This design comes from an exercise in tuning for a short achievable clock period and few clock cycles on the open sky130 flow, not from production work. At most, simulation tests tie the RTL to the original design; equivalence was not proved. Not every run is shown, and edits may drop behaviour that the tests do not exercise. The RTL of run 2 was laid out without a check of its function. Power figures rest on the tool's default switching activity, not on a simulated workload.

Fig. 1: run 1, supply network
Pins as bars on the die edge.
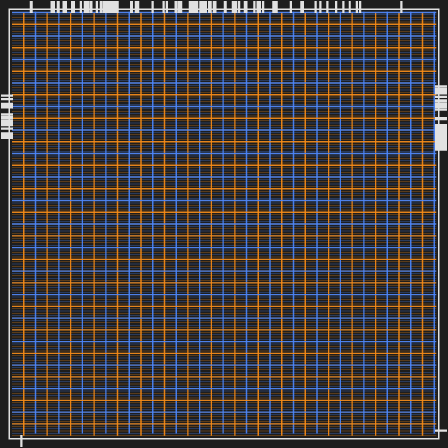
Fig. 2: run 1, placed cells, one colour a class
Fill, decap, tap and diode cells in grey.
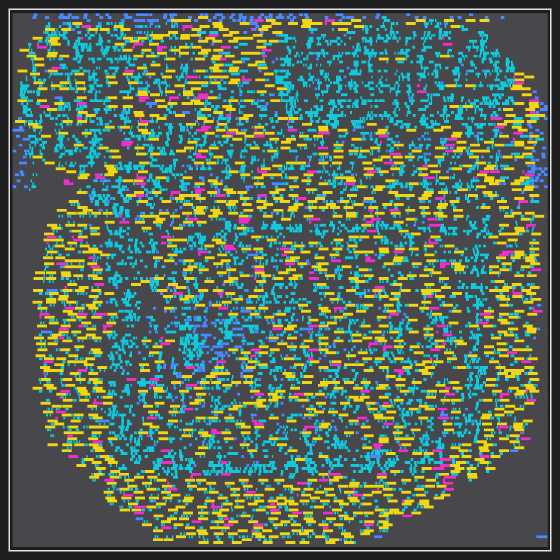
Fig. 3: run 1, routed clock nets over the placement
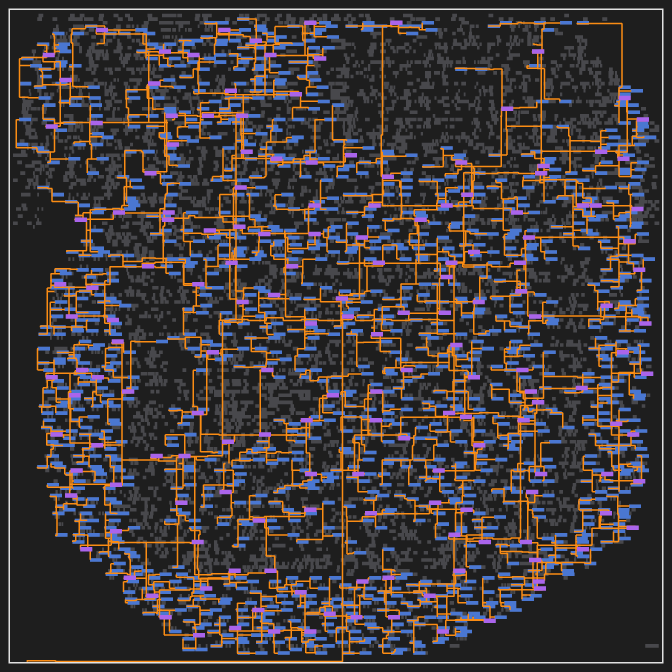
File: flow/run.sh
#!/bin/bash
# synth_recipe.tcl (not shown) runs the flow's synth.tcl, then flattens the netlist and writes it again
# the make line also repeats each setting of config.mk as NAME=value (left out here)
make -C /OpenROAD-flow-scripts/flow DESIGN_CONFIG=/design/flow/config.mk WORK_HOME=/design/flow/orfs CLKGATE_MAP_FILE= SYNTH_SCRIPT=/design/flow/synth_recipe.tcl finish
File: flow/config.mk
export PLATFORM = sky130hd
export DESIGN_NAME = cpu
export DESIGN_NICKNAME = cpu
export VERILOG_FILES = /design/flow/design.v
export SDC_FILE = /design/flow/constraint.sdc
export NUM_CORES = 4
export LEC_CHECK = 0
export CAP_MARGIN = 30
export CORE_MARGIN = 2
export CORE_UTILIZATION = 30
export PLACE_DENSITY = 0.4
export SLEW_MARGIN = 30
File: flow/design.v
module Alu(ALUcontrol, opA, opB, ALUresult);
input [3:0] ALUcontrol;
input [31:0] opA, opB;
output [31:0] ALUresult;
 wire [31:0] ss;
  assign ss = (opA<opB) ? 32'd1: 32'd0;
  assign ALUresult = (ALUcontrol == 4'b0010) ? (opA+opB):
						(ALUcontrol == 4'b0110) ? (opA-opB):
						(ALUcontrol == 4'b0000) ? (opA&opB):
						(ALUcontrol == 4'b0001) ?  (opA|opB): 
						(ALUcontrol == 4'b0111) ? ss : 
						(ALUcontrol == 4'b0100) ? opA << opB[10:6]:
						(ALUcontrol == 4'b0111) ? opA >> opB[10:6]: 32'd0;
endmodule 
module adder(i1, i2, o);
input [31:0] i1, i2;
output [31:0] o;
assign o = i1 + i2;
endmodule
module mux2_32bits(i1, i2, s, o);
input [31:0] i1, i2;
input s;
output [31:0] o;
assign o = s ? i2: i1;
endmodule
module mux3_32bits(i1, i2, i3, s, o);
input [31:0] i1, i2, i3;
input [1:0] s;
output [31:0] o;
assign o = (s == 2'd0) ? i1 :
            (s == 2'd1) ? i2: 
            (s == 2'd2) ? i3: 32'd0;
endmodule
module regfile(clk, rst, A1, A2, A3, WD, RegWrite, RD1, RD2);
input clk, rst, RegWrite;
input [4:0] A1, A2, A3;
input [31:0] WD;
output [31:0] RD1, RD2;
reg [31:0] mem[0:31];
integer i;
assign RD1 = mem[A1];
assign RD2 = mem[A2];
always @(posedge clk or negedge rst) begin
    if (!rst) 
        for(i = 0; i<32; i = i+1) 
            mem[i] <= 32'd0;
    else if(RegWrite && (A3 != 5'd0))
        mem[A3] <= WD;
end
endmodule 
module signextend (i, o);
    input [15:0] i;
    output [31:0] o;
    assign o = i[15] ? {16'hffff, i}: {16'd0, i};
endmodule
module RegEx_Mem(clk, Reset, RegWriteE, RegWriteM, MemtoRegE,
		 MemtoRegM, MemWriteE, MemWriteM, ALUOutE, ALUOutM,
		 WriteDataE, WriteDataM, WriteRegE, WriteRegM);
  input clk, Reset,  RegWriteE, MemtoRegE, MemWriteE;
  input [31:0] WriteRegE, WriteDataE, ALUOutE;
  output reg RegWriteM, MemtoRegM, MemWriteM;
  output reg [31:0] WriteRegM, WriteDataM, ALUOutM;
  always @ (posedge clk or negedge Reset) 
  begin
    if (!Reset) 
	 begin
			RegWriteM <= 0;
			MemtoRegM <= 0;
			MemWriteM <= 0;
			WriteRegM <= 0;
			WriteDataM <= 0;
			ALUOutM <= 0;
    end
    else 
	 begin
			RegWriteM <= RegWriteE;
			MemtoRegM <= MemtoRegE;
			MemWriteM <= MemWriteE;
			WriteRegM <= WriteRegE;
			WriteDataM <= WriteDataE;
			ALUOutM <= ALUOutE;
    end
  end
endmodule
module HazardUnit(rst, StallFi, StallDi, BranchDi, ForwardADi, ForwardBDi, FlushEi, 
		 ForwardAEi, ForwardBEi, MemtoRegEi, RegWriteEi, MemtoRegMi, RegWriteMi,
		 RegWriteWi, RsEi, RtEi, RsDi, RtDi, WriteRegMi, WriteRegWi, WriteRegEi);
  input rst, BranchDi, MemtoRegEi, RegWriteEi, MemtoRegMi, RegWriteMi, RegWriteWi;
  input [4:0] RsEi, RtEi, RsDi, RtDi, WriteRegMi, WriteRegWi, WriteRegEi;
  output StallFi, StallDi, FlushEi;
  output [1:0] ForwardAEi, ForwardBEi, ForwardADi, ForwardBDi;
  wire lwstall, branchstall;
  reg BranchD, MemtoRegE, RegWriteE, MemtoRegM, RegWriteM, RegWriteW;
  reg [4:0] RsE, RtE, RsD, RtD, WriteRegM, WriteRegW, WriteRegE;
  always @(*) begin
    BranchD = BranchDi;
    MemtoRegE = MemtoRegEi;
    RegWriteE = RegWriteEi;
    MemtoRegM = MemtoRegMi;
    RegWriteM = RegWriteMi;
    RegWriteW = RegWriteWi;
    RsE = RsEi;
    RtE = RtEi;
    RsD = RsDi;
    RtD = RtDi;
    WriteRegM = WriteRegMi;
    WriteRegW = WriteRegWi;
    WriteRegE = WriteRegEi;
  end
  assign ForwardAEi = ((RsE!=0)&&(RsE==WriteRegM)&&(RegWriteM))? 2'b10:
							((RsE!=0)&&(RsE==WriteRegW)&&(RegWriteW))? 2'b01: 2'b00;
  assign ForwardBEi = ((RtE!=0)&&(RtE==WriteRegM)&&(RegWriteM))? 2'b10:
							((RtE!=0)&&(RtE==WriteRegW)&&(RegWriteW))? 2'b01: 2'b00;
  assign branchstall = (BranchD && RegWriteE &&((WriteRegE==RsD)|| (WriteRegE==RtD)) )||
							  (BranchD && MemtoRegM &&((WriteRegM==RsD)||(WriteRegM==RtD)));
  assign ForwardADi = ((RsD!=0)&&(RsD==WriteRegM)&&RegWriteM) ? 2'b01:
                      ((RsD!=0)&&(RsD==WriteRegW)&&RegWriteW) ? 2'b10: 2'b00;
  assign ForwardBDi = ((RtD!=0)&&(RtD==WriteRegM)&&RegWriteM) ? 2'b01:
                      ((RtD!=0)&&(RtD==WriteRegW)&&RegWriteW) ? 2'b10: 2'b00;
  assign lwstall = ((RsD==RtE)||(RtD==RtE))&& MemtoRegE;
  assign StallFi = (!rst) ? 1'b0: (lwstall || branchstall);
  assign StallDi = (!rst) ? 1'b0: lwstall || branchstall;
  assign FlushEi = (!rst) ? 1'b0: lwstall || branchstall;
endmodule
module RegDe_Ex(clk, reset, FlushE, RegWriteD, RegWriteE, MemtoRegD,
		 MemtoRegE, MemWriteD, MemWriteE, ALUControlD, ALUControlE, 
		 ALUSrcD, ALUSrcE, RegDstD, RegDstE, RD1_in, RD1_out, RD2_in,
		 RD2_out, RsD, RsE, RtD, RtE, RdE, RdD, SignImmE, SignImmD);
  input clk, reset, FlushE, RegWriteD, MemtoRegD, MemWriteD, ALUSrcD, RegDstD;
  input [4:0]  RsD, RtD, RdD;
  input [3:0] ALUControlD;
  input [31:0] RD1_in, RD2_in, SignImmD;
  output reg RegWriteE, MemtoRegE, MemWriteE, ALUSrcE, RegDstE;
  output reg [4:0]  RsE, RtE, RdE;
  output reg [3:0] ALUControlE;
  output reg [31:0] RD1_out, RD2_out, SignImmE;
  always @ (posedge clk or negedge reset) 
  begin
    if (!reset) 
	 begin
			RegWriteE <= 0;
			MemtoRegE <= 0;
			MemWriteE <= 0;
			ALUSrcE <= 0;
			RegDstE <= 0;
			ALUControlE <= 0;
			RD1_out <= 0;
			RD2_out <= 0;
			RsE <= 0;
			RtE <= 0;
			RdE <= 0;
			SignImmE <= 0;
    end
    else if (FlushE)
	 begin
			RegWriteE <= 0;
			MemtoRegE <= 0;
			MemWriteE <= 0;
			ALUSrcE <= 0;
			RegDstE <= 0;
			ALUControlE <= 0;
			RD1_out <= 0;
			RD2_out <= 0;
			RsE <= 0;
			RtE <= 0;
			RdE <= 0;
			SignImmE <= 0;
    end
    else 
	 begin
			RegWriteE <= RegWriteD;
			MemtoRegE <= MemtoRegD;
			MemWriteE <= MemWriteD;
			ALUSrcE <= ALUSrcD;
			RegDstE <= RegDstD;
			ALUControlE <= ALUControlD;
			RD1_out <= RD1_in;
			RD2_out <= RD2_in;
			RsE <= RsD;
			RtE <= RtD;
			RdE <= RdD;
			SignImmE <= SignImmD;
    end
  end
endmodule
module RegFe(clk, rst, StallF, PC, PCF);
input clk, rst, StallF;
input [31:0] PC;
output reg [31:0] PCF;
always @(posedge clk or negedge rst) begin
    if(!rst) begin
        PCF <= 32'd0;
    end else if (!StallF)
        PCF <= PC;
end
endmodule
module RegFe_De(clk, rst, StallD, Flush, Ins_i, Ins_o, PC_i, PC_o);
input clk, rst, StallD, Flush;
input [31:0] Ins_i, PC_i;
output reg [31:0] PC_o, Ins_o;
always @(posedge clk or negedge rst) begin
    if(!rst) begin
        Ins_o <= 32'd0;
        PC_o <= 32'd0;
    end
    else if(!StallD) begin
        if(!Flush) begin
        Ins_o <= Ins_i;
        PC_o <= PC_i;
        end else begin
            Ins_o <= 32'd0;
            PC_o <= 32'd0;
        end
    end
end
endmodule
module RegMem_WB(clk, rst, RegWriteM, RegWriteW, MemtoRegM, MemtoRegW,
		 ReadDataM, ReadDataW, ALUOutM, ALUOutW, WriteRegM, WriteRegW);
  input clk, rst, RegWriteM, MemtoRegM;
  input [31:0] ReadDataM, ALUOutM;
  input [4:0] WriteRegM;
  output reg RegWriteW, MemtoRegW;
  output reg [31:0] ReadDataW, ALUOutW;
  output reg [4:0] WriteRegW;
  always @ (posedge clk or negedge rst) 
  begin
    if (!rst) 
	 begin
      RegWriteW <= 0;
		MemtoRegW <= 0;
		ReadDataW <= 0;
		ALUOutW <= 0;
		WriteRegW <= 0;
    end
    else 
	 begin
	   WriteRegW <= WriteRegM;
      RegWriteW <= RegWriteM;
		MemtoRegW <= MemtoRegM;
		ReadDataW <= ReadDataM;
		ALUOutW <= ALUOutM;
    end
  end
endmodule
module control(opcode, inst,
RegDst, MemWrite, MemToReg, 
ALUcontrol, ALUSrc, RegWrite, Branch, Jump, stall);
input [5:0] opcode, inst;
input stall;
output RegDst, MemWrite, MemToReg, ALUSrc, RegWrite, Branch, Jump;
output [3:0] ALUcontrol;
parameter R = 6'h00;
parameter lw = 6'h23;
parameter sw = 6'h2b;
parameter beq = 6'h04;
parameter addi = 6'h08;
parameter bne = 6'h05;
parameter J  = 6'h02;
wire [9:0] c;
assign c = 
            (opcode == R) ? 10'h122 :
            (opcode == lw) ? 10'h0f0 :
            (opcode == sw) ? 10'h1c8 :
            (opcode == beq) ? 10'h005 :
            (opcode == bne) ? 10'h004 :
            (opcode == addi) ? 10'h0a0 : 
            (opcode == J) ? 10'h200 : 10'd0 ; 
assign Jump = c[9];
assign RegDst = c[8];
assign ALUSrc = c[7];
assign MemToReg = c[6];
assign RegWrite = c[5];
assign MemWrite = c[3];
assign Branch = c[2];
wire [1:0] alu_control;
assign alu_control = c[1:0];
wire Rtype;
assign Rtype = (alu_control == 2'b10) ? 1'b1: 1'b0;
wire lww;  
assign lww = (alu_control == 2'b00) ? 1'b1: 1'b0;
parameter [5:0] And = 6'h24;
parameter [5:0] Add = 6'h20;
parameter [5:0] Sub = 6'h22;
parameter [5:0] Or = 6'h25;
parameter [5:0] Slt = 6'h2a;
parameter [5:0] Sll = 6'h00;
parameter [5:0] Srl = 6'h02;
assign ALUcontrol = lww ? 4'b0010:
                 (alu_control == 2'b01) ? 4'b0110: 
						    	(Rtype && inst == Add) ? 4'b0010:
						     (Rtype && inst == Sub) ? 4'b0110:
						     (Rtype && inst == And) ? 4'b0000:
						     (Rtype && inst == Or) ? 4'b0001:
						     (Rtype && inst == Slt) ? 4'b0111: 
						     (Rtype && inst == Sll) ? 4'b0100:
						     (Rtype && inst == Srl) ? 4'b0111: 4'b1111; 
endmodule
module Decode(clk, rst, InstrD, PCPlus4D, RegWriteW, WriteRegW, ResultW,
RegWriteD, MemToRegD, MemWriteD, ALUcontrolD, ALUSrcD, RegDstD,
PCSrcD, RD1, RD2, RsD, RtD,RdD, SignImmD, PCBranchD, BranchD, ForwardAD, ForwardBD, ALUOutM, JA, Jump, stall);
input clk, rst, RegWriteW, stall;
input [4:0] WriteRegW;
input [31:0] PCPlus4D, ResultW, InstrD, ALUOutM;
input [1:0] ForwardAD, ForwardBD;
output RegWriteD, MemToRegD, MemWriteD, ALUSrcD, RegDstD, PCSrcD, BranchD, Jump;
output [3:0] ALUcontrolD;
output [31:0] PCBranchD, SignImmD, RD1, RD2, JA;
output [4:0] RsD, RtD, RdD;
wire equal, br;
wire [31:0] shifted, c1, c2, s1, RD1i, RD2i;
control c(InstrD[31:26], InstrD[5:0],
RegDstD, MemWriteD, MemToRegD, 
ALUcontrolD, ALUSrcD, RegWriteD, BranchD, Jump, stall);
regfile rf(clk, rst, InstrD[25:21], InstrD[20:16], WriteRegW, ResultW, RegWriteW, RD1i, RD2i);
signextend se(InstrD[15:0], SignImmD);
assign shifted = SignImmD << 2;
mux3_32bits mu7(RD1i, ALUOutM, ResultW, ForwardAD, c1);
mux3_32bits mu8(RD2i, ALUOutM, ResultW, ForwardBD, c2);
adder add4_PC(shifted, PCPlus4D, PCBranchD);
assign JA = InstrD[25:0] << 2;
assign br = ((InstrD[31:26] == 6'h05) && (c1 != c2)) ? 1'b1 :
             ((InstrD[31:26] == 6'h04) && (c1  == c2)) ? 1'b1 :1'b0;
assign PCSrcD = ((br || Jump) && BranchD);
assign RsD = InstrD[25:21];
assign RtD = InstrD[20:16];
assign RdD = InstrD[15:11];
assign RD1 = c1;
assign RD2 = c2;
endmodule
module Ex(ALUcontrolE, ALUSrcE, RegDstE, RD1, RD2, RtE, RdE, ForwardAE, 
ForwardBE, ResultW, ALUOutM, SignImmE, ALUOutE, WriteDataE, WriteRegE);
input [3:0] ALUcontrolE;
input ALUSrcE, RegDstE;
input [31:0] ALUOutM, ResultW, RD1, RD2, SignImmE;
input [4:0] RtE, RdE;
input [1:0] ForwardAE, ForwardBE;
output [31:0] ALUOutE, WriteDataE;
output [4:0] WriteRegE;
wire [31:0] SrcAE, SrcBE;
mux2_32bits muxRegDst(RtE, RdE, RegDstE, WriteRegE);
mux3_32bits m1(RD1, ResultW, ALUOutM, ForwardAE, SrcAE);
mux3_32bits m2(RD2, ResultW, ALUOutM, ForwardBE, WriteDataE);
mux2_32bits m3(WriteDataE, SignImmE, ALUSrcE, SrcBE);
Alu alu(ALUcontrolE, SrcAE, SrcBE, ALUOutE);
endmodule
module Fetch(clk, rst, StallF, imem_rdata, RD, PCSrcD, PCBranchD, PCPlus4_F, PCF, PC, JA, Jump);
input clk, rst, StallF, PCSrcD, Jump;
input [31:0] PCBranchD, PCF, JA, imem_rdata;
output [31:0] RD, PCPlus4_F;
output [31:0] PC;
wire [31:0] P;
mux2_32bits PC_mux(PCPlus4_F, PCBranchD, PCSrcD, P);
mux2_32bits PCJ(P, JA, Jump, PC);
adder add4_PC(32'd4, PCF, PCPlus4_F);
assign RD = imem_rdata;
endmodule
module WB(MemToRegW, ReadDataW, ALUOutW, ResultW);
input MemToRegW;
input [31:0] ReadDataW, ALUOutW;
output [31:0] ResultW;
mux2_32bits mux6(ALUOutW, ReadDataW, MemToRegW, ResultW);
endmodule
module cpu(clk, rst, imem_addr, imem_rdata, dmem_addr, dmem_wdata, dmem_we, dmem_rdata);
input clk, rst;
input [31:0] imem_rdata, dmem_rdata;
output [31:0] imem_addr, dmem_addr, dmem_wdata;
output dmem_we;
wire StallF, PCSrcD;
wire [31:0] PC, PCF, PCPlus4F, PCBranchD, RDF;
wire StallD, RegWriteW, RegWriteD, MemToRegD, MemWriteD, ALUSrcD, RegDstD, BranchD, Jump;
wire [3:0] ALUcontrolD;
wire [31:0] InstrD, PCPlus4D, RD1_in, RD2_in, SignImmD, ALUOutM, JA, ResultW ; 
wire [4:0] RsD, RtD,RdD, WriteRegW;
wire FlushE, RegWriteE, MemtoRegE, MemWriteE, ALUSrcE, RegDstE;
wire [3:0] ALUControlE;
wire [31:0]  RD1_out, RD2_out, SignImmE, ALUOutE, WriteDataE;
wire [1:0] ForwardAE, ForwardBE, ForwardAD, ForwardBD;
wire [4:0] WriteRegE, RsE, RtE, RdE;
wire RegWriteM, MemtoRegM, MemWriteM;
wire [31:0] WriteDataM, ReadDataM;
wire [4:0] WriteRegM;
wire MemtoRegW;
wire [31:0] ReadDataW, ALUOutW;
RegFe fe(clk, rst, StallF, PC, PCF);
Fetch fetch(clk, rst, StallF, imem_rdata, RDF, PCSrcD, PCBranchD, PCPlus4F, PCF, PC, JA, Jump);
RegFe_De fe_de(clk, rst, StallD, PCSrcD, RDF, InstrD, PCPlus4F, PCPlus4D);
Decode decode(clk, rst, InstrD, PCPlus4D, RegWriteW, WriteRegW, ResultW, RegWriteD, MemToRegD, MemWriteD, ALUcontrolD, ALUSrcD, RegDstD, PCSrcD, RD1_in, RD2_in, 
RsD, RtD,RdD, SignImmD, PCBranchD, BranchD, ForwardAD, ForwardBD, ALUOutM, JA, Jump, StallD);
RegDe_Ex de_ex(clk, rst, FlushE, RegWriteD, RegWriteE, MemToRegD,
		 MemtoRegE, MemWriteD, MemWriteE, ALUcontrolD, ALUControlE, 
		 ALUSrcD, ALUSrcE, RegDstD, RegDstE, RD1_in, RD1_out, RD2_in,
		 RD2_out, RsD, RsE, RtD, RtE, RdE, RdD, SignImmE, SignImmD);
Ex ex(ALUControlE, ALUSrcE, RegDstE, RD1_out, RD2_out, RtE, RdE, ForwardAE, 
ForwardBE, ResultW, ALUOutM, SignImmE, ALUOutE, WriteDataE, WriteRegE);
RegEx_Mem ex_mem(clk, rst, RegWriteE, RegWriteM, MemtoRegE,
		 MemtoRegM, MemWriteE, MemWriteM, ALUOutE, ALUOutM,
		 WriteDataE, WriteDataM, WriteRegE, WriteRegM);
assign ReadDataM = dmem_rdata;
assign imem_addr = PCF;
assign dmem_addr = ALUOutM;
assign dmem_wdata = WriteDataM;
assign dmem_we = MemWriteM;
RegMem_WB mem_wb(clk, rst, RegWriteM, RegWriteW, MemtoRegM, MemtoRegW,
		 ReadDataM, ReadDataW, ALUOutM, ALUOutW, WriteRegM, WriteRegW);
WB wb(MemtoRegW, ReadDataW, ALUOutW, ResultW);
HazardUnit hazard(rst, StallF, StallD, BranchD, ForwardAD, ForwardBD, FlushE, 
		 ForwardAE, ForwardBE, MemtoRegE, RegWriteE, MemtoRegM, RegWriteM,
		 RegWriteW, RsE, RtE, RsD, RtD, WriteRegM, WriteRegW, WriteRegE);
endmodule
File: flow/constraint.sdc
create_clock -name core_clock -period 8.0 [get_ports {clk}]
set_input_delay 1.6000 -clock core_clock [delete_from_list [all_inputs] [get_ports {clk}]]
set_output_delay 1.6000 -clock core_clock [all_outputs]
set_load 0.01 [all_outputs]
==> summary.md, run 1 <==
| Metric | Value |
|---|---|
| Fin area | 85200 um2 |
| Maximum level of the CTS H-tree | 4 |
| Count of nets left with antenna violations after detail routing | 0 |
| Transition time at the pin with the least slew margin | 1150 ps |
| Power Dens Cells | roughly 240 nW/um2 |
| Top flip-flop cell by instance count after synthesis | dfrtp_1 |
| Mean post-synth cell area | between 8 and 9 um2 |
| Number of pins exceeding their max-slew limit in the final report | 0 |
| Library cells used by synthesis | 97 |
| Total power draw | roughly 21000 uW |
| Setup TNS | 0 ps |
| Post-DP HPWL | approximately 300000 um |
| Final hold violation count | 0 |
| Proportion of register bits with asynchronous set or reset after synthesis | 100% |
| Number of global-route vias before repair | around 68000 |
| Seq cells post-synth | approximately 1400 |
| Post-Synthesis Cell Area | ~72000 um2 |
| Fraction of the cycle the final worst path needs | 99.7% |
| Count of input and output buffers | about 160 |
| TritonCTS clock tree | done |
| Total wirelength of the detailed-routed design | about 450000 um |
| Full die area | roughly 250000 um2 |
| Shortest period the worst path allows | 7980 ps |
| Complex-gate fraction of the synthesized area | a little under a quarter |
| Area added between synthesis and finish | 17.8% |
| Instance area at placement | 79300 um2 |
| Fraction of the yosys area taken by sequential cells | between 40% and 50% |
| CTS Buf Count | 168 |
| Number of flops mapped to enable cells by yosys | 0 |
| Xor and xnor fraction of the mapped netlist area | under 10% |
| Mux cell area share after synthesis | 2.16% |
| Unrepaired setup endpoints after global routing | no |
| Number of synthesis warnings | 13 |
| Number of placement rows | 180 |
| Wire length of the first global-routing pass | 603000 um |
| Outcome | finished clean |
| Quantity of hold-fixing buffers added after cts | 0 |
| Post-synthesis adder-cell area fraction | 2.28% |
| Critical Setup Path Class | reg -> reg |
| Share of final-layout standard cells stronger than drive strength 1 | roughly 11% |
| Num Clock Sinks | 1362 |
| Final layout net count | 8296 |
| Initial Utilization | between 30% and 40% |
Testbench counts for the RTL of run 1, summed over its fixed seeds: cycles 75,505.
-- Fig. 1 (at the start) --
Key: orange = VSS; blue = VDD
181 met1 rails follow the rows. 36 straps on met5. The core has 180 rows. 163 signal pins sit on the boundary.

-- Fig. 2 (at the start) --
Key: cyan = all other logic [cells 6054, share of their area 45%]; yellow = flops [cells 1362, share of their area 42%]; blue = other buffers and delay cells [cells 514, share of their area 5.9%]; magenta = clock drivers and dummy loads [cells 303, share of their area 7.1%]

-- Fig. 3 (at the start) --
Key: purple = cells driving clock nets [count 168]; blue = flip-flops [count 1362]; orange = clock wires [length 22.3 mm]
Position of the flops: spread over the die. There are 169 routed clock nets.

==> run 1: power by group <==
part	internal (uW)	leakage [uW]	switching, uW
combinational	1480	0.0159	2820
sequential	7500	0.0184	882
clock	4680	0.00279	3440
total	13700	0.0372	7140
==> run 1: flip-flops by register name (all words and copies together), names as in the netlist, 16 cells and up <==
register / cells
mem_wb.ALUOutW: 32
fe_de.Ins_o: 32
fe.PCF: 32
de_ex.RD1_out: 32
ex_mem.ALUOutM: 32
decode.rf.mem: 1024
de_ex.SignImmE: 16
ex_mem.WriteDataM: 32
fe_de.PC_o: 32
de_ex.RD2_out: 32
mem_wb.ReadDataW: 32
==> run 1: path summary, 6_finish.rpt <==
kind / startpoint / endpoint / slack, ps / cells past startpoint
worst max-delay path: fe_de.Ins_o[25] / fe_de.Ins_o[18] / 20 / 15
worst min-delay path: de_ex.MemWriteE / ex_mem.MemWriteM / 350 / 0
worst max register to register: fe_de.Ins_o[25] / fe_de.Ins_o[18] / 20 / 15
worst min register to register: de_ex.MemWriteE / ex_mem.MemWriteM / 350 / 0
max in group asynchronous: rst / fe_de.Ins_o[17] / 5200 / 3
min in group asynchronous: rst / decode.rf.mem[11][29] / 660 / 1
==> run 1: cells in the mapped netlist (68+ instances only) <==
cell type  instances
dfrtp_1         1362
nor2_1           987
nand2_1          799
a21oi_1          785
a22oi_1          655
o21ai_0          640
clkbuf_1         547
and3_1           276
nand4_1          139
buf_2            130
ha_1             127
inv_1            127
nand3_1          122
mux2i_1          118
xnor2_1           88
a221oi_1          82
a2111oi_0         78
and2_1            68
nor3_1            68
==> run 1: metal layers <==
layer	routed length (um)	part of all wire [%]	GRT usage, %	vias to the layer above
li1	-	-	-	29455
met1	187000	42	48.4	36462
met2	182000	41	50.1	5123
met3	48500	11	10.5	1483
met4	31300	7.0	20.9	32
met5	293	0.065	0	-
==> run 1: worst max-delay path: stages, from the launching register on <==
cell,delay [ps]
dfrtp_1,610
buf_4,330
or3_1,490
nor2_1,650
or3_2,670
buf_4,330
nor2_1,70
a211oi_2,650
o21ai_1,560
xor2_1,300
nor4_1,670
nand4_1,630
o211ai_1,490
nand2_2,470
buf_4,320
o21ai_0,510
==> run 1: cell type report <==
type                    instances  area (um2)
repair buffers                514        4760
inverters                     129         484
clock buffers                 241        4830
diodes                         53         133
flip-flops and latches       1362       34100
clock inverters                62         911
fillers                     24389      155000
multi-input cells            5925       36000
well taps                    3185        3990
--- run 2 (changed files replaced; the others as in run 1) ---
==> flow/design.v <==
module cpu(clk, rst, imem_addr, imem_rdata, dmem_addr, dmem_wdata, dmem_we, dmem_rdata);
input clk, rst;
input [31:0] imem_rdata, dmem_rdata;
output [31:0] imem_addr, dmem_addr, dmem_wdata;
output dmem_we;
reg  [9:0]  pcF;
reg  [31:0] instD;
reg  [9:0]  pcp1D;
reg         ptD;
reg  [31:0] aE, bE, sE;
reg         selAM, selAW, selBM, selBW, selSM, selSW, lateE;
reg         oAdd, oAnd, oOr, oSlt, oSll, subE;
reg         wrE, ldE, stE, brE, beqE, ptE;
reg  [4:0]  dstE;
reg  [9:0]  altE;
reg  [31:0] aluM, sdM;
reg         wrM, ldM, stM, lateM;
reg  [4:0]  dstM;
reg  [31:0] resW;
reg         wrW;
reg  [4:0]  dstW;
reg  [31:0] rf [1:31];
wire [31:0] instF = imem_rdata;
wire [5:0]  opF   = instF[31:26];
wire        brF   = (opF[5:1] == 5'b00010);
wire        ptF   = brF & (opF[0] | instF[15]);
wire [9:0]  pcp1F = pcF + 10'd1;
wire [9:0]  tgtF  = pcp1F + instF[9:0];
wire [5:0] opD = instD[31:26];
wire [5:0] fnD = instD[5:0];
wire [4:0] rsD = instD[25:21];
wire [4:0] rtD = instD[20:16];
wire [4:0] rdD = instD[15:11];
wire isR    = (opD == 6'h00);
wire isAddi = (opD == 6'h08);
wire isLw   = (opD == 6'h23);
wire isSw   = (opD == 6'h2b);
wire isBeq  = (opD == 6'h04);
wire isBne  = (opD == 6'h05);
wire isJ    = (opD == 6'h02);
wire [4:0] dstD = isR ? rdD : rtD;
wire wrD   = (isR | isAddi | isLw) & (dstD != 5'd0);
wire useRs = isR | isAddi | isLw | isSw | isBeq | isBne;
wire useRt = isR | isBeq | isBne;           
wire immD  = isAddi | isLw | isSw;
wire [31:0] simmD = {{16{instD[15]}}, instD[15:0]};
wire rsE_hit = wrE & (dstE == rsD);
wire rtE_hit = wrE & (dstE == rtD);
wire rsM_hit = wrM & (dstM == rsD);
wire rtM_hit = wrM & (dstM == rtD);
wire rsW_hit = wrW & (dstW == rsD);
wire rtW_hit = wrW & (dstW == rtD);
wire stall = ldE & ((useRs & rsE_hit) | (useRt & rtE_hit));
wire [31:0] rfA = (rsD == 5'd0) ? 32'd0 : rf[rsD];
wire [31:0] rfB = (rtD == 5'd0) ? 32'd0 : rf[rtD];
wire [31:0] rdA = rsW_hit ? resW : rfA;
wire [31:0] rdB = rtW_hit ? resW : rfB;
wire [9:0] tgtD = pcp1D + instD[9:0];
wire fR_add = isR & ((fnD == 6'h20) | (fnD == 6'h22));
wire fR_and = isR & (fnD == 6'h24);
wire fR_or  = isR & (fnD == 6'h25);
wire fR_slt = isR & ((fnD == 6'h2a) | (fnD == 6'h02));
wire fR_sll = isR & (fnD == 6'h00);
wire fR_sub = isR & ((fnD == 6'h22) | (fnD == 6'h2a) | (fnD == 6'h02));
wire [31:0] A  = selAM ? aluM : selAW ? resW : aE;
wire [31:0] B  = selBM ? aluM : selBW ? resW : bE;
wire [31:0] SD = selSM ? aluM : selSW ? resW : sE;
wire [31:0] Bx = subE ? ~B : B;
wire [32:0] sum = {1'b0, A} + {1'b0, Bx} + {32'd0, subE};
wire lt = ~sum[32];
wire [31:0] shl = A << B[10:6];
wire [31:0] resE = ({32{oAdd}} & sum[31:0]) | ({32{oAnd}} & (A & B)) |
                   ({32{oOr}} & (A | B)) | ({31'd0, oSlt & lt}) | ({32{oSll}} & shl);
wire eq = (A == B);
wire takenE = beqE ? eq : ~eq;
wire mispE = brE & (takenE ^ ptE);
assign imem_addr  = {20'd0, pcF, 2'b00};
assign dmem_addr  = aluM;
assign dmem_wdata = lateM ? resW : sdM;
assign dmem_we    = stM;
reg [9:0] pcN;
always @* begin
  if (mispE)      pcN = altE;
  else if (stall) pcN = pcF;
  else if (isJ)   pcN = instD[9:0];
  else if (ptF)   pcN = tgtF;
  else            pcN = pcp1F;
end
always @(posedge clk or negedge rst) begin
  if (!rst) begin
    pcF <= 10'd0;
    instD <= 32'd0;
    ptD <= 1'b0;
    wrE <= 1'b0; ldE <= 1'b0; stE <= 1'b0; brE <= 1'b0;
    wrM <= 1'b0; ldM <= 1'b0; stM <= 1'b0;
    wrW <= 1'b0;
  end else begin
    pcF <= pcN;
    if (mispE) begin
      instD <= 32'd0;
      ptD <= 1'b0;
    end else if (!stall) begin
      instD <= instF;
      ptD <= ptF & ~isJ;
    end
    if (mispE | stall) begin
      wrE <= 1'b0; ldE <= 1'b0; stE <= 1'b0; brE <= 1'b0;
    end else begin
      wrE <= wrD; ldE <= isLw; stE <= isSw; brE <= isBeq | isBne;
    end
    wrM <= wrE; ldM <= ldE; stM <= stE;
    wrW <= wrM;
  end
end
always @(posedge clk) begin
  if (!mispE && !stall) pcp1D <= pcp1F;
  aE <= rdA;
  bE <= immD ? simmD : rdB;
  sE <= rdB;
  selAM <= rsE_hit;
  selAW <= ~rsE_hit & rsM_hit;
  selBM <= ~immD & rtE_hit;
  selBW <= ~immD & ~rtE_hit & rtM_hit;
  selSM <= rtE_hit & ~ldE;
  selSW <= ~rtE_hit & rtM_hit;
  lateE <= rtE_hit & ldE;
  oAdd <= isAddi | isLw | isSw | fR_add;
  oAnd <= fR_and;
  oOr  <= fR_or;
  oSlt <= fR_slt;
  oSll <= fR_sll;
  subE <= fR_sub;
  dstE <= dstD;
  beqE <= isBeq;
  ptE  <= ptD;
  altE <= ptD ? pcp1D : tgtD;
  aluM <= resE;
  sdM <= SD;
  lateM <= lateE;
  dstM <= dstE;
  resW <= ldM ? dmem_rdata : aluM;
  dstW <= dstM;
end
integer i;
always @(posedge clk or negedge rst) begin
  if (!rst) begin
    for (i = 1; i < 32; i = i + 1) rf[i] <= 32'd0;
  end else if (wrW) begin
    rf[dstW] <= resW;
  end
end
endmodule
==> flow/config.mk <==
export PLATFORM = sky130hd
export DESIGN_NAME = cpu
export DESIGN_NICKNAME = cpu
export VERILOG_FILES = /design/flow/design.v
export SDC_FILE = /design/flow/constraint.sdc
export NUM_CORES = 4
export LEC_CHECK = 0
export ABC_CLOCK_PERIOD_IN_PS = 2500
export CAP_MARGIN = 30
export CORE_MARGIN = 2
export CORE_UTILIZATION = 40
export PLACE_DENSITY = 0.6
export SETUP_SLACK_MARGIN = 5.0
export SLEW_MARGIN = 30
Fig. 4: run 2, metal layers overlaid
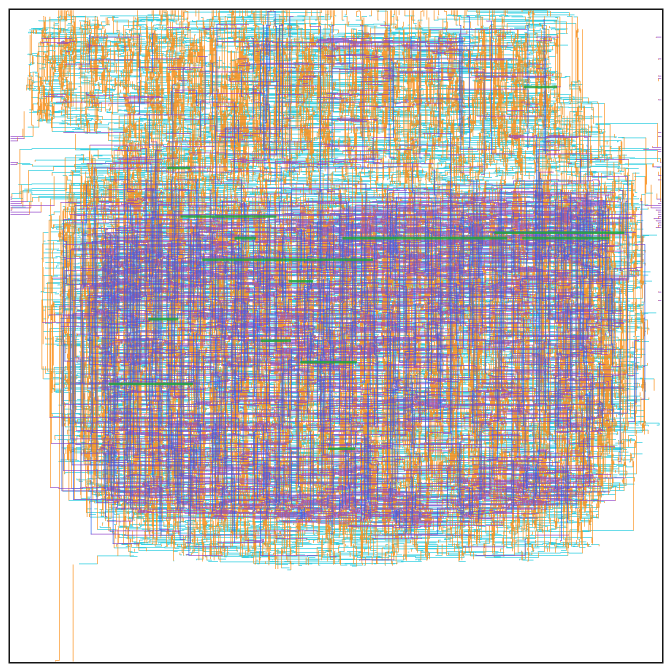
Key: green = met5 [wire length 594 um]; purple = met3 [wire length 51.8 mm]; blue = met4 [wire length 29.7 mm]; cyan = met1 [wire length 122 mm]; orange = met2 [wire length 131 mm]

Fig. 5: run 2, supply network
Pins as bars on the die edge.
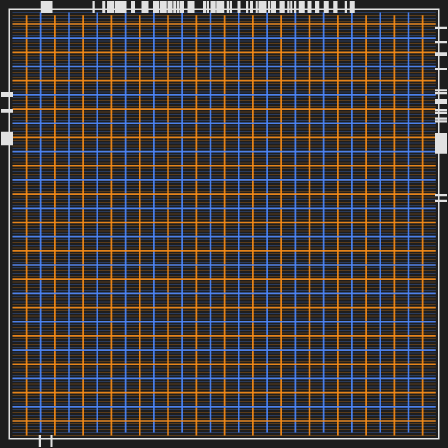
floorplan die height: 411 um
worst supply voltage drop on vdd: 0.000179 V
Die Wd: 411 um

Fig. 6: run 2, routed clock nets over the placement
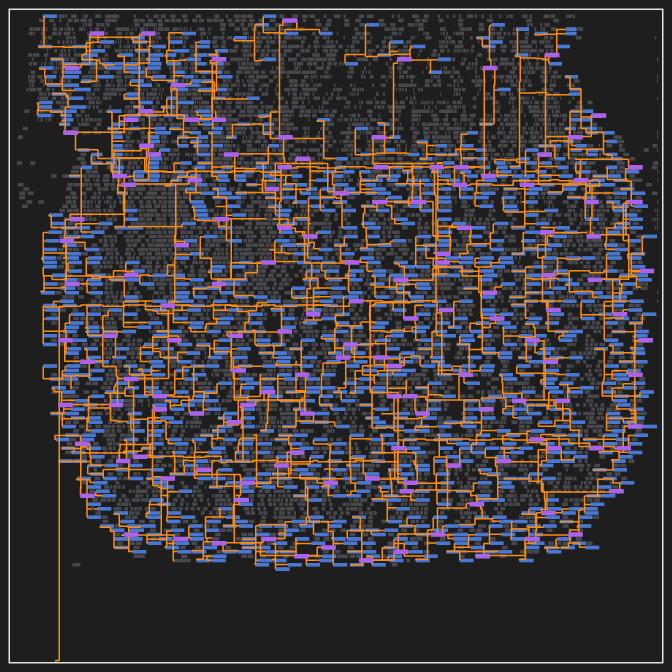
Key: orange = clock wires [length 17200 um]; blue = flip-flops [count 1286]; purple = cells driving clock nets [count 140]
Position of the flops: spread over the die.

Fig. 7: run 2, placed cells, one colour a class
Fill, decap, tap and diode cells in grey.
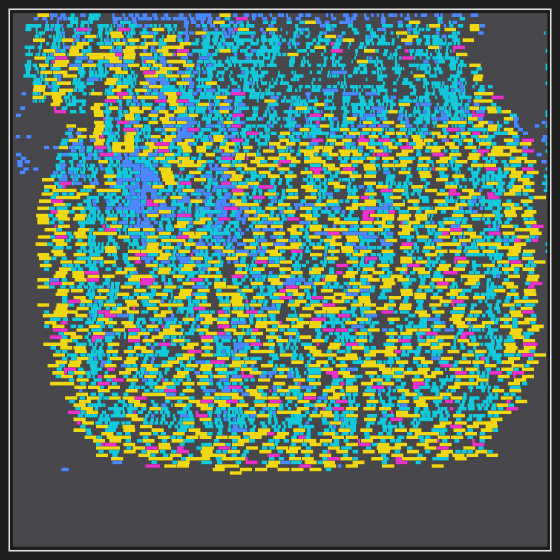
Key: cyan = all other logic [cells 4099, share of their area 44%]; blue = other buffers and delay cells [cells 743, share of their area 11%]; yellow = flops [cells 1286, share of their area 39%]; magenta = clock drivers and dummy loads [cells 262, share of their area 6.0%]

==> summary.md, run 2 <==
| Metric | Value |
|---|---|
| Outcome | finished clean |
| Number of pins exceeding their max-slew limit in the final report | 0 (unchanged) |
| Fraction of the yosys area taken by sequential cells | 47.0% (-0.095 points) |
| CTS Buf Count | 140 (-17%) |
| Min-Delay Endpoint | lateM |
| CP max stage cell | dfxtp_4 |
| Count of nets left with antenna violations after detail routing | 0 (unchanged) |
| Most frequent CP cell | mux2i_4 |
| Share of total power in combinational logic | 11.3% (-9.4 points) |
| Mean post-synth cell area | 11.1 um2 (+25%) |
| Top flip-flop cell by instance count after synthesis | dfrtp_1 |
| Critical Setup Path Class | reg -> reg |
| Flip-flop count of the largest register after layout | 992 (-3.1%) |
| Initial Utilization | 40.2% (+10 points) |
| R2R cell count | 17 (+2) |
| Instance area at placement | 70600 um2 (-11%) |
| Library cells used by synthesis | 81 (-16%) |
| Unrepaired setup endpoints after global routing | yes |
| Total wirelength of the detailed-routed design | 335000 um (-25%) |
| Clock network fraction of design power | 44.9% (+5.9 points) |
| Filler instances | 14301 (-41%) |
| Transition time at the pin with the least slew margin | 1160 ps (+0.557 ps) |
| Setup TNS | 0 ps (unchanged) |
| Num Clock Sinks | 1286 (-5.6%) |
| Maximum level of the CTS H-tree | 4 (unchanged) |
| Fin area | 83300 um2 (-2.2%) |
| Largest Register | rf |
| Worst reg-to-reg setup slack | 3960 ps (+3940 ps) |
| Count of input and output buffers | 140 (-14%) |
| Worst Min Path Start | lateE |
| Seq cells post-synth | 1286 (-5.6%) |
[run 2: cell count changes after synthesis, sizes merged, moves of 116 or more]
cell,before,now
nand2,801,331
mux2,32,1118
a21oi,785,255
a22oi,655,448
and3,277,13
dfrtp,1362,1043
nor2,1013,186
a221oi,82,198
o21ai,653,162
a22o,64,196
dfxtp,0,233
[run 2: kinds of logic (layout without fill, tap and decap cells)]
family / count (synthesis) / after routing / share of synthesized area [%]
other: 1 / 42 / 0.00567
AND/OR/NAND/NOR: 951 / 953 / 6.82
flip-flops: 1286 / 1286 / 47.0
AO/OA/AOI/OAI: 1531 / 1531 / 17.0
adder cells (fa/ha/maj): 118 / 118 / 2.26
multiplexers: 1251 / 1251 / 21.1
buffers and inverters: 693 / 1110 / 4.14
XOR/XNOR: 119 / 119 / 1.64
[run 2: worst max-delay path by stage]
stage | start | end | slack, ps | cells after the start
5_1_grt | selBW | aluM[29] | 3900 | 20
2_1_floorplan | selBW | aluM[24] | 4180 | 17
3_3_place_gp | selAW | wrE | 3190 | 13
3_5_place_dp | selAW | wrE | 3200 | 13
4_1_cts | lateM | dmem_wdata[28] | 4070 | 3
6_report | selBW | aluM[0] | 3960 | 17
[run 2: power groups by stage]
stage	registers (uW)	clock network, uW	logic (uW)
after global placement	6920	0	1380
after CTS	6760	6930	1570
after floorplan	6850	0	814
after detailed placement	6920	0	1400
after global routing	6780	7200	1840
final	6770	6940	1750
[run 2: final cells by class]
class	instances	share of cell area, %
Antenna cell	20	0.0601
Clock buffer	198	4.87
Clock inverter	64	0.950
Inverter	104	0.491
Multi-Input combinational cell	3994	42.5
Sequential cell	1286	37.5
Tap cell	2189	3.29
Timing Repair Buffer	743	10.3
Timing Repair inverter	1	0.00601
[run 2: routing by layer]
metal	wire length (um)	track usage, %
met1	122000	47.4
met5	594	0.904
met2	131000	50.8
met3	51800	16.9
met4	29700	26.1
[run 2: worst max-delay path, delay by kind of cell (launching register included)]
family | cells | cell delay (ps)
AND/OR/NAND/NOR | 1 | 50
AO/OA/AOI/OAI | 10 | 2180
multiplexers | 3 | 800
buffers and inverters | 2 | 280
adder cells (fa/ha/maj) | 1 | 270
flip-flops | 1 | 360
[run 2: timing repair]
action / CTS / global route
setup endpoints to repair: 281 / 322
pin swaps: 111 / 175
hold buffers: 0 / 0
gates resized for setup: 793 / 481
setup buffers: 222 / 139
cloned: 11 / 23
==> run 3: a larger rewrite; changed files in full <==
==> flow/design.v <==
module cpu(clk, rst, imem_addr, imem_rdata, dmem_addr, dmem_wdata, dmem_we, dmem_rdata);
input clk, rst;
input [31:0] imem_rdata, dmem_rdata;
output [31:0] imem_addr, dmem_addr, dmem_wdata;
output dmem_we;
reg  [9:0]  pcF;
reg  [31:0] instD;
reg  [9:0]  pcp1D;
reg         vD, ptD;
reg  [31:0] aE, bE, sE;
reg         lateE;
reg         oAdd, oSub, oAnd, oOr, oSlt, oSll;
reg         wrE, ldE, stE, brE, beqE, ptE;
reg  [4:0]  dstE;
reg  [9:0]  altE;
reg  [31:0] aluM, sdM;
reg         wrM, ldM, stM;
reg  [4:0]  dstM;
reg  [31:0] resW;
reg         wrW;
reg  [4:0]  dstW;
reg  [31:0] rf [1:31];
wire [31:0] instF = imem_rdata;
wire [5:0]  opF   = instF[31:26];
wire        brF   = (opF[5:1] == 5'b00010);
wire        ptF   = brF & (opF[0] | instF[15]);
wire [9:0]  pcp1F = pcF + 10'd1;
wire [9:0]  tgtF  = pcp1F + instF[9:0];
wire [31:0] sum  = aE + bE;
wire [31:0] diff = aE - bE;
wire        lt   = aE < bE;
wire [31:0] shl  = aE << bE[10:6];
wire [31:0] resE = ({32{oAdd}} & sum) | ({32{oSub}} & diff) | ({32{oAnd}} & (aE & bE)) |
                   ({32{oOr}} & (aE | bE)) | {31'd0, oSlt & lt} | ({32{oSll}} & shl);
wire eq     = (aE == bE);
wire mispE  = brE & ~(eq ^ beqE ^ ptE);    
wire takenE = beqE ? eq : ~eq;
wire [5:0] opD = instD[31:26];
wire [5:0] fnD = instD[5:0];
wire [4:0] rsD = instD[25:21];
wire [4:0] rtD = instD[20:16];
wire [4:0] rdD = instD[15:11];
wire isR    = vD & (opD == 6'h00);
wire isAddi = vD & (opD == 6'h08);
wire isLw   = vD & (opD == 6'h23);
wire isSw   = vD & (opD == 6'h2b);
wire isBeq  = vD & (opD == 6'h04);
wire isBne  = vD & (opD == 6'h05);
wire isJ    = vD & (opD == 6'h02);
wire [4:0] dstD = isR ? rdD : rtD;
wire wrD   = (isR | isAddi | isLw) & (dstD != 5'd0);
wire useRs = isR | isAddi | isLw | isSw | isBeq | isBne;
wire useRt = isR | isBeq | isBne;           
wire immD  = isAddi | isLw | isSw;
wire [31:0] simmD = {{16{instD[15]}}, instD[15:0]};
wire rsE_hit = wrE & (dstE == rsD);
wire rtE_hit = wrE & (dstE == rtD);
wire rsM_hit = wrM & (dstM == rsD);
wire rtM_hit = wrM & (dstM == rtD);
wire rsW_hit = wrW & (dstW == rsD);
wire rtW_hit = wrW & (dstW == rtD);
wire stall = ldE & ((useRs & rsE_hit) | (useRt & rtE_hit));
wire [31:0] rfA = (rsD == 5'd0) ? 32'd0 : rf[rsD];
wire [31:0] rfB = (rtD == 5'd0) ? 32'd0 : rf[rtD];
wire [31:0] valM = ldM ? dmem_rdata : aluM;      
wire [31:0] oldA = rsM_hit ? valM : rsW_hit ? resW : rfA;
wire [31:0] oldB = rtM_hit ? valM : rtW_hit ? resW : rfB;
wire [9:0] tgtD = pcp1D + instD[9:0];
wire isBrD  = isBeq | isBne;
wire [31:0] Yx = bE ^ {32{oSub}};
wire [31:0] Xy = aE ^ Yx;
wire [31:0] genc = aE | Yx;                           
wire sumEq  = (Xy[0] == oSub) & (&(Xy[31:1] ~^ genc[30:0]));
wire andEq  = ~|(aE & bE);
wire orEq   = ~|(aE | bE);
wire eqE    = ((oAdd | oSub) & sumEq) | (oAnd & andEq) | (oOr & orEq) |
              ~(oAdd | oSub | oAnd | oOr);
wire zcmp   = (rtD == 5'd0) ? rsE_hit : (rsD == 5'd0) & rtE_hit;
wire resD   = zcmp & ~(oSlt | oSll);
wire eqD    = eqE;
wire mispD  = isBrD & resD & ~(eqD ^ isBeq ^ ptD);
wire fR_add = isR & (fnD == 6'h20);
wire fR_sub = isR & (fnD == 6'h22);
wire fR_and = isR & (fnD == 6'h24);
wire fR_or  = isR & (fnD == 6'h25);
wire fR_slt = isR & ((fnD == 6'h2a) | (fnD == 6'h02));
wire fR_sll = isR & (fnD == 6'h00);
assign imem_addr  = {20'd0, pcF, 2'b00};
assign dmem_addr  = aluM;
assign dmem_wdata = sdM;
assign dmem_we    = stM;
reg [9:0] pcN;
always @* begin
  if (mispE)      pcN = altE;
  else if (stall) pcN = pcF;
  else if (mispD) pcN = ptD ? pcp1D : tgtD;
  else if (isJ)   pcN = instD[9:0];
  else if (ptF)   pcN = tgtF;
  else            pcN = pcp1F;
end
always @(posedge clk or negedge rst) begin
  if (!rst) begin
    pcF <= 10'd0;
    vD <= 1'b0;
    wrE <= 1'b0; ldE <= 1'b0; stE <= 1'b0; brE <= 1'b0;
    wrM <= 1'b0; ldM <= 1'b0; stM <= 1'b0;
    wrW <= 1'b0;
  end else begin
    pcF <= pcN;
    if (mispE | (mispD & ~stall)) vD <= 1'b0;
    else if (!stall) vD <= 1'b1;
    if (mispE | stall) begin
      wrE <= 1'b0; ldE <= 1'b0; stE <= 1'b0; brE <= 1'b0;
    end else begin
      wrE <= wrD; ldE <= isLw; stE <= isSw; brE <= isBrD & ~resD;
    end
    wrM <= wrE; ldM <= ldE; stM <= stE;
    wrW <= wrM;
  end
end
always @(posedge clk) begin
  if (!stall) begin
    instD <= instF;
    pcp1D <= pcp1F;
    ptD   <= ptF & ~isJ;
  end
  aE <= rsE_hit ? resE : oldA;
  bE <= immD ? simmD : rtE_hit ? resE : oldB;
  sE <= rtE_hit ? resE : oldB;
  lateE <= rtE_hit & ldE;
  oAdd <= isAddi | isLw | isSw | fR_add;
  oSub <= fR_sub;
  oAnd <= fR_and;
  oOr  <= fR_or;
  oSlt <= fR_slt;
  oSll <= fR_sll;
  dstE <= dstD;
  beqE <= isBeq;
  ptE  <= ptD;
  altE <= ptD ? pcp1D : tgtD;
  aluM <= resE;
  sdM <= lateE ? dmem_rdata : sE;
  dstM <= dstE;
  resW <= valM;
  dstW <= dstM;
end
integer i;
always @(posedge clk or negedge rst) begin
  if (!rst) begin
    for (i = 1; i < 32; i = i + 1) rf[i] <= 32'd0;
  end else if (wrW) begin
    rf[dstW] <= resW;
  end
end
endmodule
==> flow/config.mk <==
export PLATFORM = sky130hd
export DESIGN_NAME = cpu
export DESIGN_NICKNAME = cpu
export VERILOG_FILES = /design/flow/design.v
export SDC_FILE = /design/flow/constraint.sdc
export NUM_CORES = 4
export LEC_CHECK = 0
export ABC_CLOCK_PERIOD_IN_PS = 1000
export CAP_MARGIN = 30
export CORE_MARGIN = 2
export CORE_UTILIZATION = 40
export PLACE_DENSITY = 0.6
export SETUP_SLACK_MARGIN = 5.0
export SLEW_MARGIN = 30
Fig. 8: run 3, placed cells, one colour a class
Fill, decap, tap and diode cells in grey.
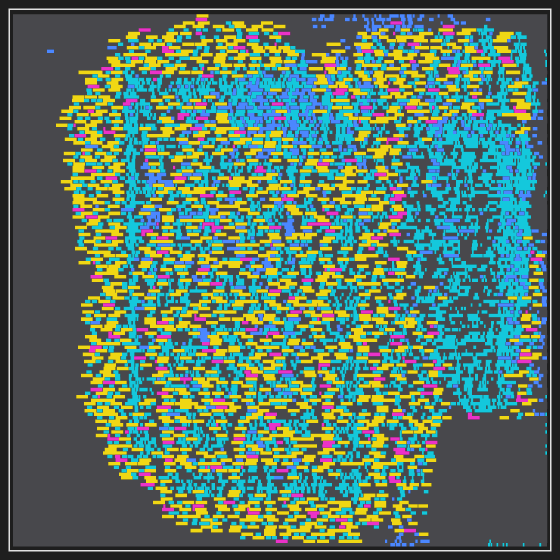
Key: cyan = all other logic [cells 4415, share of their area 47%]; magenta = clock drivers and dummy loads [cells 250, share of their area 5.7%]; yellow = flops [cells 1280, share of their area 38%]; blue = other buffers and delay cells [cells 757, share of their area 9.8%]

Fig. 9: run 3, routed clock nets over the placement
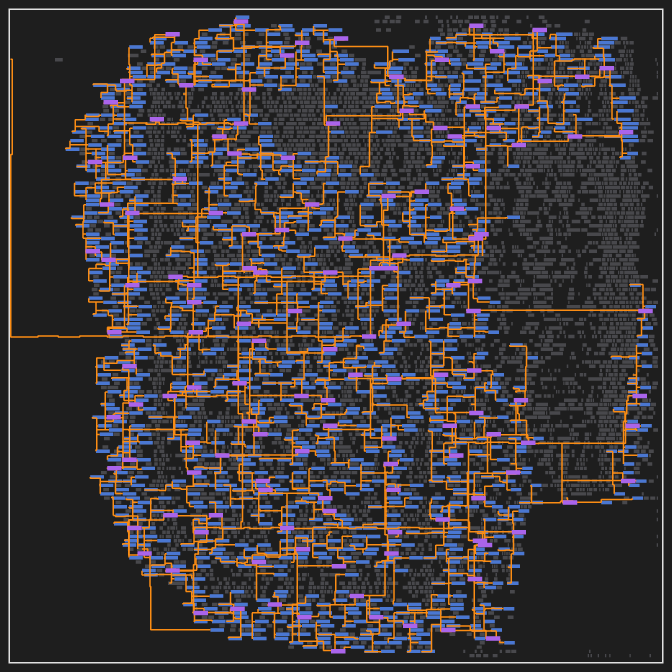
Key: blue = flip-flops [count 1280]; orange = clock wires [length 16700 um]; purple = cells driving clock nets [count 140]
There are 141 routed clock nets.

Fig. 10: run 3, the whole layout, all layers
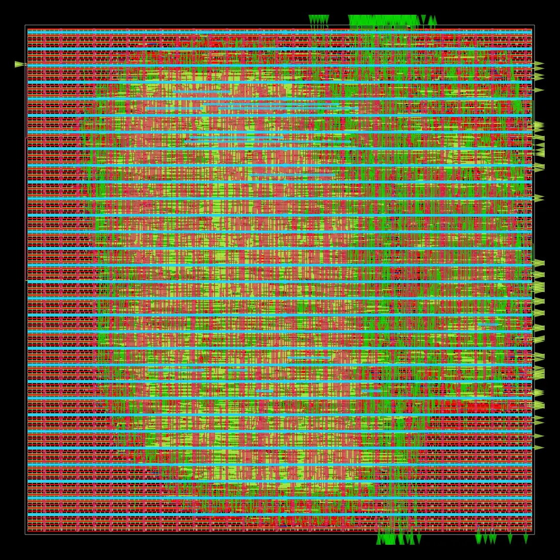
floorplan die height: 417 um
total wirelength of the detailed-routed design: 352000 um
Die Wd: 417 um
full die area: 174000 um2
core occupancy in the finished layout: 50.6%

Fig. 11: run 3, supply network
Pins as bars on the die edge.
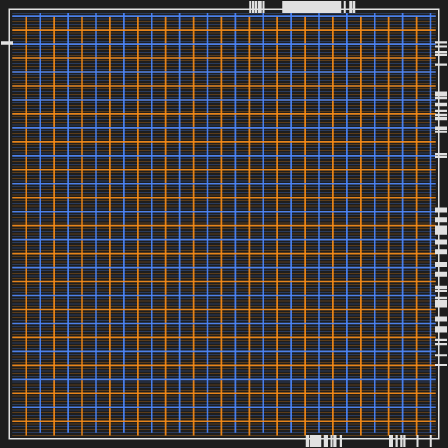
floorplan core area: 169000 um2
worst supply voltage drop on vdd: 0.000234 V

==> summary.md, run 3 <==
| Metric | Value |
|---|---|
| Worst reg-to-reg setup slack | 4520 ps (+560 ps) |
| Complex-gate fraction of the synthesized area | 16.5% (-0.52 points) |
| Quantity of hold-fixing buffers added after cts | 0 (unchanged) |
| R2R cell count | 12 (-5) |
| Min-Delay Endpoint | stM |
| Top flip-flop cell by instance count after synthesis | dfrtp_1 |
| Clock network fraction of design power | 43.2% (-1.7 points) |
| Maximum level of the CTS H-tree | 4 (unchanged) |
| Critical Setup Path Class | reg -> reg |
| Share of total power in combinational logic | 13.5% (+2.2 points) |
| Mean post-synth cell area | 10.9 um2 (-1.8%) |
| Transition time at the pin with the least slew margin | 1180 ps (+28.9 ps) |
| Gate family responsible for the most delay along the worst path | simple AND/OR/NAND/NOR gates |
| CP max stage cell | nor4_1 |
| Post-synthesis adder-cell area fraction | 2.98% (+0.72 points) |
| Largest Register | rf |
| Fraction of the yosys area taken by sequential cells | 45.7% (-1.3 points) |
| Combinational family with the most area after synthesis | multiplexers |
| Seq cells post-synth | 1280 (-0.47%) |
| Unrepaired setup endpoints after global routing | yes |
| Count of nets left with antenna violations after detail routing | 0 (unchanged) |
| Worst Min Path Start | stE |
| Flip-flop count of the largest register after layout | 992 (unchanged) |
| Number of pins exceeding their max-slew limit in the final report | 0 (unchanged) |
| Library cells used by synthesis | 93 (+15%) |
| CTS Buf Count | 140 (unchanged) |
| Initial Utilization | 40.2% (+0.088 points) |
| Count of input and output buffers | 140 (unchanged) |
| Outcome | finished clean |
| Xor and xnor fraction of the mapped netlist area | 1.95% (+0.31 points) |
Testbench counts for the RTL of run 3, summed over its fixed seeds: cycles 66,205.
-- run 3: cell count changes after synthesis, moves of 61 or more --
| cell | previous run | this run |
|---|---|---|
| a22oi_1 | 448 | 826 |
| a221oi_1 | 198 | 9 |
| a22o_1 | 196 | 9 |
| buf_2 | 10 | 74 |
| o21ai_0 | 155 | 93 |
| clkbuf_1 | 453 | 392 |
-- run 3: how the worst max path moves through the flow --
stage	startpoint	endpoint	slack [ps]	depth (start not counted)
finish	bE[7]	pcF[5]	4520	12
global route	bE[7]	pcF[2]	4500	12
CTS	aE[17]	bE[28]	4530	11
detailed placement	instD[24]	wrE	3480	10
global placement	instD[21]	wrE	2950	9
floorplan	imem_rdata[0]	pcF[8]	4600	11
-- run 3: through the flow --
stage                     instance area, um2  setup slack, ps  total power [uW]
after detailed placement               72100             3480              8500
after floorplan                        68600             4600              7800
final                                  85700             4520             15700
after global placement                 72000             2950              8480
after CTS                              82100             4530             15400
after global routing                   85600             4500             16100
-- run 3: layer usage --
layer / wire length (um) / up-vias / track usage (%)
li1: - / 24178 / -
met1: 120000 / 31328 / 45.2
met2: 141000 / 6028 / 54.5
met3: 54200 / 2225 / 18.5
met4: 35900 / 26 / 28.4
met5: 721 / - / 1.78
-- run 3: repair_timing --
item                                    4_1_cts  5_1_grt
cloned                                       19       10
buffers inserted                            284      146
gates resized for setup                     884      387
pin swaps                                   142      173
endpoints found under the setup margin      332      320
-- run 3: final cells by class --
class | count | area, um2 | share of cell area [%]
well taps | 2218 | 2780 | 3.24
clock inverters | 51 | 606 | 0.707
flip-flops and latches | 1280 | 31300 | 36.6
repair inverters | 2 | 23.8 | 0.0278
inverters | 129 | 547 | 0.638
clock buffers | 199 | 4100 | 4.79
multi-input cells | 4284 | 38100 | 44.5
diodes | 11 | 27.5 | 0.0321
repair buffers | 757 | 8130 | 9.49
-- run 3: worst register-to-register path, cell delays in order (launching register included) --
cell and delay [ps]:
dfxtp_4 380, bufbuf_16 310, ha_1 220, nor4_1 560, nand4_1 210, nor3_1 540
nor3_1 260, o21ai_2 160, xnor2_2 100, nor3_4 150, buf_12 180, mux2i_1 220
o21ai_1 80
-- run 3: power groups by stage --
stage,Sequential (uW),Combinational [uW],Clock [uW]
3_5_place_dp,6940,1560,0
3_3_place_gp,6940,1540,0
4_1_cts,6780,1880,6780
6_report,6790,2110,6760
2_1_floorplan,6860,945,0
5_1_grt,6800,2210,7050
==> run 3 -> run 4 <==
--- a/flow/design.v
+++ b/flow/design.v
@@ -23,7 +23,10 @@
 wire [31:0] instF = imem_rdata;
 wire [5:0]  opF   = instF[31:26];
 wire        brF   = (opF[5:1] == 5'b00010);
-wire        ptF   = brF & (opF[0] | instF[15]);
+wire        sameF = (instF[25:21] == instF[20:16]);    
+reg  [31:0] zr;     
+wire        zeqF  = zr[instF[25:21]] & zr[instF[20:16]];
+wire        ptF   = brF & ((sameF | zeqF) ? ~opF[0] : (opF[0] | instF[15]));
 wire [9:0]  pcp1F = pcF + 10'd1;
 wire [9:0]  tgtF  = pcp1F + instF[9:0];
 wire [31:0] sum  = aE + bE;
@@ -67,13 +70,12 @@
 wire [31:0] oldB = rtM_hit ? valM : rtW_hit ? resW : rfB;
 wire [9:0] tgtD = pcp1D + instD[9:0];
 wire isBrD  = isBeq | isBne;
-wire [31:0] Yx = bE ^ {32{oSub}};
-wire [31:0] Xy = aE ^ Yx;
-wire [31:0] genc = aE | Yx;                           
-wire sumEq  = (Xy[0] == oSub) & (&(Xy[31:1] ~^ genc[30:0]));
+wire [31:0] Xy = aE ^ bE;
+wire [31:0] genc = aE | bE;                           
+wire sumEq  = ~Xy[0] & (&(Xy[31:1] ~^ genc[30:0]));
 wire andEq  = ~|(aE & bE);
-wire orEq   = ~|(aE | bE);
-wire eqE    = ((oAdd | oSub) & sumEq) | (oAnd & andEq) | (oOr & orEq) |
+wire orEq   = ~|genc;
+wire eqE    = (oAdd & sumEq) | (oSub & eq) | (oAnd & andEq) | (oOr & orEq) |
               ~(oAdd | oSub | oAnd | oOr);
 wire zcmp   = (rtD == 5'd0) ? rsE_hit : (rsD == 5'd0) & rtE_hit;
 wire resD   = zcmp & ~(oSlt | oSll);
@@ -85,19 +87,24 @@
 wire fR_or  = isR & (fnD == 6'h25);
 wire fR_slt = isR & ((fnD == 6'h2a) | (fnD == 6'h02));
 wire fR_sll = isR & (fnD == 6'h00);
+function [31:0] fwd(input hit, input [31:0] other);
+  fwd = ({32{hit & oAdd}} & sum) | ({32{hit & oSub}} & diff) |
+        ({32{hit & oAnd}} & (aE & bE)) | ({32{hit & oOr}} & (aE | bE)) |
+        {31'd0, hit & oSlt & lt} | ({32{hit & oSll}} & shl) | ({32{~hit}} & other);
+endfunction
 assign imem_addr  = {20'd0, pcF, 2'b00};
 assign dmem_addr  = aluM;
 assign dmem_wdata = sdM;
 assign dmem_we    = stM;
-reg [9:0] pcN;
+reg [9:0] pcE;       
 always @* begin
-  if (mispE)      pcN = altE;
-  else if (stall) pcN = pcF;
-  else if (mispD) pcN = ptD ? pcp1D : tgtD;
-  else if (isJ)   pcN = instD[9:0];
-  else if (ptF)   pcN = tgtF;
-  else            pcN = pcp1F;
+  if (mispE)      pcE = altE;
+  else if (stall) pcE = pcF;
+  else if (mispD) pcE = ptD ? pcp1D : tgtD;
+  else            pcE = instD[9:0];
 end
+wire redir = mispE | stall | mispD | isJ;
+wire [9:0] pcN = redir ? pcE : ptF ? tgtF : pcp1F;
 always @(posedge clk or negedge rst) begin
   if (!rst) begin
     pcF <= 10'd0;
@@ -124,9 +131,9 @@
     pcp1D <= pcp1F;
     ptD   <= ptF & ~isJ;
   end
-  aE <= rsE_hit ? resE : oldA;
-  bE <= immD ? simmD : rtE_hit ? resE : oldB;
-  sE <= rtE_hit ? resE : oldB;
+  aE <= fwd(rsE_hit, oldA);
+  bE <= fwd(rtE_hit & ~immD, immD ? simmD : oldB);
+  sE <= fwd(rtE_hit, oldB);
   lateE <= rtE_hit & ldE;
   oAdd <= isAddi | isLw | isSw | fR_add;
   oSub <= fR_sub;
@@ -144,6 +151,10 @@
   resW <= valM;
   dstW <= dstM;
 end
+always @(posedge clk or negedge rst) begin
+  if (!rst) zr <= 32'hffffffff;
+  else if (wrW) zr[dstW] <= ~|resW;
+end
 integer i;
 always @(posedge clk or negedge rst) begin
   if (!rst) begin
Fig. 12: run 4, the whole layout, all layers
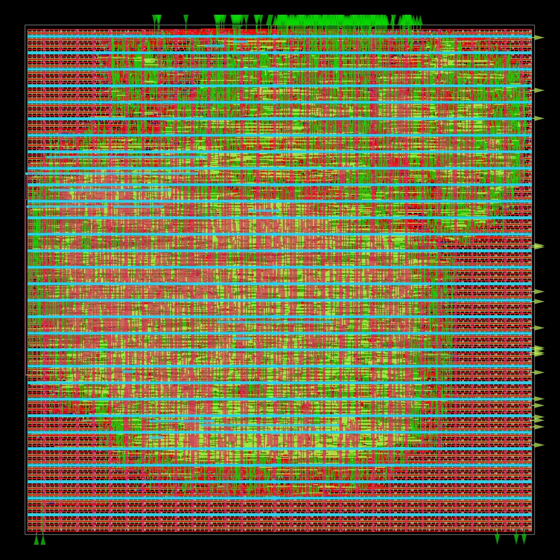
total wirelength of the detailed-routed design: 366000 um
Die Wd: 420 um
core occupancy in the finished layout: 52.9%

Fig. 13: run 4, supply network
Pins as bars on the die edge.
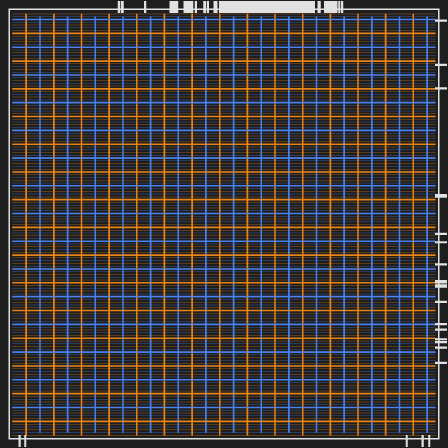
worst supply voltage drop on vdd: 0.000221 V
floorplan die height: 420 um
floorplan core area: 172000 um2

Fig. 14: run 4, metal layers overlaid
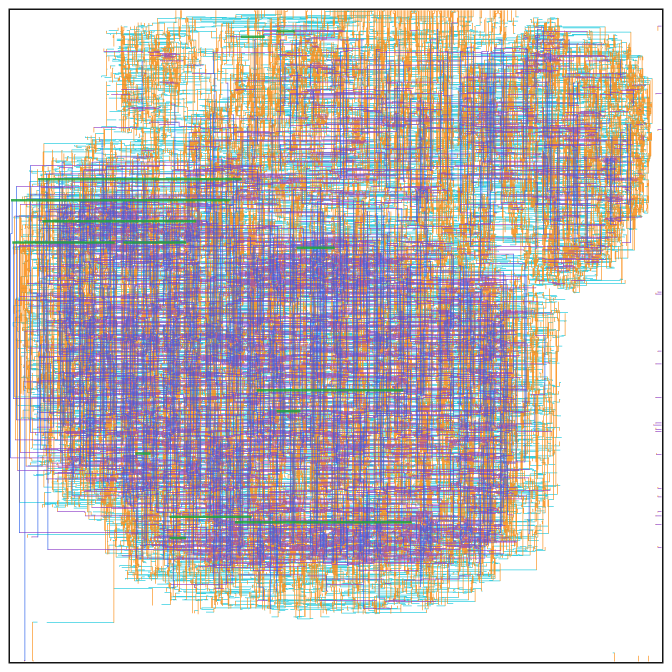
Via Count: 67135
average routed wire per standard cell: 39.1 um
All-Layer GR Usage: 39.8%

Fig. 15: run 4, routed clock nets over the placement
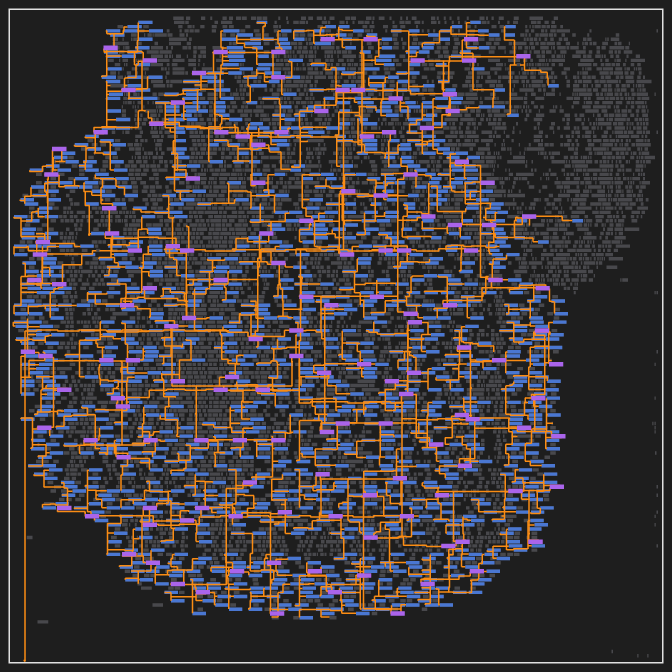
setup clock skew after layout: 41.6 ps
clock network fraction of design power: 43.1%
power consumed by the clock network: 7030 uW

==> summary.md, run 4 <==
| Metric | Value |
|---|---|
| Outcome | finished clean |
| Fraction of the yosys area taken by sequential cells | 46.1% (+0.48 points) |
| Maximum level of the CTS H-tree | 4 (unchanged) |
| Gate family responsible for the most delay along the worst path | simple AND/OR/NAND/NOR gates |
| Quantity of hold-fixing buffers added after cts | 0 (unchanged) |
| Worst Min Path Start | stE |
| Seq cells post-synth | 1312 (+2.5%) |
| Initial Utilization | 40.3% (+0.076 points) |
| CP max stage cell | nor4_4 |
| Mean post-synth cell area | 10.9 um2 (+0.24%) |
| R2R cell count | 12 (unchanged) |
| Min-Delay Endpoint | stM |
| Full die area | 176000 um2 (+1.6%) |
| Final critical-path setup slack | 4350 ps (-169 ps) |
| Maximum number of buffers from clock root to sink | 3 |
| Worst reg-to-reg setup slack | 4350 ps (-170 ps) |
| Number of flops mapped to enable cells by yosys | 43 |
| Share of final-layout standard cells stronger than drive strength 1 | between 40% and 50% |
| Ports placed on the boundary | around 160 |
| Flip-flop count of the largest register after layout | 992 (unchanged) |
| Number of pins exceeding their max-slew limit in the final report | 0 (unchanged) |
| Library cells used by synthesis | 95 (+2.2%) |
| Top flip-flop cell by instance count after synthesis | dfrtp_1 |
| Transition time at the pin with the least slew margin | 1150 ps (-32.2 ps) |
| Worst path depth | 12 (unchanged) |
| Count of input and output buffers | 140 (unchanged) |
| Post-synthesis cell count | between 6000 and 7000 |
| Count of nets left with antenna violations after detail routing | 0 (unchanged) |
| Sort of element at the end of the critical path | flip-flop |
| Largest Register | rf |
| Number of antenna violations at the first check in global routing | 19 |
| Critical Setup Path Class | reg -> reg |
| Number of buffer and inverter instances along the worst setup path | 3 |
Testbench counts for the RTL of run 4, summed over its fixed seeds: cycles 63,595.
[run 4: cell count changes after synthesis, sizes merged, moves of 29 or more]
cell	before	now
a22o	9	45
a22oi	826	797
buf	190	151
clkbuf	392	431
dfstp	0	32
ha	156	123
mux2i	87	55
xnor2	107	75
[run 4: cells by family after synthesis]
group / synth area share, %
adder cells (fa/ha/maj): 2.34
XOR/XNOR: 1.73
AO/OA/AOI/OAI: 16.9
multiplexers: 20.1
flip-flops: 46.1
buffers and inverters: 4.18
AND/OR/NAND/NOR: 8.64
other: 0.00542
[run 4: layer usage]
| layer | up-vias | track usage, % | part of all wire, % |
|---|---|---|---|
| li1 | 25081 | - | - |
| met1 | 33023 | 48.2 | 35 |
| met2 | 6706 | 53.6 | 39 |
| met3 | 2297 | 19.1 | 16 |
| met4 | 28 | 30.6 | 10 |
| met5 | - | 2.36 | 0.22 |
[run 4: per-stage QoR]
| stage | utilization [%] | cell area, um2 | total power (uW) | hold WS (ps) |
|---|---|---|---|---|
| after global routing | 52.9 | 90800 | 16700 | 366 |
| after CTS | 50.7 | 87100 | 16000 | 349 |
| after detailed placement | 43.0 | 73800 | 8700 | 338 |
| after floorplan | - | 69700 | 7980 | 331 |
| after global placement | 42.9 | 73700 | 8690 | 334 |
| final | 52.9 | 90900 | 16300 | 345 |
[run 4: area by class of cell]
type,count,area (um2)
timing repair inverter,1,5.00
antenna,27,67.6
multi-input combinational,4325,39300
inverter,136,576
fill,14382,80900
timing repair buffer,981,10900
tap,2310,2890
sequential,1312,32200
clock inverter,55,632
clock buffer,211,4280
[run 4: worst max path at each step]
| stage | to | start | slack [ps] |
|---|---|---|---|
| global route | aE[7] | instD[24] | 4380 |
| detailed placement | pcF[2] | bE[10] | 2820 |
| global placement | pcF[1] | imem_rdata[17] | 2770 |
| CTS | pcF[9] | instD[24] | 4620 |
| finish | aE[7] | instD[24] | 4350 |
| floorplan | pcF[9] | imem_rdata[16] | 4120 |
[run 4: power by group]
group	switching, uW	leakage [uW]	total (uW)	internal, uW
Clock	2970	0.00244	7030	4060
Sequential	152	0.0168	6960	6800
Combinational	1370	0.0206	2330	969
[run 4: repair_timing]
action	in CTS	in global routing
hold endpoints to repair	0	0
pin swaps	255	205
resized for setup	1233	432
cloned	28	6
setup buffers	397	206
endpoints found under the setup margin	436	392
==> run 4 -> run 5 <==
--- a/flow/design.v
+++ b/flow/design.v
@@ -5,6 +5,7 @@
 output dmem_we;
 reg  [9:0]  pcF;
 reg  [31:0] instD;
+reg  [31:1] rsOH, rtOH;    
 reg  [9:0]  pcp1D;
 reg         vD, ptD;
 reg  [31:0] aE, bE, sE;
@@ -30,14 +31,16 @@
 wire [9:0]  pcp1F = pcF + 10'd1;
 wire [9:0]  tgtF  = pcp1F + instF[9:0];
 wire [31:0] sum  = aE + bE;
-wire [31:0] diff = aE - bE;
-wire        lt   = aE < bE;
+wire [32:0] dif33 = {1'b0, aE} - {1'b0, bE};
+wire [31:0] diff = dif33[31:0];
+wire        lt   = dif33[32];             
 wire [31:0] shl  = aE << bE[10:6];
 wire [31:0] resE = ({32{oAdd}} & sum) | ({32{oSub}} & diff) | ({32{oAnd}} & (aE & bE)) |
                    ({32{oOr}} & (aE | bE)) | {31'd0, oSlt & lt} | ({32{oSll}} & shl);
 wire eq     = (aE == bE);
-wire mispE  = brE & ~(eq ^ beqE ^ ptE);    
-wire takenE = beqE ? eq : ~eq;
+wire mispEx = brE & ~(eq ^ beqE ^ ptE);    
+reg  mispE;             
+reg  [9:0] altM;
 wire [5:0] opD = instD[31:26];
 wire [5:0] fnD = instD[5:0];
 wire [4:0] rsD = instD[25:21];
@@ -63,8 +66,17 @@
 wire rsW_hit = wrW & (dstW == rsD);
 wire rtW_hit = wrW & (dstW == rtD);
 wire stall = ldE & ((useRs & rsE_hit) | (useRt & rtE_hit));
-wire [31:0] rfA = (rsD == 5'd0) ? 32'd0 : rf[rsD];
-wire [31:0] rfB = (rtD == 5'd0) ? 32'd0 : rf[rtD];
+reg  [31:0] rfA, rfB;
+integer k;
+integer j;
+always @* begin
+  rfA = 32'd0;
+  rfB = 32'd0;
+  for (k = 1; k < 32; k = k + 1) begin
+    rfA = rfA | ({32{rsOH[k]}} & rf[k]);
+    rfB = rfB | ({32{rtOH[k]}} & rf[k]);
+  end
+end
 wire [31:0] valM = ldM ? dmem_rdata : aluM;      
 wire [31:0] oldA = rsM_hit ? valM : rsW_hit ? resW : rfA;
 wire [31:0] oldB = rtM_hit ? valM : rtW_hit ? resW : rfB;
@@ -98,7 +110,7 @@
 assign dmem_we    = stM;
 reg [9:0] pcE;       
 always @* begin
-  if (mispE)      pcE = altE;
+  if (mispE)      pcE = altM;
   else if (stall) pcE = pcF;
   else if (mispD) pcE = ptD ? pcp1D : tgtD;
   else            pcE = instD[9:0];
@@ -110,7 +122,7 @@
     pcF <= 10'd0;
     vD <= 1'b0;
     wrE <= 1'b0; ldE <= 1'b0; stE <= 1'b0; brE <= 1'b0;
-    wrM <= 1'b0; ldM <= 1'b0; stM <= 1'b0;
+    wrM <= 1'b0; ldM <= 1'b0; stM <= 1'b0; mispE <= 1'b0;
     wrW <= 1'b0;
   end else begin
     pcF <= pcN;
@@ -121,13 +133,21 @@
     end else begin
       wrE <= wrD; ldE <= isLw; stE <= isSw; brE <= isBrD & ~resD;
     end
-    wrM <= wrE; ldM <= ldE; stM <= stE;
+    if (mispE) begin
+      wrM <= 1'b0; ldM <= 1'b0; stM <= 1'b0; mispE <= 1'b0;
+    end else begin
+      wrM <= wrE; ldM <= ldE; stM <= stE; mispE <= mispEx;
+    end
     wrW <= wrM;
   end
 end
 always @(posedge clk) begin
   if (!stall) begin
     instD <= instF;
+    for (j = 1; j < 32; j = j + 1) begin
+      rsOH[j] <= (instF[25:21] == j);
+      rtOH[j] <= (instF[20:16] == j);
+    end
     pcp1D <= pcp1F;
     ptD   <= ptF & ~isJ;
   end
@@ -145,6 +165,7 @@
   beqE <= isBeq;
   ptE  <= ptD;
   altE <= ptD ? pcp1D : tgtD;
+  altM <= altE;
   aluM <= resE;
   sdM <= lateE ? dmem_rdata : sE;
   dstM <= dstE;
Fig. 16: run 5, metal layers overlaid
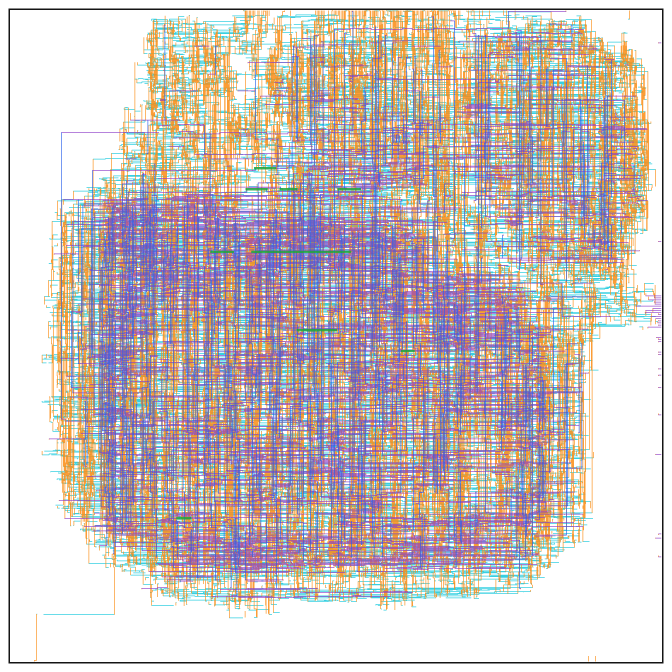
Key: purple = met3 [wire length 50.9 mm]; cyan = met1 [wire length 123 mm]; orange = met2 [wire length 141 mm]; green = met5 [wire length 167 um]; blue = met4 [wire length 31.4 mm]

Fig. 17: run 5, the whole layout, all layers
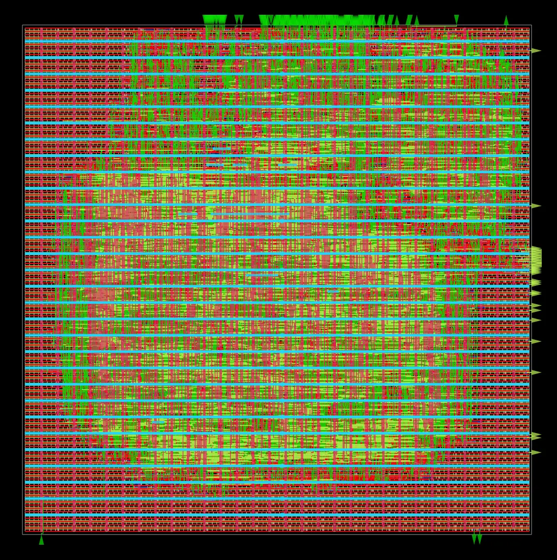
fin area: 85500 um2
full die area: 180000 um2

Fig. 18: run 5, placed cells, one colour a class
Fill, decap, tap and diode cells in grey.
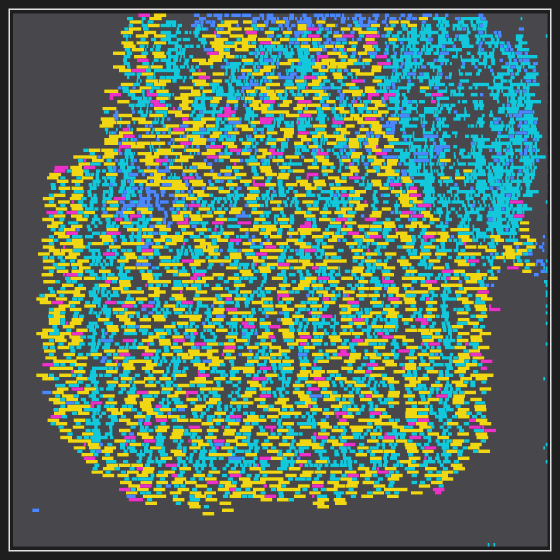
Key: blue = other buffers and delay cells [cells 593, share of their area 6.7%]; yellow = flops [cells 1385, share of their area 41%]; cyan = all other logic [cells 4199, share of their area 46%]; magenta = clock drivers and dummy loads [cells 279, share of their area 6.2%]

Fig. 19: run 5, supply network
Pins as bars on the die edge.
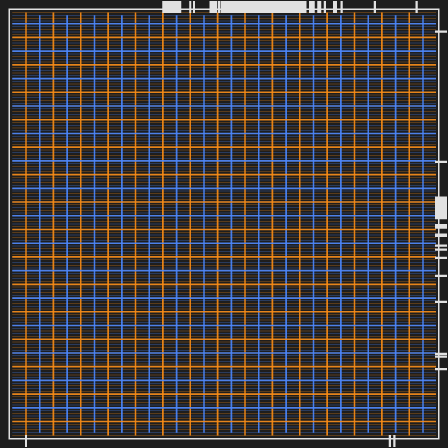
Key: orange = VSS; blue = VDD
The core has 154 rows. 30 straps on met5. 155 met1 rails follow the rows. 30 straps on met4. 163 signal pins sit on the boundary.

==> summary.md, run 5 <==
| Metric | Value |
|---|---|
| Average routed wire per standard cell | 39.4 um (+0.67%) |
| Outcome | finished clean |
| Seq cells post-synth | 1385 (+5.6%) |
| Number of pins exceeding their max-slew limit in the final report | 0 (unchanged) |
| Sort of element at the end of the critical path | flip-flop |
| Xor and xnor fraction of the mapped netlist area | 1.64% (-0.097 points) |
| Library cells used by synthesis | 90 (-5.3%) |
| Transition time at the pin with the least slew margin | 1190 ps (+34.1 ps) |
| Number of flops mapped to enable cells by yosys | 105 (+140%) |
| Largest Register | rf |
| Flip-flop count of the largest register after layout | 992 (unchanged) |
| Die Wd | 424 um (+1.0%) |
| All-Layer GR Usage | 37.3% (-2.5 points) |
| Mux cell area share after synthesis | 19.6% (-0.47 points) |
| Quantity of hold-fixing buffers added after cts | 0 (unchanged) |
| Count of input and output buffers | 140 (unchanged) |
| Count of nets left with antenna violations after detail routing | 0 (unchanged) |
| Floorplan core area | 176000 um2 (+2.4%) |
| Mean post-synth cell area | 11.5 um2 (+5.6%) |
| Core occupancy in the finished layout | 48.6% (-4.3 points) |
| Critical Setup Path Class | reg -> reg |
| Via Count | 63568 (-5.3%) |
| Worst Min Path Start | altE[0] |
| Instance area at placement | 75100 um2 (+1.7%) |
| Share of final-layout standard cells stronger than drive strength 1 | 38.4% (-5.7 points) |
| Fraction of the yosys area taken by sequential cells | 48.2% (+2.0 points) |
| Initial Utilization | 40.2% (-0.15 points) |
| Combinational family with the most area after synthesis | multiplexers |
| Complex-gate fraction of the synthesized area | 17.3% (+0.41 points) |
Testbench counts for the RTL of run 5, summed over its fixed seeds: cycles 64,002.
[run 5: worst paths after layout]
check,endpoint,cells after the start,slack (ps)
worst min-delay path,altM[0],0,330
min in group asynchronous,rf[4][11],1,850
worst min register to register,altM[0],0,330
worst max register to register,pcF[8],15,4600
worst max-delay path,pcF[8],15,4600
max in group asynchronous,pcF[2],3,5340
[run 5: stage by stage]
stage                     instances  setup WS, ps
after floorplan                6140          3780
after global placement         8275          2710
after detailed placement       8278          2750
after CTS                      8717          4610
after global routing           8796          4570
final                          8809          4600
[run 5: area by class of cell]
class / instances / area, um2
Fill cell: 15471 / 90400
Multi-Input combinational cell: 4060 / 37200
Sequential cell: 1385 / 34300
Timing Repair Buffer: 593 / 5500
Clock buffer: 210 / 4270
Tap cell: 2340 / 2930
Clock inverter: 69 / 818
Inverter: 138 / 559
Antenna cell: 13 / 32.5
Timing Repair inverter: 1 / 7.51
[run 5: cells by family (layout without fill, tap and decap cells)]
family	Yosys count	in the layout
other	1	35
adders and majority gates	124	124
buffers and inverters	699	1011
xor gates and xnor gates	132	132
AOI/OAI and AO/OA	1571	1571
muxes	1196	1196
DFF	1385	1385
and+or+nand+nor	1011	1015
[run 5: what timing repair did]
item	4_1_cts	5_1_grt
pin swaps	121	86
setup endpoints to repair	829	436
buffers inserted	150	75
cloned	10	1
gates resized for setup	872	219
[run 5: routing by layer]
layer / part of all wire (%) / vias to the layer above / global-route usage (%)
met2: 41 / 5836 / 52.3
met3: 15 / 1812 / 15.2
met5: 0.048 / - / 0.265
met1: 36 / 31915 / 46.1
met4: 9.1 / 18 / 26.9
li1: - / 23987 / -
[run 5: power by group]
part	leakage [uW]	switching, uW	total [uW]	internal [uW]
registers	0.0176	136	7360	7220
clock network	0.00249	3120	7280	4160
logic	0.0175	1010	1680	667
[run 5: critical path: cells and delay by family (launching register included)]
family | cells | cell delay, ps
AO/OA/AOI/OAI | 3 | 500
buffers and inverters | 5 | 670
adder cells (fa/ha/maj) | 1 | 400
AND/OR/NAND/NOR | 5 | 930
flip-flops | 1 | 460
XOR/XNOR | 1 | 270
==> run 5 -> run 6 <==
--- a/flow/design.v
+++ b/flow/design.v
@@ -85,14 +85,9 @@
 wire [31:0] Xy = aE ^ bE;
 wire [31:0] genc = aE | bE;                           
 wire sumEq  = ~Xy[0] & (&(Xy[31:1] ~^ genc[30:0]));
-wire andEq  = ~|(aE & bE);
-wire orEq   = ~|genc;
-wire eqE    = (oAdd & sumEq) | (oSub & eq) | (oAnd & andEq) | (oOr & orEq) |
-              ~(oAdd | oSub | oAnd | oOr);
 wire zcmp   = (rtD == 5'd0) ? rsE_hit : (rsD == 5'd0) & rtE_hit;
-wire resD   = zcmp & ~(oSlt | oSll);
-wire eqD    = eqE;
-wire mispD  = isBrD & resD & ~(eqD ^ isBeq ^ ptD);
+wire resD   = zcmp & oAdd;                             
+wire mispD  = isBrD & resD & ~(sumEq ^ isBeq ^ ptD);
 wire fR_add = isR & (fnD == 6'h20);
 wire fR_sub = isR & (fnD == 6'h22);
 wire fR_and = isR & (fnD == 6'h24);
@@ -112,11 +107,11 @@
 always @* begin
   if (mispE)      pcE = altM;
   else if (stall) pcE = pcF;
-  else if (mispD) pcE = ptD ? pcp1D : tgtD;
   else            pcE = instD[9:0];
 end
-wire redir = mispE | stall | mispD | isJ;
-wire [9:0] pcN = redir ? pcE : ptF ? tgtF : pcp1F;
+wire redir = mispE | stall | isJ;
+wire [9:0] pcN0 = redir ? pcE : ptF ? tgtF : pcp1F;
+wire [9:0] pcN = (mispD & ~mispE & ~stall) ? (ptD ? pcp1D : tgtD) : pcN0;
 always @(posedge clk or negedge rst) begin
   if (!rst) begin
     pcF <= 10'd0;
Fig. 20: run 6, routed clock nets over the placement
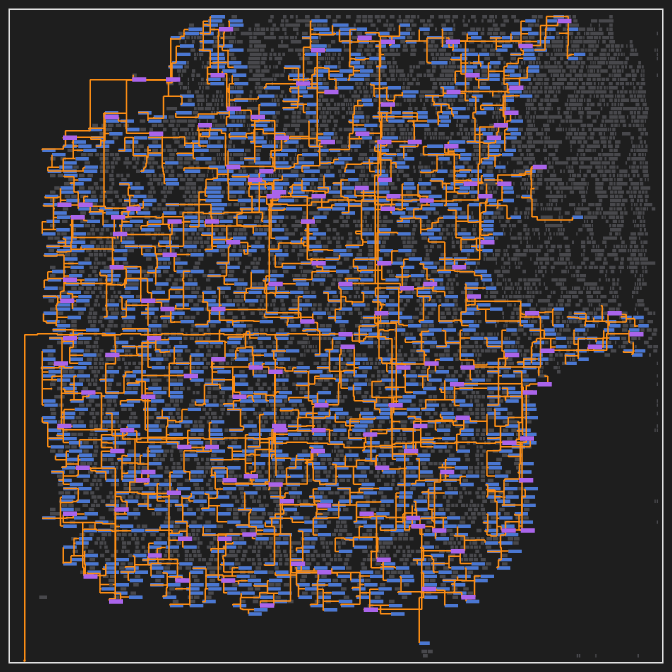
clock insertion delay at the later pin of the skew report: 820 ps
setup clock skew after layout: 44.6 ps
power consumed by the clock network: 7320 uW
clock network fraction of design power: 44.9%

Fig. 21: run 6, placed cells, one colour a class
Fill, decap, tap and diode cells in grey.
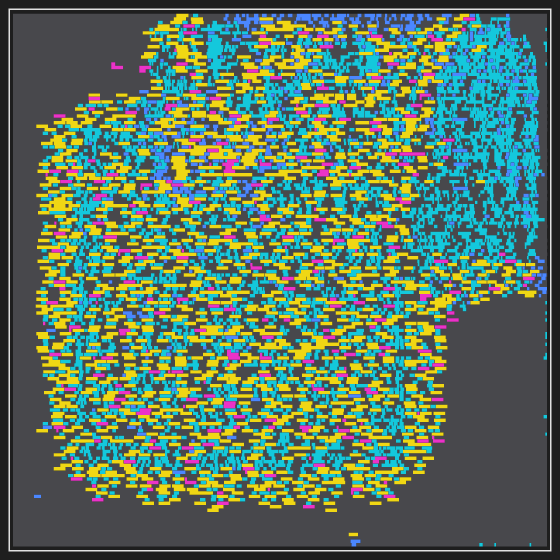
Key: cyan = all other logic [cells 4257, share of their area 45%]; yellow = flops [cells 1385, share of their area 41%]; magenta = clock drivers and dummy loads [cells 278, share of their area 6.3%]; blue = other buffers and delay cells [cells 573, share of their area 6.8%]

Fig. 22: run 6, the whole layout, all layers
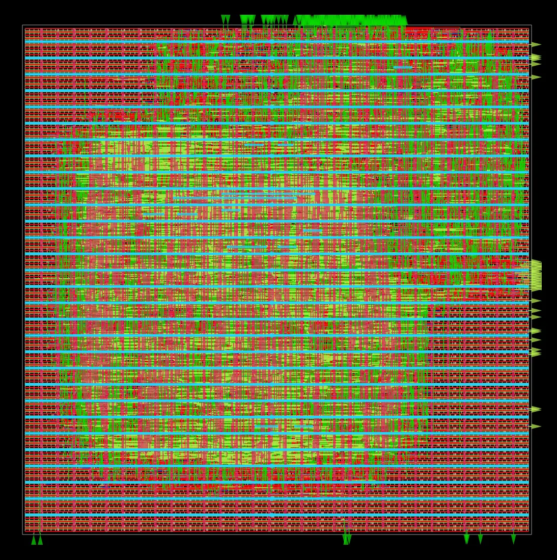
Die Wd: 425 um
full die area: 180000 um2
total wirelength of the detailed-routed design: 342000 um
core occupancy in the finished layout: 48.5%
number of placement rows: 154

Fig. 23: run 6, metal layers overlaid
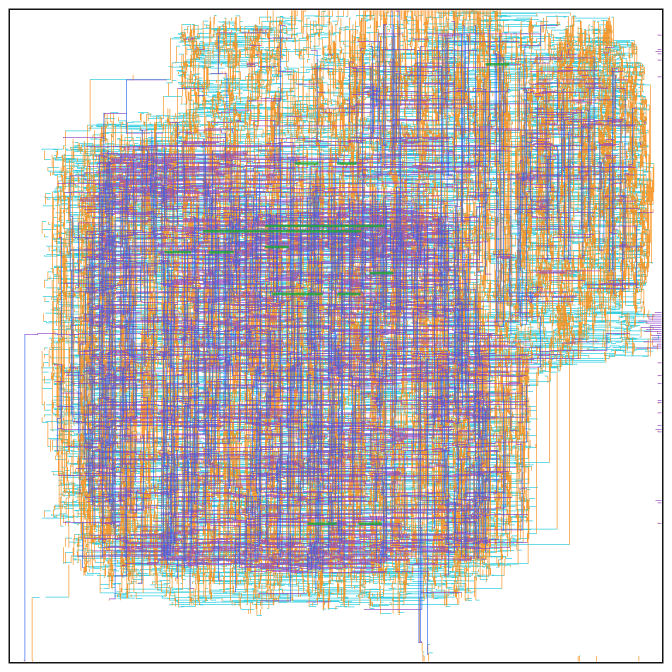
Key: orange = met2 [wire length 139 mm]; cyan = met1 [wire length 121 mm]; purple = met3 [wire length 48.3 mm]; blue = met4 [wire length 34.0 mm]; green = met5 [wire length 351 um]

==> summary.md, run 6 <==
| Metric | Value |
|---|---|
| Fin area | 85400 um2 (-0.17%) |
| Worst slew slack as a fraction of its limit | between 20% and 30% |
| Largest Register | rf |
| Via Count | 63197 (-0.58%) |
| Complex-gate fraction of the synthesized area | 17.6% (+0.33 points) |
| Combinational family with the most area after synthesis | multiplexers |
| Critical Setup Path Class | in -> reg |
| Transition time at the pin with the least slew margin | 1160 ps (-30.2 ps) |
| Clock Tree Root | clkbuf_16 |
| Share of final-layout standard cells stronger than drive strength 1 | 37.0% (-1.3 points) |
| Quantity of hold-fixing buffers added after cts | 0 (unchanged) |
| Startpoint type of the worst setup path | input port |
| Number of cells in the design after placement | 8329 (+0.62%) |
| Maximum number of buffers from clock root to sink | 3 |
| Unrepaired setup endpoints after global routing | yes |
| Initial Utilization | 40.2% (+0.063 points) |
| Average routed wire per standard cell | 38.7 um (-1.8%) |
| Fraction of the yosys area taken by sequential cells | 48.1% (-0.076 points) |
| Number of standard cells in the layout, taps in and fillers out | 8845 (+0.41%) |
| Outcome | finished clean |
| Number of vias per cell | around 7.1 |
| Library cells used by synthesis | 86 (-4.4%) |
| Seq cells post-synth | 1385 (unchanged) |
| Floorplan core area | 176000 um2 (unchanged) |
| Number of flops mapped to enable cells by yosys | 105 (unchanged) |
| Number of pins exceeding their max-slew limit in the final report | 0 (unchanged) |
| Instance area at placement | 75000 um2 (about the same) |
| Count of input and output buffers | 140 (unchanged) |
| All-Layer GR Usage | 36.6% (-0.66 points) |
| Xor and xnor fraction of the mapped netlist area | 1.61% (-0.027 points) |
| Mean post-synth cell area | 11.4 um2 (-0.91%) |
| Flip-flop count of the largest register after layout | 992 (unchanged) |
| Sort of element at the end of the critical path | flip-flop |
Testbench counts for the RTL of run 6, summed over its fixed seeds: cycles 64,038.
[run 6: what timing repair did]
| action | in CTS | in global routing |
|---|---|---|
| buffers inserted | 138 | 73 |
| endpoints found under the setup margin | 965 | 440 |
| cloned | 7 | 3 |
| gates resized for setup | 761 | 265 |
| pin swaps | 108 | 124 |
[run 6: critical path, delay by kind of cell]
family | cells | cell delay [ps]
AO/OA/AOI/OAI | 5 | 960
multiplexers | 2 | 710
AND/OR/NAND/NOR | 2 | 470
buffers and inverters | 2 | 270
[run 6: final timing paths]
check,start,to,slack (ps),cells past startpoint
max,imem_rdata[17],pcF[8],4650,11
min,altE[4],altM[4],320,0
max reg2reg,aE[25],pcF[9],4750,11
min reg2reg,altE[4],altM[4],320,0
max in group asynchronous,rst,rf[18][27],5460,3
min in group asynchronous,rst,rf[24][16],790,1
[run 6: logic make-up (layout without fill, tap and decap cells)]
kind of cell | after synthesis | count (layout)
AO/OA/AOI/OAI | 1605 | 1605
XOR/XNOR | 130 | 130
flip-flops | 1385 | 1385
AND/OR/NAND/NOR | 1030 | 1033
other | 1 | 34
multiplexers | 1203 | 1203
adder cells (fa/ha/maj) | 124 | 124
buffers and inverters | 707 | 991
[run 6: power by group]
group / total (uW) / switching (uW) / internal [uW]
Clock: 7320 / 3120 / 4200
Combinational: 1650 / 1010 / 646
Sequential: 7340 / 116 / 7230
[run 6: per-layer routing]
metal	wire length [um]	vias up	GRT usage [%]
met5	350	-	0.503
met2	139000	5587	51.3
li1	-	24160	-
met1	121000	31512	44.5
met4	34000	26	28.1
met3	48300	1912	15.0
[run 6: cell type report]
| type | instances | area (um2) |
|---|---|---|
| antenna | 12 | 30.0 |
| clock buffer | 234 | 4620 |
| clock inverter | 44 | 551 |
| fill | 15604 | 90500 |
| inverter | 139 | 586 |
| multi-input combinational | 4117 | 36900 |
| sequential | 1385 | 34200 |
| tap | 2340 | 2930 |
| timing repair buffer | 573 | 5570 |
| timing repair inverter | 1 | 8.76 |
[run 6: metrics by stage]
stage	hold slack (ps)	setup WS [ps]
detailed placement	315	2420
CTS	319	4640
finish	316	4650
floorplan	310	4050
global placement	311	2390
global route	333	4570
==> run 6 -> run 7 <==
--- a/flow/config.mk
+++ b/flow/config.mk
@@ -8,7 +8,7 @@
 export ABC_CLOCK_PERIOD_IN_PS = 1000
 export CAP_MARGIN = 30
 export CORE_MARGIN = 2
-export CORE_UTILIZATION = 40
-export PLACE_DENSITY = 0.6
+export CORE_UTILIZATION = 55
+export PLACE_DENSITY = 0.7
 export SETUP_SLACK_MARGIN = 5.0
 export SLEW_MARGIN = 30
Fig. 24: run 7, the whole layout, all layers
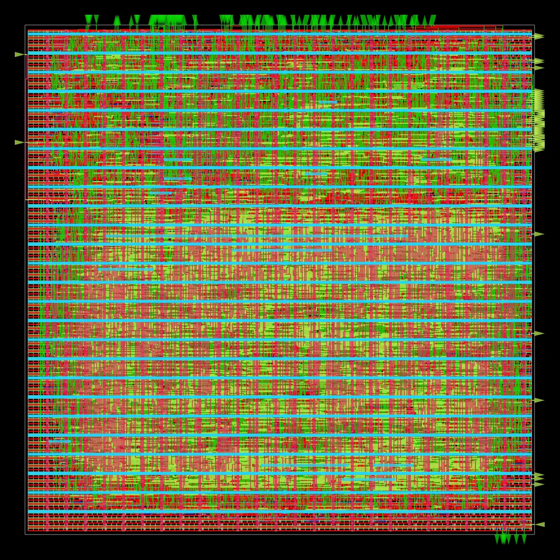
floorplan die height: 363 um
full die area: 132000 um2
fin area: 83800 um2
core occupancy in the finished layout: 65.7%
number of placement rows: 131

Fig. 25: run 7, placed cells, one colour a class
Fill, decap, tap and diode cells in grey.
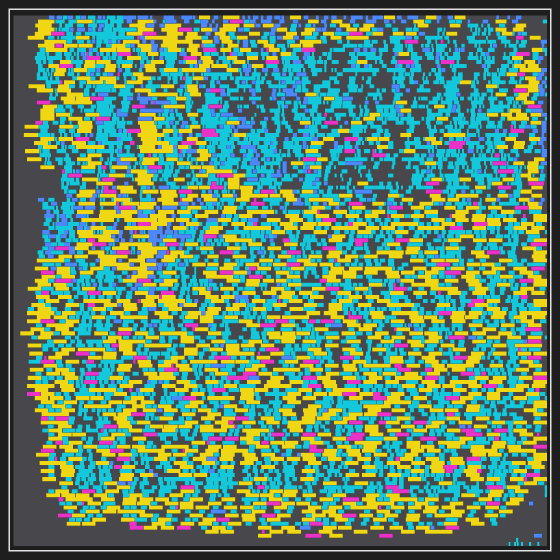
Seq/total area: 40.7%
floorplan core area: 128000 um2

Fig. 26: run 7, routed clock nets over the placement
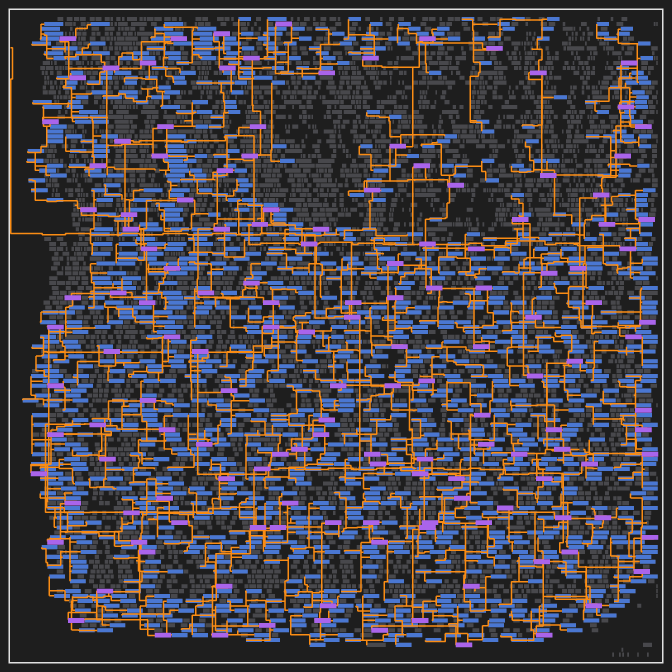
setup clock skew after layout: 40.4 ps
clock network fraction of design power: 45.4%

Fig. 27: run 7, metal layers overlaid
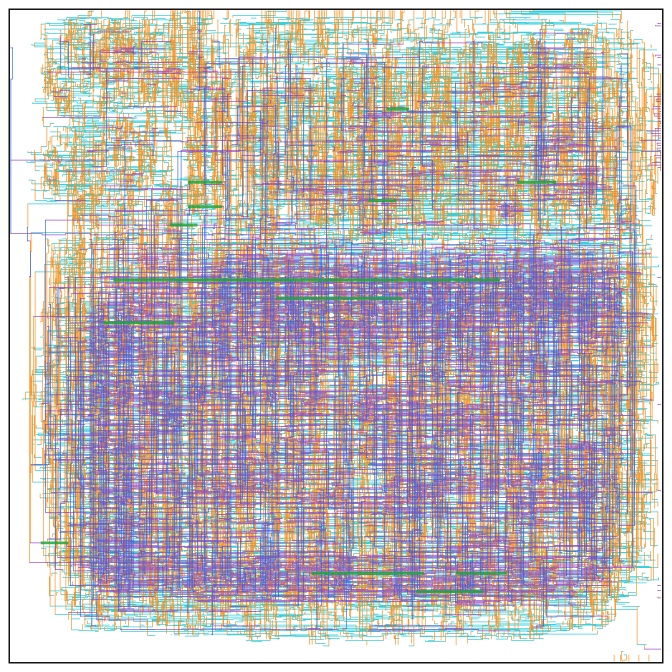
All-Layer GR Usage: 48.3%
total wirelength of the detailed-routed design: 327000 um

==> summary.md, run 7 <==
| Metric | Value |
|---|---|
| Gate family responsible for the most delay along the worst path | compound AO/OA/AOI/OAI gates |
| Biggest area consumer among synthesized cells | dfrtp_1 |
| Shortest period the worst path allows | around 3300 ps |
| Maximum number of buffers from clock root to sink | 3 (unchanged) |
| Total leakage power | ~0.037 uW |
| Count of input and output buffers | 140 (unchanged) |
| Library cells used by synthesis | 86 (unchanged) |
| Sort of element at the end of the critical path | flip-flop |
| Min-Delay Endpoint | altM[6] |
| Share of final-layout standard cells stronger than drive strength 1 | 35.9% (-1.1 points) |
| Number of buffer and inverter instances along the worst setup path | 3 (+1) |
| Worst supply voltage drop on vdd | approximately 0.00019 V |
| Fraction of the yosys area taken by sequential cells | 48.1% (unchanged) |
| Worst slew slack as a fraction of its limit | 23.5% (+0.61 points) |
| Clock insertion delay at the later pin of the skew report | 830 ps (about the same) |
| Average routed wire per standard cell | 40.1 um (+3.7%) |
| Unrepaired setup endpoints after global routing | yes |
| Startpoint type of the worst setup path | input port |
| Outcome | finished clean |
| Initial Utilization | 55.4% (+15 points) |
| Critical Setup Path Class | in -> reg |
| Worst reg-to-reg setup slack | 4720 ps (-30 ps) |
| Number of flops mapped to enable cells by yosys | 105 (unchanged) |
| Via Count | 63914 (+1.1%) |
| Die Wd | 363 um (-15%) |
| Instance area at placement | 74100 um2 (-1.3%) |
| Number of vias per cell | 7.84 (+9.7%) |
| Clock Tree Root | clkbuf_16 |
| Final layout net count | around 6500 |
| Count of nets left with antenna violations after detail routing | 0 |
| Seq cells post-synth | 1385 (unchanged) |
| Transition time at the pin with the least slew margin | 1150 ps (-9.16 ps) |
| Final critical-path setup slack | 4690 ps (+40.0 ps) |
| Post-placement worst setup slack | 2380 ps (-37.0 ps) |
| Number of pins exceeding their max-slew limit in the final report | 0 (unchanged) |
| Number of standard cells in the layout, taps in and fillers out | 8153 (-7.8%) |
| Launch point of the worst reg-to-reg path | aE[0] |
| Crit Reg-Reg Endpoint | aluM[28] |
| Worst Min Path Start | altE[6] |
| Worst Hold Path Cells | 0 (unchanged) |
| Data arrival time of the worst path | approximately 4000 ps |
| Filler instances | 9602 (-38%) |
| Proportion of register bits with asynchronous set or reset after synthesis | between 70% and 80% |
| Largest Register | rf |
| Commonest non-fill, non-tap cell in the layout | mux2_2 |
| Quantity of hold-fixing buffers added after cts | 0 (unchanged) |
| Flip-flop count of the largest register after layout | 992 (unchanged) |
| Number of synthesis warnings | 2 |
| Most frequent cells after synthesis | mux2_2, dfrtp_1, clkbuf_1 |
| R2R cell count | 16 (+5) |
| Mean post-synth cell area | 11.4 um2 (unchanged) |
| Number of cells in the design after placement | 7641 (-8.3%) |
| TritonCTS clock tree | done |
-- run 7: logic make-up after synthesis --
kind of cell | after synthesis | synth area share [%]
compound gates | 1605 | 17.6
fa+ha+maj | 124 | 2.23
simple gates | 1030 | 7.13
buf+inv | 707 | 3.95
flops | 1385 | 48.1
xor+xnor | 130 | 1.61
other cells | 1 | 0.00530
mux | 1203 | 19.4
-- run 7: final cells by class --
cell class | count | area, um2 | share of cell area [%]
clock inverter | 61 | 862 | 1.03
tap | 1662 | 2080 | 2.48
sequential | 1385 | 34100 | 40.7
timing repair inverter | 1 | 11.3 | 0.0134
multi-input combinational | 4114 | 36600 | 43.6
inverter | 139 | 609 | 0.727
timing repair buffer | 550 | 5140 | 6.13
clock buffer | 215 | 4360 | 5.20
antenna | 26 | 65.1 | 0.0776
-- run 7: where the power goes --
| group | switching [uW] | internal, uW |
|---|---|---|
| logic | 1000 | 645 |
| registers | 117 | 7230 |
| clock network | 3060 | 4420 |
| total | 4180 | 12300 |
-- run 7: what timing repair did --
item | 4_1_cts | 5_1_grt
pin swaps | 91 | 129
gates resized for setup | 603 | 311
endpoints found under the setup margin | 869 | 536
endpoints found under the hold margin | 0 | 0
gates cloned | 2 | 3
buffers inserted | 111 | 92
-- run 7: metrics by stage --
stage | hold slack, ps | power, uW
after floorplan | 310 | 8210
after CTS | 325 | 16300
after detailed placement | 312 | 8790
after global routing | 328 | 16800
after global placement | 310 | 8770
final | 321 | 16500
-- run 7: worst max path at each step --
stage,start,endpoint,slack [ps],cells after the start
floorplan,imem_rdata[17],pcF[8],4050,10
global placement,imem_rdata[22],pcF[8],2420,10
detailed placement,imem_rdata[17],pcF[8],2380,10
CTS,imem_rdata[17],pcF[8],4690,11
global route,imem_rdata[17],pcF[2],4650,12
finish,imem_rdata[17],pcF[2],4690,12
-- run 7: per-layer routing --
metal  wire length (um)  vias up  global-route usage [%]
met5                551        -                    2.74
met4              32400       26                    34.3
met3              54300     2239                    23.9
met2             126000     6202                    64.3
met1             113000    31410                    60.1
li1                   -    24037                       -
==> run 7 -> run 8 <==
--- a/flow/design.v
+++ b/flow/design.v
@@ -26,8 +26,7 @@
 wire        brF   = (opF[5:1] == 5'b00010);
 wire        sameF = (instF[25:21] == instF[20:16]);    
 reg  [31:0] zr;     
-wire        zeqF  = zr[instF[25:21]] & zr[instF[20:16]];
-wire        ptF   = brF & ((sameF | zeqF) ? ~opF[0] : (opF[0] | instF[15]));
+wire        ptF   = brF & (sameF ? ~opF[0] : (opF[0] | instF[15]));
 wire [9:0]  pcp1F = pcF + 10'd1;
 wire [9:0]  tgtF  = pcp1F + instF[9:0];
 wire [31:0] sum  = aE + bE;
@@ -59,12 +58,7 @@
 wire useRt = isR | isBeq | isBne;           
 wire immD  = isAddi | isLw | isSw;
 wire [31:0] simmD = {{16{instD[15]}}, instD[15:0]};
-wire rsE_hit = wrE & (dstE == rsD);
-wire rtE_hit = wrE & (dstE == rtD);
-wire rsM_hit = wrM & (dstM == rsD);
-wire rtM_hit = wrM & (dstM == rtD);
-wire rsW_hit = wrW & (dstW == rsD);
-wire rtW_hit = wrW & (dstW == rtD);
+reg rsE_hit, rtE_hit, rsM_hit, rtM_hit, rsW_hit, rtW_hit;
 wire stall = ldE & ((useRs & rsE_hit) | (useRt & rtE_hit));
 reg  [31:0] rfA, rfB;
 integer k;
@@ -88,6 +82,10 @@
 wire zcmp   = (rtD == 5'd0) ? rsE_hit : (rsD == 5'd0) & rtE_hit;
 wire resD   = zcmp & oAdd;                             
 wire mispD  = isBrD & resD & ~(sumEq ^ isBeq ^ ptD);
+wire zA     = (rsD == 5'd0) | (|(rsOH & zr[31:1]));
+wire zB     = (rtD == 5'd0) | (|(rtOH & zr[31:1]));
+wire ovrD   = isBrD & ~resD & zA & zB & (ptD ^ isBeq);
+wire redD   = mispD | ovrD;
 wire fR_add = isR & (fnD == 6'h20);
 wire fR_sub = isR & (fnD == 6'h22);
 wire fR_and = isR & (fnD == 6'h24);
@@ -111,7 +109,7 @@
 end
 wire redir = mispE | stall | isJ;
 wire [9:0] pcN0 = redir ? pcE : ptF ? tgtF : pcp1F;
-wire [9:0] pcN = (mispD & ~mispE & ~stall) ? (ptD ? pcp1D : tgtD) : pcN0;
+wire [9:0] pcN = (redD & ~mispE & ~stall) ? (ptD ? pcp1D : tgtD) : pcN0;
 always @(posedge clk or negedge rst) begin
   if (!rst) begin
     pcF <= 10'd0;
@@ -121,7 +119,7 @@
     wrW <= 1'b0;
   end else begin
     pcF <= pcN;
-    if (mispE | (mispD & ~stall)) vD <= 1'b0;
+    if (mispE | (redD & ~stall)) vD <= 1'b0;
     else if (!stall) vD <= 1'b1;
     if (mispE | stall) begin
       wrE <= 1'b0; ldE <= 1'b0; stE <= 1'b0; brE <= 1'b0;
@@ -136,7 +134,17 @@
     wrW <= wrM;
   end
 end
+wire [4:0] rsN = stall ? rsD : instF[25:21];      
+wire [4:0] rtN = stall ? rtD : instF[20:16];
+wire wrEN = wrD & ~stall & ~mispE;                 
+wire wrMN = wrE & ~mispE;                          
 always @(posedge clk) begin
+  rsE_hit <= wrEN & (dstD == rsN);
+  rtE_hit <= wrEN & (dstD == rtN);
+  rsM_hit <= wrMN & (dstE == rsN);
+  rtM_hit <= wrMN & (dstE == rtN);
+  rsW_hit <= wrM & (dstM == rsN);
+  rtW_hit <= wrM & (dstM == rtN);
   if (!stall) begin
     instD <= instF;
     for (j = 1; j < 32; j = j + 1) begin
@@ -158,8 +166,8 @@
   oSll <= fR_sll;
   dstE <= dstD;
   beqE <= isBeq;
-  ptE  <= ptD;
-  altE <= ptD ? pcp1D : tgtD;
+  ptE  <= ptD ^ ovrD;
+  altE <= (ptD ^ ovrD) ? pcp1D : tgtD;
   altM <= altE;
   aluM <= resE;
   sdM <= lateE ? dmem_rdata : sE;
--- a/flow/config.mk
+++ b/flow/config.mk
@@ -8,7 +8,7 @@
 export ABC_CLOCK_PERIOD_IN_PS = 1000
 export CAP_MARGIN = 30
 export CORE_MARGIN = 2
-export CORE_UTILIZATION = 55
-export PLACE_DENSITY = 0.7
+export CORE_UTILIZATION = 40
+export PLACE_DENSITY = 0.6
 export SETUP_SLACK_MARGIN = 5.0
 export SLEW_MARGIN = 30
Fig. 28: run 8, the whole layout, all layers
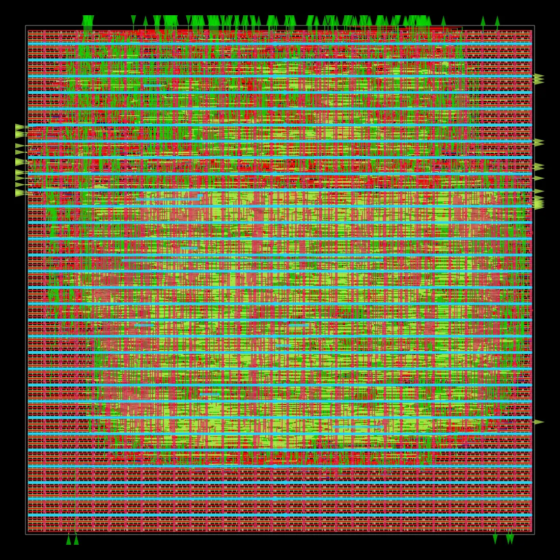
total wirelength of the detailed-routed design: 348000 um
number of standard cells in the layout, taps in and fillers out: 8918
full die area: 181000 um2

Fig. 29: run 8, placed cells, one colour a class
Fill, decap, tap and diode cells in grey.
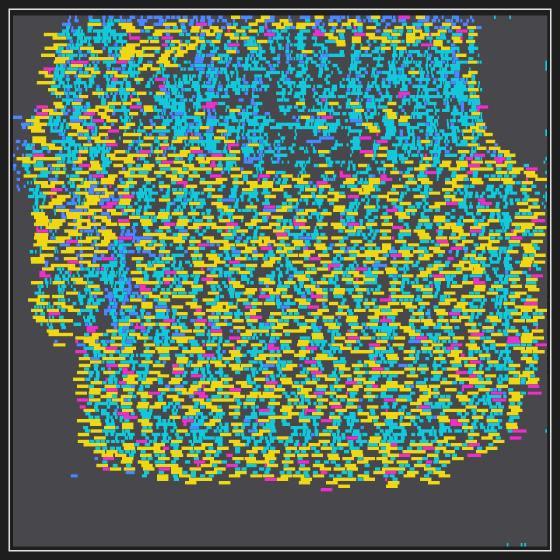
Seq/total area: 40.0%
fin area: 85700 um2
number of placement rows: 154

Fig. 30: run 8, metal layers overlaid
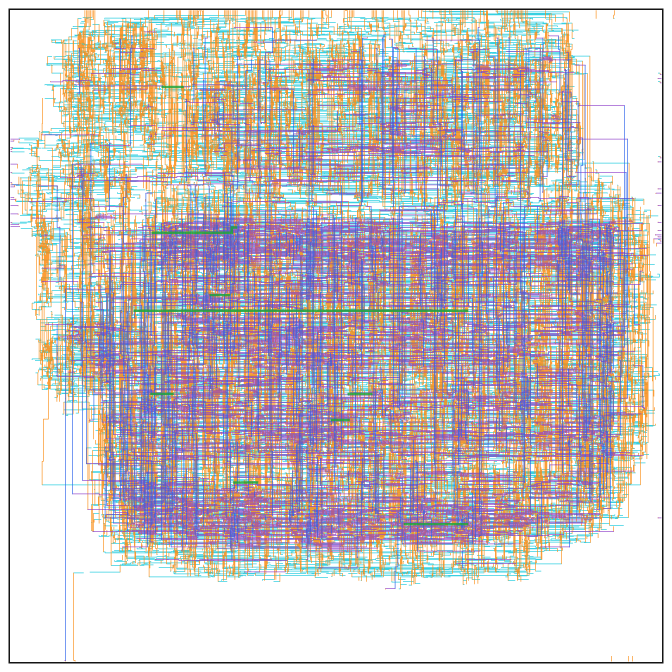
Key: cyan = met1 [wire length 130 mm]; blue = met4 [wire length 28.4 mm]; purple = met3 [wire length 54.9 mm]; green = met5 [wire length 394 um]; orange = met2 [wire length 135 mm]

Fig. 31: run 8, supply network
Pins as bars on the die edge.
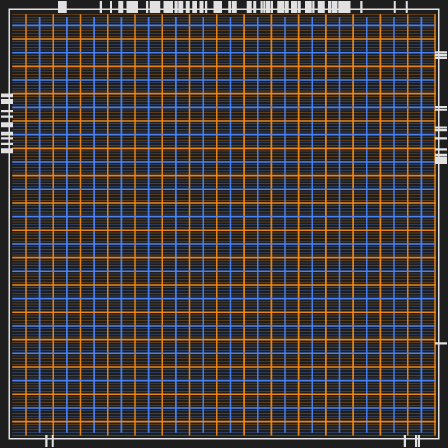
Die Wd: 426 um
floorplan core area: 176000 um2
worst supply voltage drop on vdd: 0.000182 V

==> summary.md, run 8 <==
| Metric | Value |
|---|---|
| Biggest area consumer among synthesized cells | dfrtp_1 |
| Xor and xnor fraction of the mapped netlist area | 1.65% (+0.039 points) |
| Worst Hold Path Cells | 0 (unchanged) |
| Quantity of hold-fixing buffers added after cts | 0 (unchanged) |
| Launch point of the worst reg-to-reg path | aE[3] |
| Mean post-synth cell area | 11.5 um2 (+0.15%) |
| Count of input and output buffers | 140 (unchanged) |
| Min-Delay Endpoint | altM[1] |
| Number of pins exceeding their max-slew limit in the final report | 0 (unchanged) |
| Post-synthesis adder-cell area fraction | 2.22% (-0.014 points) |
| R2R cell count | 11 (-5) |
| TritonCTS clock tree | done |
| Flip-flop count of the largest register after layout | 992 (unchanged) |
| Unrepaired setup endpoints after global routing | yes |
| Count of nets left with antenna violations after detail routing | 0 (unchanged) |
| Number of global-route vias before repair | between 60000 and 70000 |
| Total power draw | 16300 uW (-0.75%) |
| Mux cell area share after synthesis | 19.2% (-0.17 points) |
| Crit Reg-Reg Endpoint | bE[22] |
| Data arrival time of the worst path | 3980 ps (-20 ps) |
| Average routed wire per standard cell | 39.0 um (-2.6%) |
| Sort of element at the end of the critical path | flip-flop |
| Fraction of the yosys area taken by sequential cells | 47.9% (-0.18 points) |
| Via Count | 64385 (+0.74%) |
| Final critical-path setup slack | 4720 ps (+30.9 ps) |
| Post-placement worst setup slack | 2760 ps (+383 ps) |
| Share of final-layout standard cells stronger than drive strength 1 | 36.4% (+0.43 points) |
| Transition time at the pin with the least slew margin | 1130 ps (-15.6 ps) |
| Initial DRC count | between 10000 and 15000 |
| Core occupancy in the finished layout | 48.6% (-17 points) |
| Proportion of register bits with asynchronous set or reset after synthesis | 75.0% (-0.34 points) |
| Shortest period the worst path allows | 3280 ps (-30.9 ps) |
| Largest Register | rf |
| Startpoint type of the worst setup path | flip-flop |
| Final layout net count | 6625 (+1.5%) |
| Number of vias per cell | 7.22 (-7.9%) |
| Combinational family with the most area after synthesis | multiplexers |
| Worst reg-to-reg setup slack | 4720 ps (about the same) |
| Post-DP HPWL | between 200000 and 250000 um |
| Basic-gate share of the synthesized area counting and, or, nand and nor cells | 6.60% (-0.53 points) |
| Worst slew slack as a fraction of its limit | 24.6% (+1.0 points) |
| Commonest non-fill, non-tap cell in the layout | mux2_2 |
| Number of synthesis warnings | 2 (unchanged) |
| Setup clock skew after layout | 34.7 ps (-5.69 ps) |
| Library cells used by synthesis | 106 (+23%) |
| All-Layer GR Usage | 37.1% (-11 points) |
| Initial Utilization | 40.4% (-15 points) |
| Pre-antenna DRT Iters | 10 |
| Critical Setup Path Class | reg -> reg |
| Worst Min Path Start | altE[1] |
| Complex-gate fraction of the synthesized area | 18.3% (+0.68 points) |
| Seq cells post-synth | 1390 (+0.36%) |
| Maximum number of buffers from clock root to sink | 3 (unchanged) |
| Total leakage power | 0.0374 uW (+0.71%) |
| Outcome | finished clean |
| Clock insertion delay at the later pin of the skew report | 820 ps (about the same) |
Testbench counts for the RTL of run 8, summed over its fixed seeds: cycles 64,412.
[run 8: cell types whose count changed in the layout (fill, tap and decap cells not counted), sizes merged, moves of 43 or more]
cell | previous run | this run
o21ai | 116 | 163
a211oi | 100 | 57
a21oi | 158 | 208
buf | 431 | 509
a222oi | 64 | 2
nor3 | 120 | 71
o32ai | 1 | 64
[run 8: area by class of cell]
class	instances	area [um2]
Inverter	141	601
Tap cell	2340	2930
Timing Repair Buffer	612	5600
Antenna cell	17	42.5
Clock buffer	224	4430
Sequential cell	1390	34300
Multi-Input combinational cell	4136	37100
Timing Repair inverter	2	17.5
Clock inverter	56	624
Fill cell	15819	90800
[run 8: logic make-up after synthesis]
logic type      after synthesis
compound gates             1707
flops                      1390
mux                        1184
simple gates                962
buf+inv                     714
xor+xnor                    134
fa+ha+maj                   124
other cells                   1
[run 8: stage by stage]
step           instances  instance area (um2)  hold WS [ps]
3_3_place_gp        8368                75500           311
2_1_floorplan       6237                71600           310
3_5_place_dp        8370                75600           312
6_report            8918                85700           318
4_1_cts             8816                83900           321
5_1_grt             8902                85700           329
[run 8: report_power, final]
| part | internal [uW] | switching [uW] | total [uW] |
|---|---|---|---|
| clock network | 4090 | 3150 | 7240 |
| registers | 7250 | 118 | 7370 |
| logic | 701 | 1040 | 1740 |
| total | 12000 | 4310 | 16300 |
[run 8: repair_timing]
action	in CTS	in global routing
setup buffers	157	80
cloned	9	1
pin swaps	101	111
gates resized for setup	694	256
endpoints found under the setup margin	537	256
[run 8: worst max-delay path by stage]
| stage | slack, ps | startpoint | end | depth (start not counted) |
|---|---|---|---|---|
| finish | 4720 | aE[3] | bE[22] | 11 |
| global route | 4680 | aE[0] | bE[22] | 13 |
| CTS | 4730 | aE[0] | bE[22] | 13 |
| detailed placement | 2760 | imem_rdata[20] | pcF[0] | 10 |
| global placement | 2670 | imem_rdata[20] | pcF[0] | 10 |
| floorplan | 4560 | imem_rdata[20] | pcF[0] | 10 |
[run 8: metal layers]
metal / share of wire, % / global-route usage (%)
met1: 37 / 48.7
met2: 39 / 48.8
met3: 16 / 16.9
met4: 8.2 / 23.4
met5: 0.11 / 1.08
[run 8: critical path: cells and delay by family (launching register included)]
family	cells	cell delay, ps
muxes	2	450
buffers and inverters	2	370
adders and majority gates	1	270
DFF	1	350
AOI/OAI and AO/OA	4	1140
and+or+nand+nor	2	580
==> run 8 -> run 9 <==
--- a/flow/design.v
+++ b/flow/design.v
@@ -9,7 +9,7 @@
 reg  [9:0]  pcp1D;
 reg         vD, ptD;
 reg  [31:0] aE, bE, sE;
-reg         lateE;
+reg         lateE, sfwdE;    
 reg         oAdd, oSub, oAnd, oOr, oSlt, oSll;
 reg         wrE, ldE, stE, brE, beqE, ptE;
 reg  [4:0]  dstE;
@@ -156,8 +156,9 @@
   end
   aE <= fwd(rsE_hit, oldA);
   bE <= fwd(rtE_hit & ~immD, immD ? simmD : oldB);
-  sE <= fwd(rtE_hit, oldB);
+  sE <= oldB;
   lateE <= rtE_hit & ldE;
+  sfwdE <= rtE_hit & ~ldE;
   oAdd <= isAddi | isLw | isSw | fR_add;
   oSub <= fR_sub;
   oAnd <= fR_and;
@@ -170,7 +171,7 @@
   altE <= (ptD ^ ovrD) ? pcp1D : tgtD;
   altM <= altE;
   aluM <= resE;
-  sdM <= lateE ? dmem_rdata : sE;
+  sdM <= lateE ? dmem_rdata : sfwdE ? aluM : sE;
   dstM <= dstE;
   resW <= valM;
   dstW <= dstM;
Fig. 32: run 9, routed clock nets over the placement
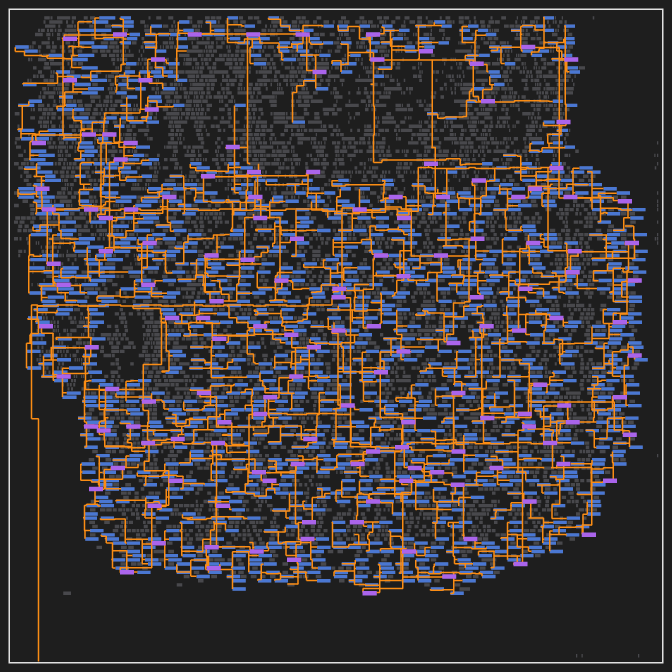
Key: purple = cells driving clock nets [count 150]; blue = flip-flops [count 1391]; orange = clock wires [length 18700 um]
Position of the flops: spread over the die.

Fig. 33: run 9, placed cells, one colour a class
Fill, decap, tap and diode cells in grey.
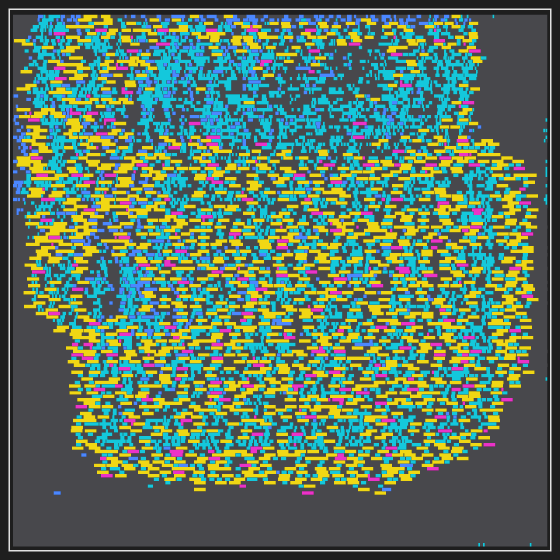
Key: blue = other buffers and delay cells [cells 632, share of their area 7.3%]; yellow = flops [cells 1391, share of their area 41%]; cyan = all other logic [cells 4274, share of their area 45%]; magenta = clock drivers and dummy loads [cells 275, share of their area 6.0%]

Fig. 34: run 9, the whole layout, all layers
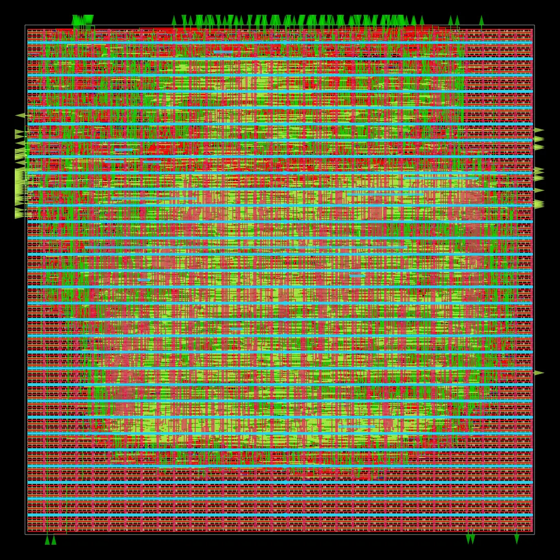
ports placed on the boundary: 163
floorplan die height: 425 um
number of standard cells in the layout, taps in and fillers out: 8927

Fig. 35: run 9, supply network
Pins as bars on the die edge.
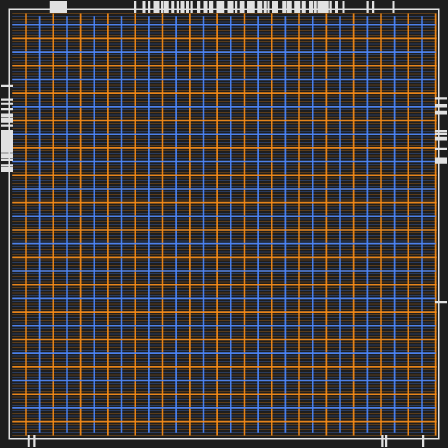
Key: blue = VDD; orange = VSS
The core has 154 rows. 30 straps on met5. 31 straps on met4. 155 met1 rails follow the rows. 163 signal pins sit on the boundary.

==> summary.md, run 9 <==
| Metric | Value |
|---|---|
| Share of final-layout standard cells stronger than drive strength 1 | 35.8% (-0.56 points) |
| Number of synthesis warnings | 2 (unchanged) |
| Outcome | finished clean |
| Mux cell area share after synthesis | 19.2% (about the same) |
| Launch point of the worst reg-to-reg path | rsOH[22] |
| Number of pins exceeding their max-slew limit in the final report | 0 (unchanged) |
| Average routed wire per standard cell | 39.3 um (+0.56%) |
| Number of vias per cell | 7.18 (-0.51%) |
| Complex-gate fraction of the synthesized area | 18.3% (about the same) |
| Fin area | 85800 um2 (+0.11%) |
| Initial Utilization | 40.3% (-0.081 points) |
| Number of placement rows | 154 (unchanged) |
| Worst reg-to-reg setup slack | 4560 ps (-160 ps) |
| TritonCTS clock tree | done |
| Count of nets left with antenna violations after detail routing | 0 (unchanged) |
| Library cells used by synthesis | 108 (+1.9%) |
| Gate family responsible for the most delay along the worst path | compound AO/OA/AOI/OAI gates |
| Floorplan core area | 176000 um2 (-0.11%) |
| Number of global-route vias before repair | 60884 (+0.53%) |
| Inverters | 144 (+0.70%) |
| Worst slew slack as a fraction of its limit | 23.2% (-1.4 points) |
| Die Wd | 425 um (-0.15%) |
| ClkCell Share | 5.84% (-0.055 points) |
| Number of combinational gates with multiple inputs | 4130 (-0.15%) |
| Total number of sequential cells | 1391 (+0.072%) |
| Final hold slack | 326 ps (+7.66 ps) |
| Largest Register | rf |
| Startpoint type of the worst setup path | flip-flop |
Testbench counts for the RTL of run 9, summed over its fixed seeds: cycles 64,412.
## run 9: cell count changes after synthesis, moves of 15 or more
| cell | previous run | this run |
|---|---|---|
| a211oi_1 | 55 | 35 |
| a21oi_1 | 203 | 184 |
| mux2_2 | 1090 | 1055 |
| mux2i_1 | 58 | 120 |
| nand2_1 | 237 | 252 |
| nor2_1 | 239 | 196 |
| o21ai_0 | 161 | 210 |
| o21ai_1 | 1 | 29 |
## run 9: repair_timing
item                                    4_1_cts  5_1_grt
pin swaps                                   100      101
hold buffers                                  0        0
gates cloned                                  5        4
gates resized for setup                     660      233
endpoints found under the hold margin         0        0
endpoints found under the setup margin      670      392
buffers inserted                            170       88
## run 9: worst max path at each step
stage / startpoint / end / slack [ps] / cells past startpoint
floorplan: imem_rdata[0] / pcF[8] / 4690 / 11
global placement: imem_rdata[20] / pcF[7] / 2950 / 10
detailed placement: imem_rdata[25] / pcF[5] / 3070 / 10
CTS: aE[0] / aE[30] / 4750 / 11
global route: aE[17] / aE[30] / 4660 / 11
finish: rsOH[22] / aE[3] / 4560 / 9
## run 9: layer usage
| metal | GRT usage [%] | wire [um] | share of wire, % |
|---|---|---|---|
| met4 | 24.8 | 29300 | 8.4 |
| met2 | 48.8 | 134000 | 38 |
| met3 | 17.3 | 54400 | 16 |
| met1 | 49.2 | 132000 | 38 |
| met5 | 1.64 | 567 | 0.16 |
## run 9: report_power, final
group	total [uW]	internal (uW)	switching, uW
Combinational	1810	740	1070
Clock	7230	4070	3160
Sequential	7380	7260	120

==> notes/layouts.md <==
Pictures saved along the way, in no particular order.

Metal layers overlaid.
image #1
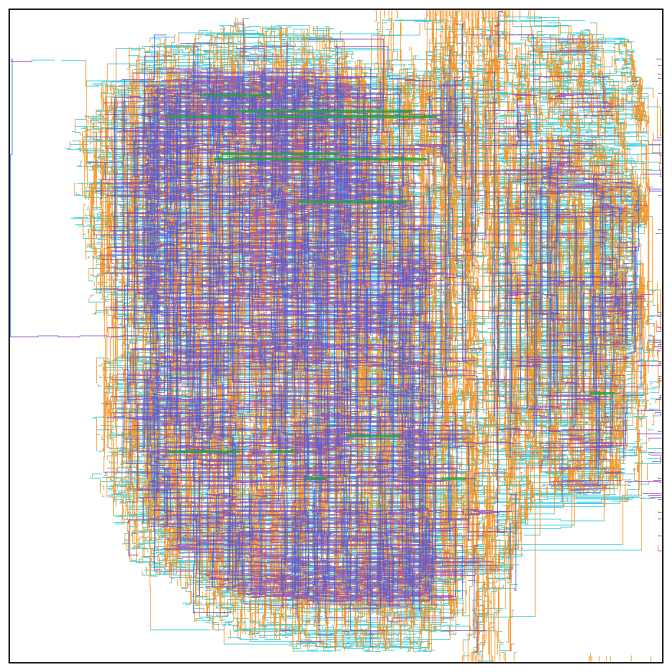
image #2
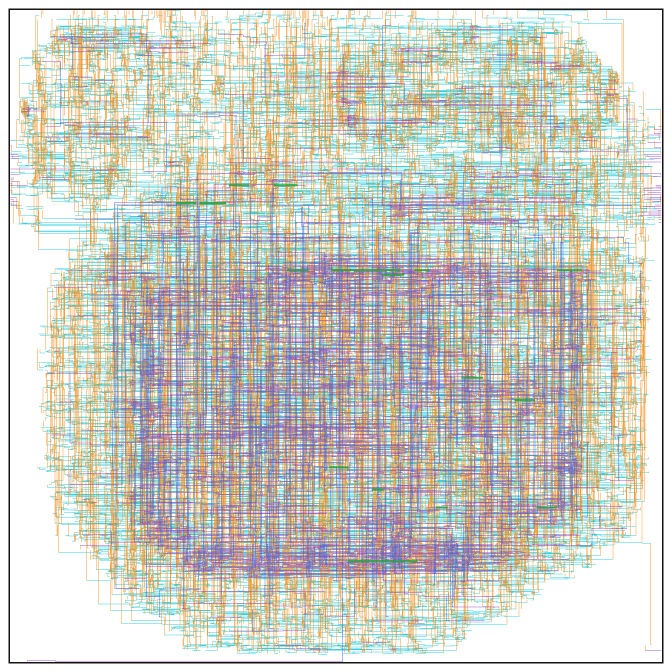
image #3
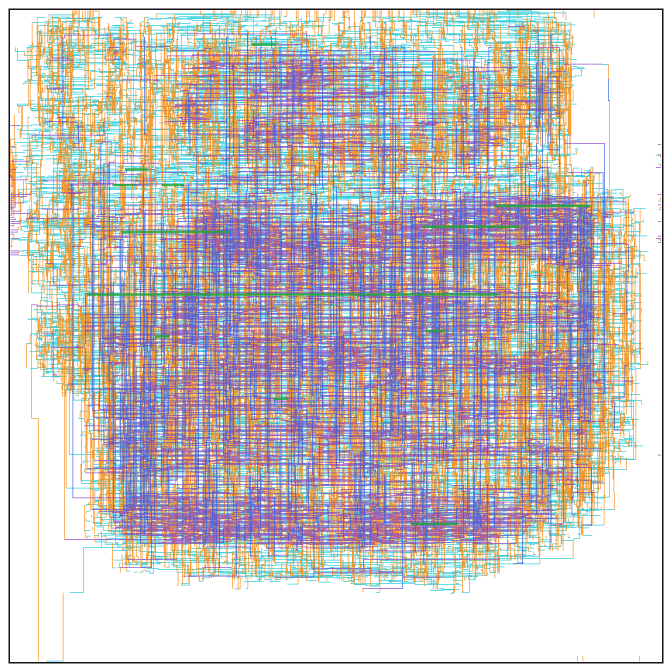
| from | picture |
|---|---|
| run 9 | image #3 |
| run 1 | image #2 |
| run 3 | image #1 |

Key to image #3:
Key: orange = met2 [wire length 134 mm]; purple = met3 [wire length 54.4 mm]; blue = met4 [wire length 29.3 mm]; cyan = met1 [wire length 132 mm]; green = met5 [wire length 568 um]

[afterwards: timing with drivers on the ports]
How much do the figures lean on ideal ports? The routed layouts below were timed once more, with nothing changed but the port constraints. Step 1 assumes that a clkbuf_16 drives the clock port and a buf_2 every other input. Step 2 times the ports against the registers' clock, not the clock port: input delays grow and output delays shrink by t, the midpoint of the rising clock arrivals with the driver on. Three values: ideal, step 1, step 2; two values: the first two.
| run | t (ns) | setup slack, ns | hold slack, ns | worst setup path at the end | worst slew at a driven data input, ns |
|---|---|---|---|---|---|
| run 1 | 0.953 | 0.020 / 0.020 / 0.020 | 0.346 / 0.346 / 0.346 | register to register | 0.09 |
| run 2 | 0.900 | 3.961 / 3.961 / 3.754 | 0.318 / 0.318 / 0.318 | input to register | 0.10 |
| run 3 | 0.890 | 4.518 / 4.518 / 3.848 | 0.363 / 0.363 / 0.363 | input to register | 0.07 |
| run 4 | 0.912 | 4.349 / 4.349 / 3.778 | 0.345 / 0.345 / 0.345 | input to register | 0.09 |
| run 5 | 0.912 | 4.602 / 4.602 / 3.813 | 0.325 / 0.325 / 0.325 | input to register | 0.06 |
| run 6 | 0.890 | 4.652 / 4.633 / 3.743 | 0.316 / 0.316 / 0.316 | input to register | 0.18 |
| run 7 | 0.887 | 4.692 / 4.603 / 3.717 | 0.321 / 0.321 / 0.321 | input to register | 0.21 |
| run 8 | 0.906 | 4.723 / 4.723 / 4.237 | 0.318 / 0.318 / 0.318 | input to register | 0.09 |
| run 9 | 0.911 | 4.561 / 4.561 / 4.097 | 0.326 / 0.326 / 0.326 | input to register | 0.07 |
After both steps every run listed still meets setup and hold. The setup slack of run 7, which loses most, moves by -0.089 ns with the drivers and by -0.975 ns with both steps.
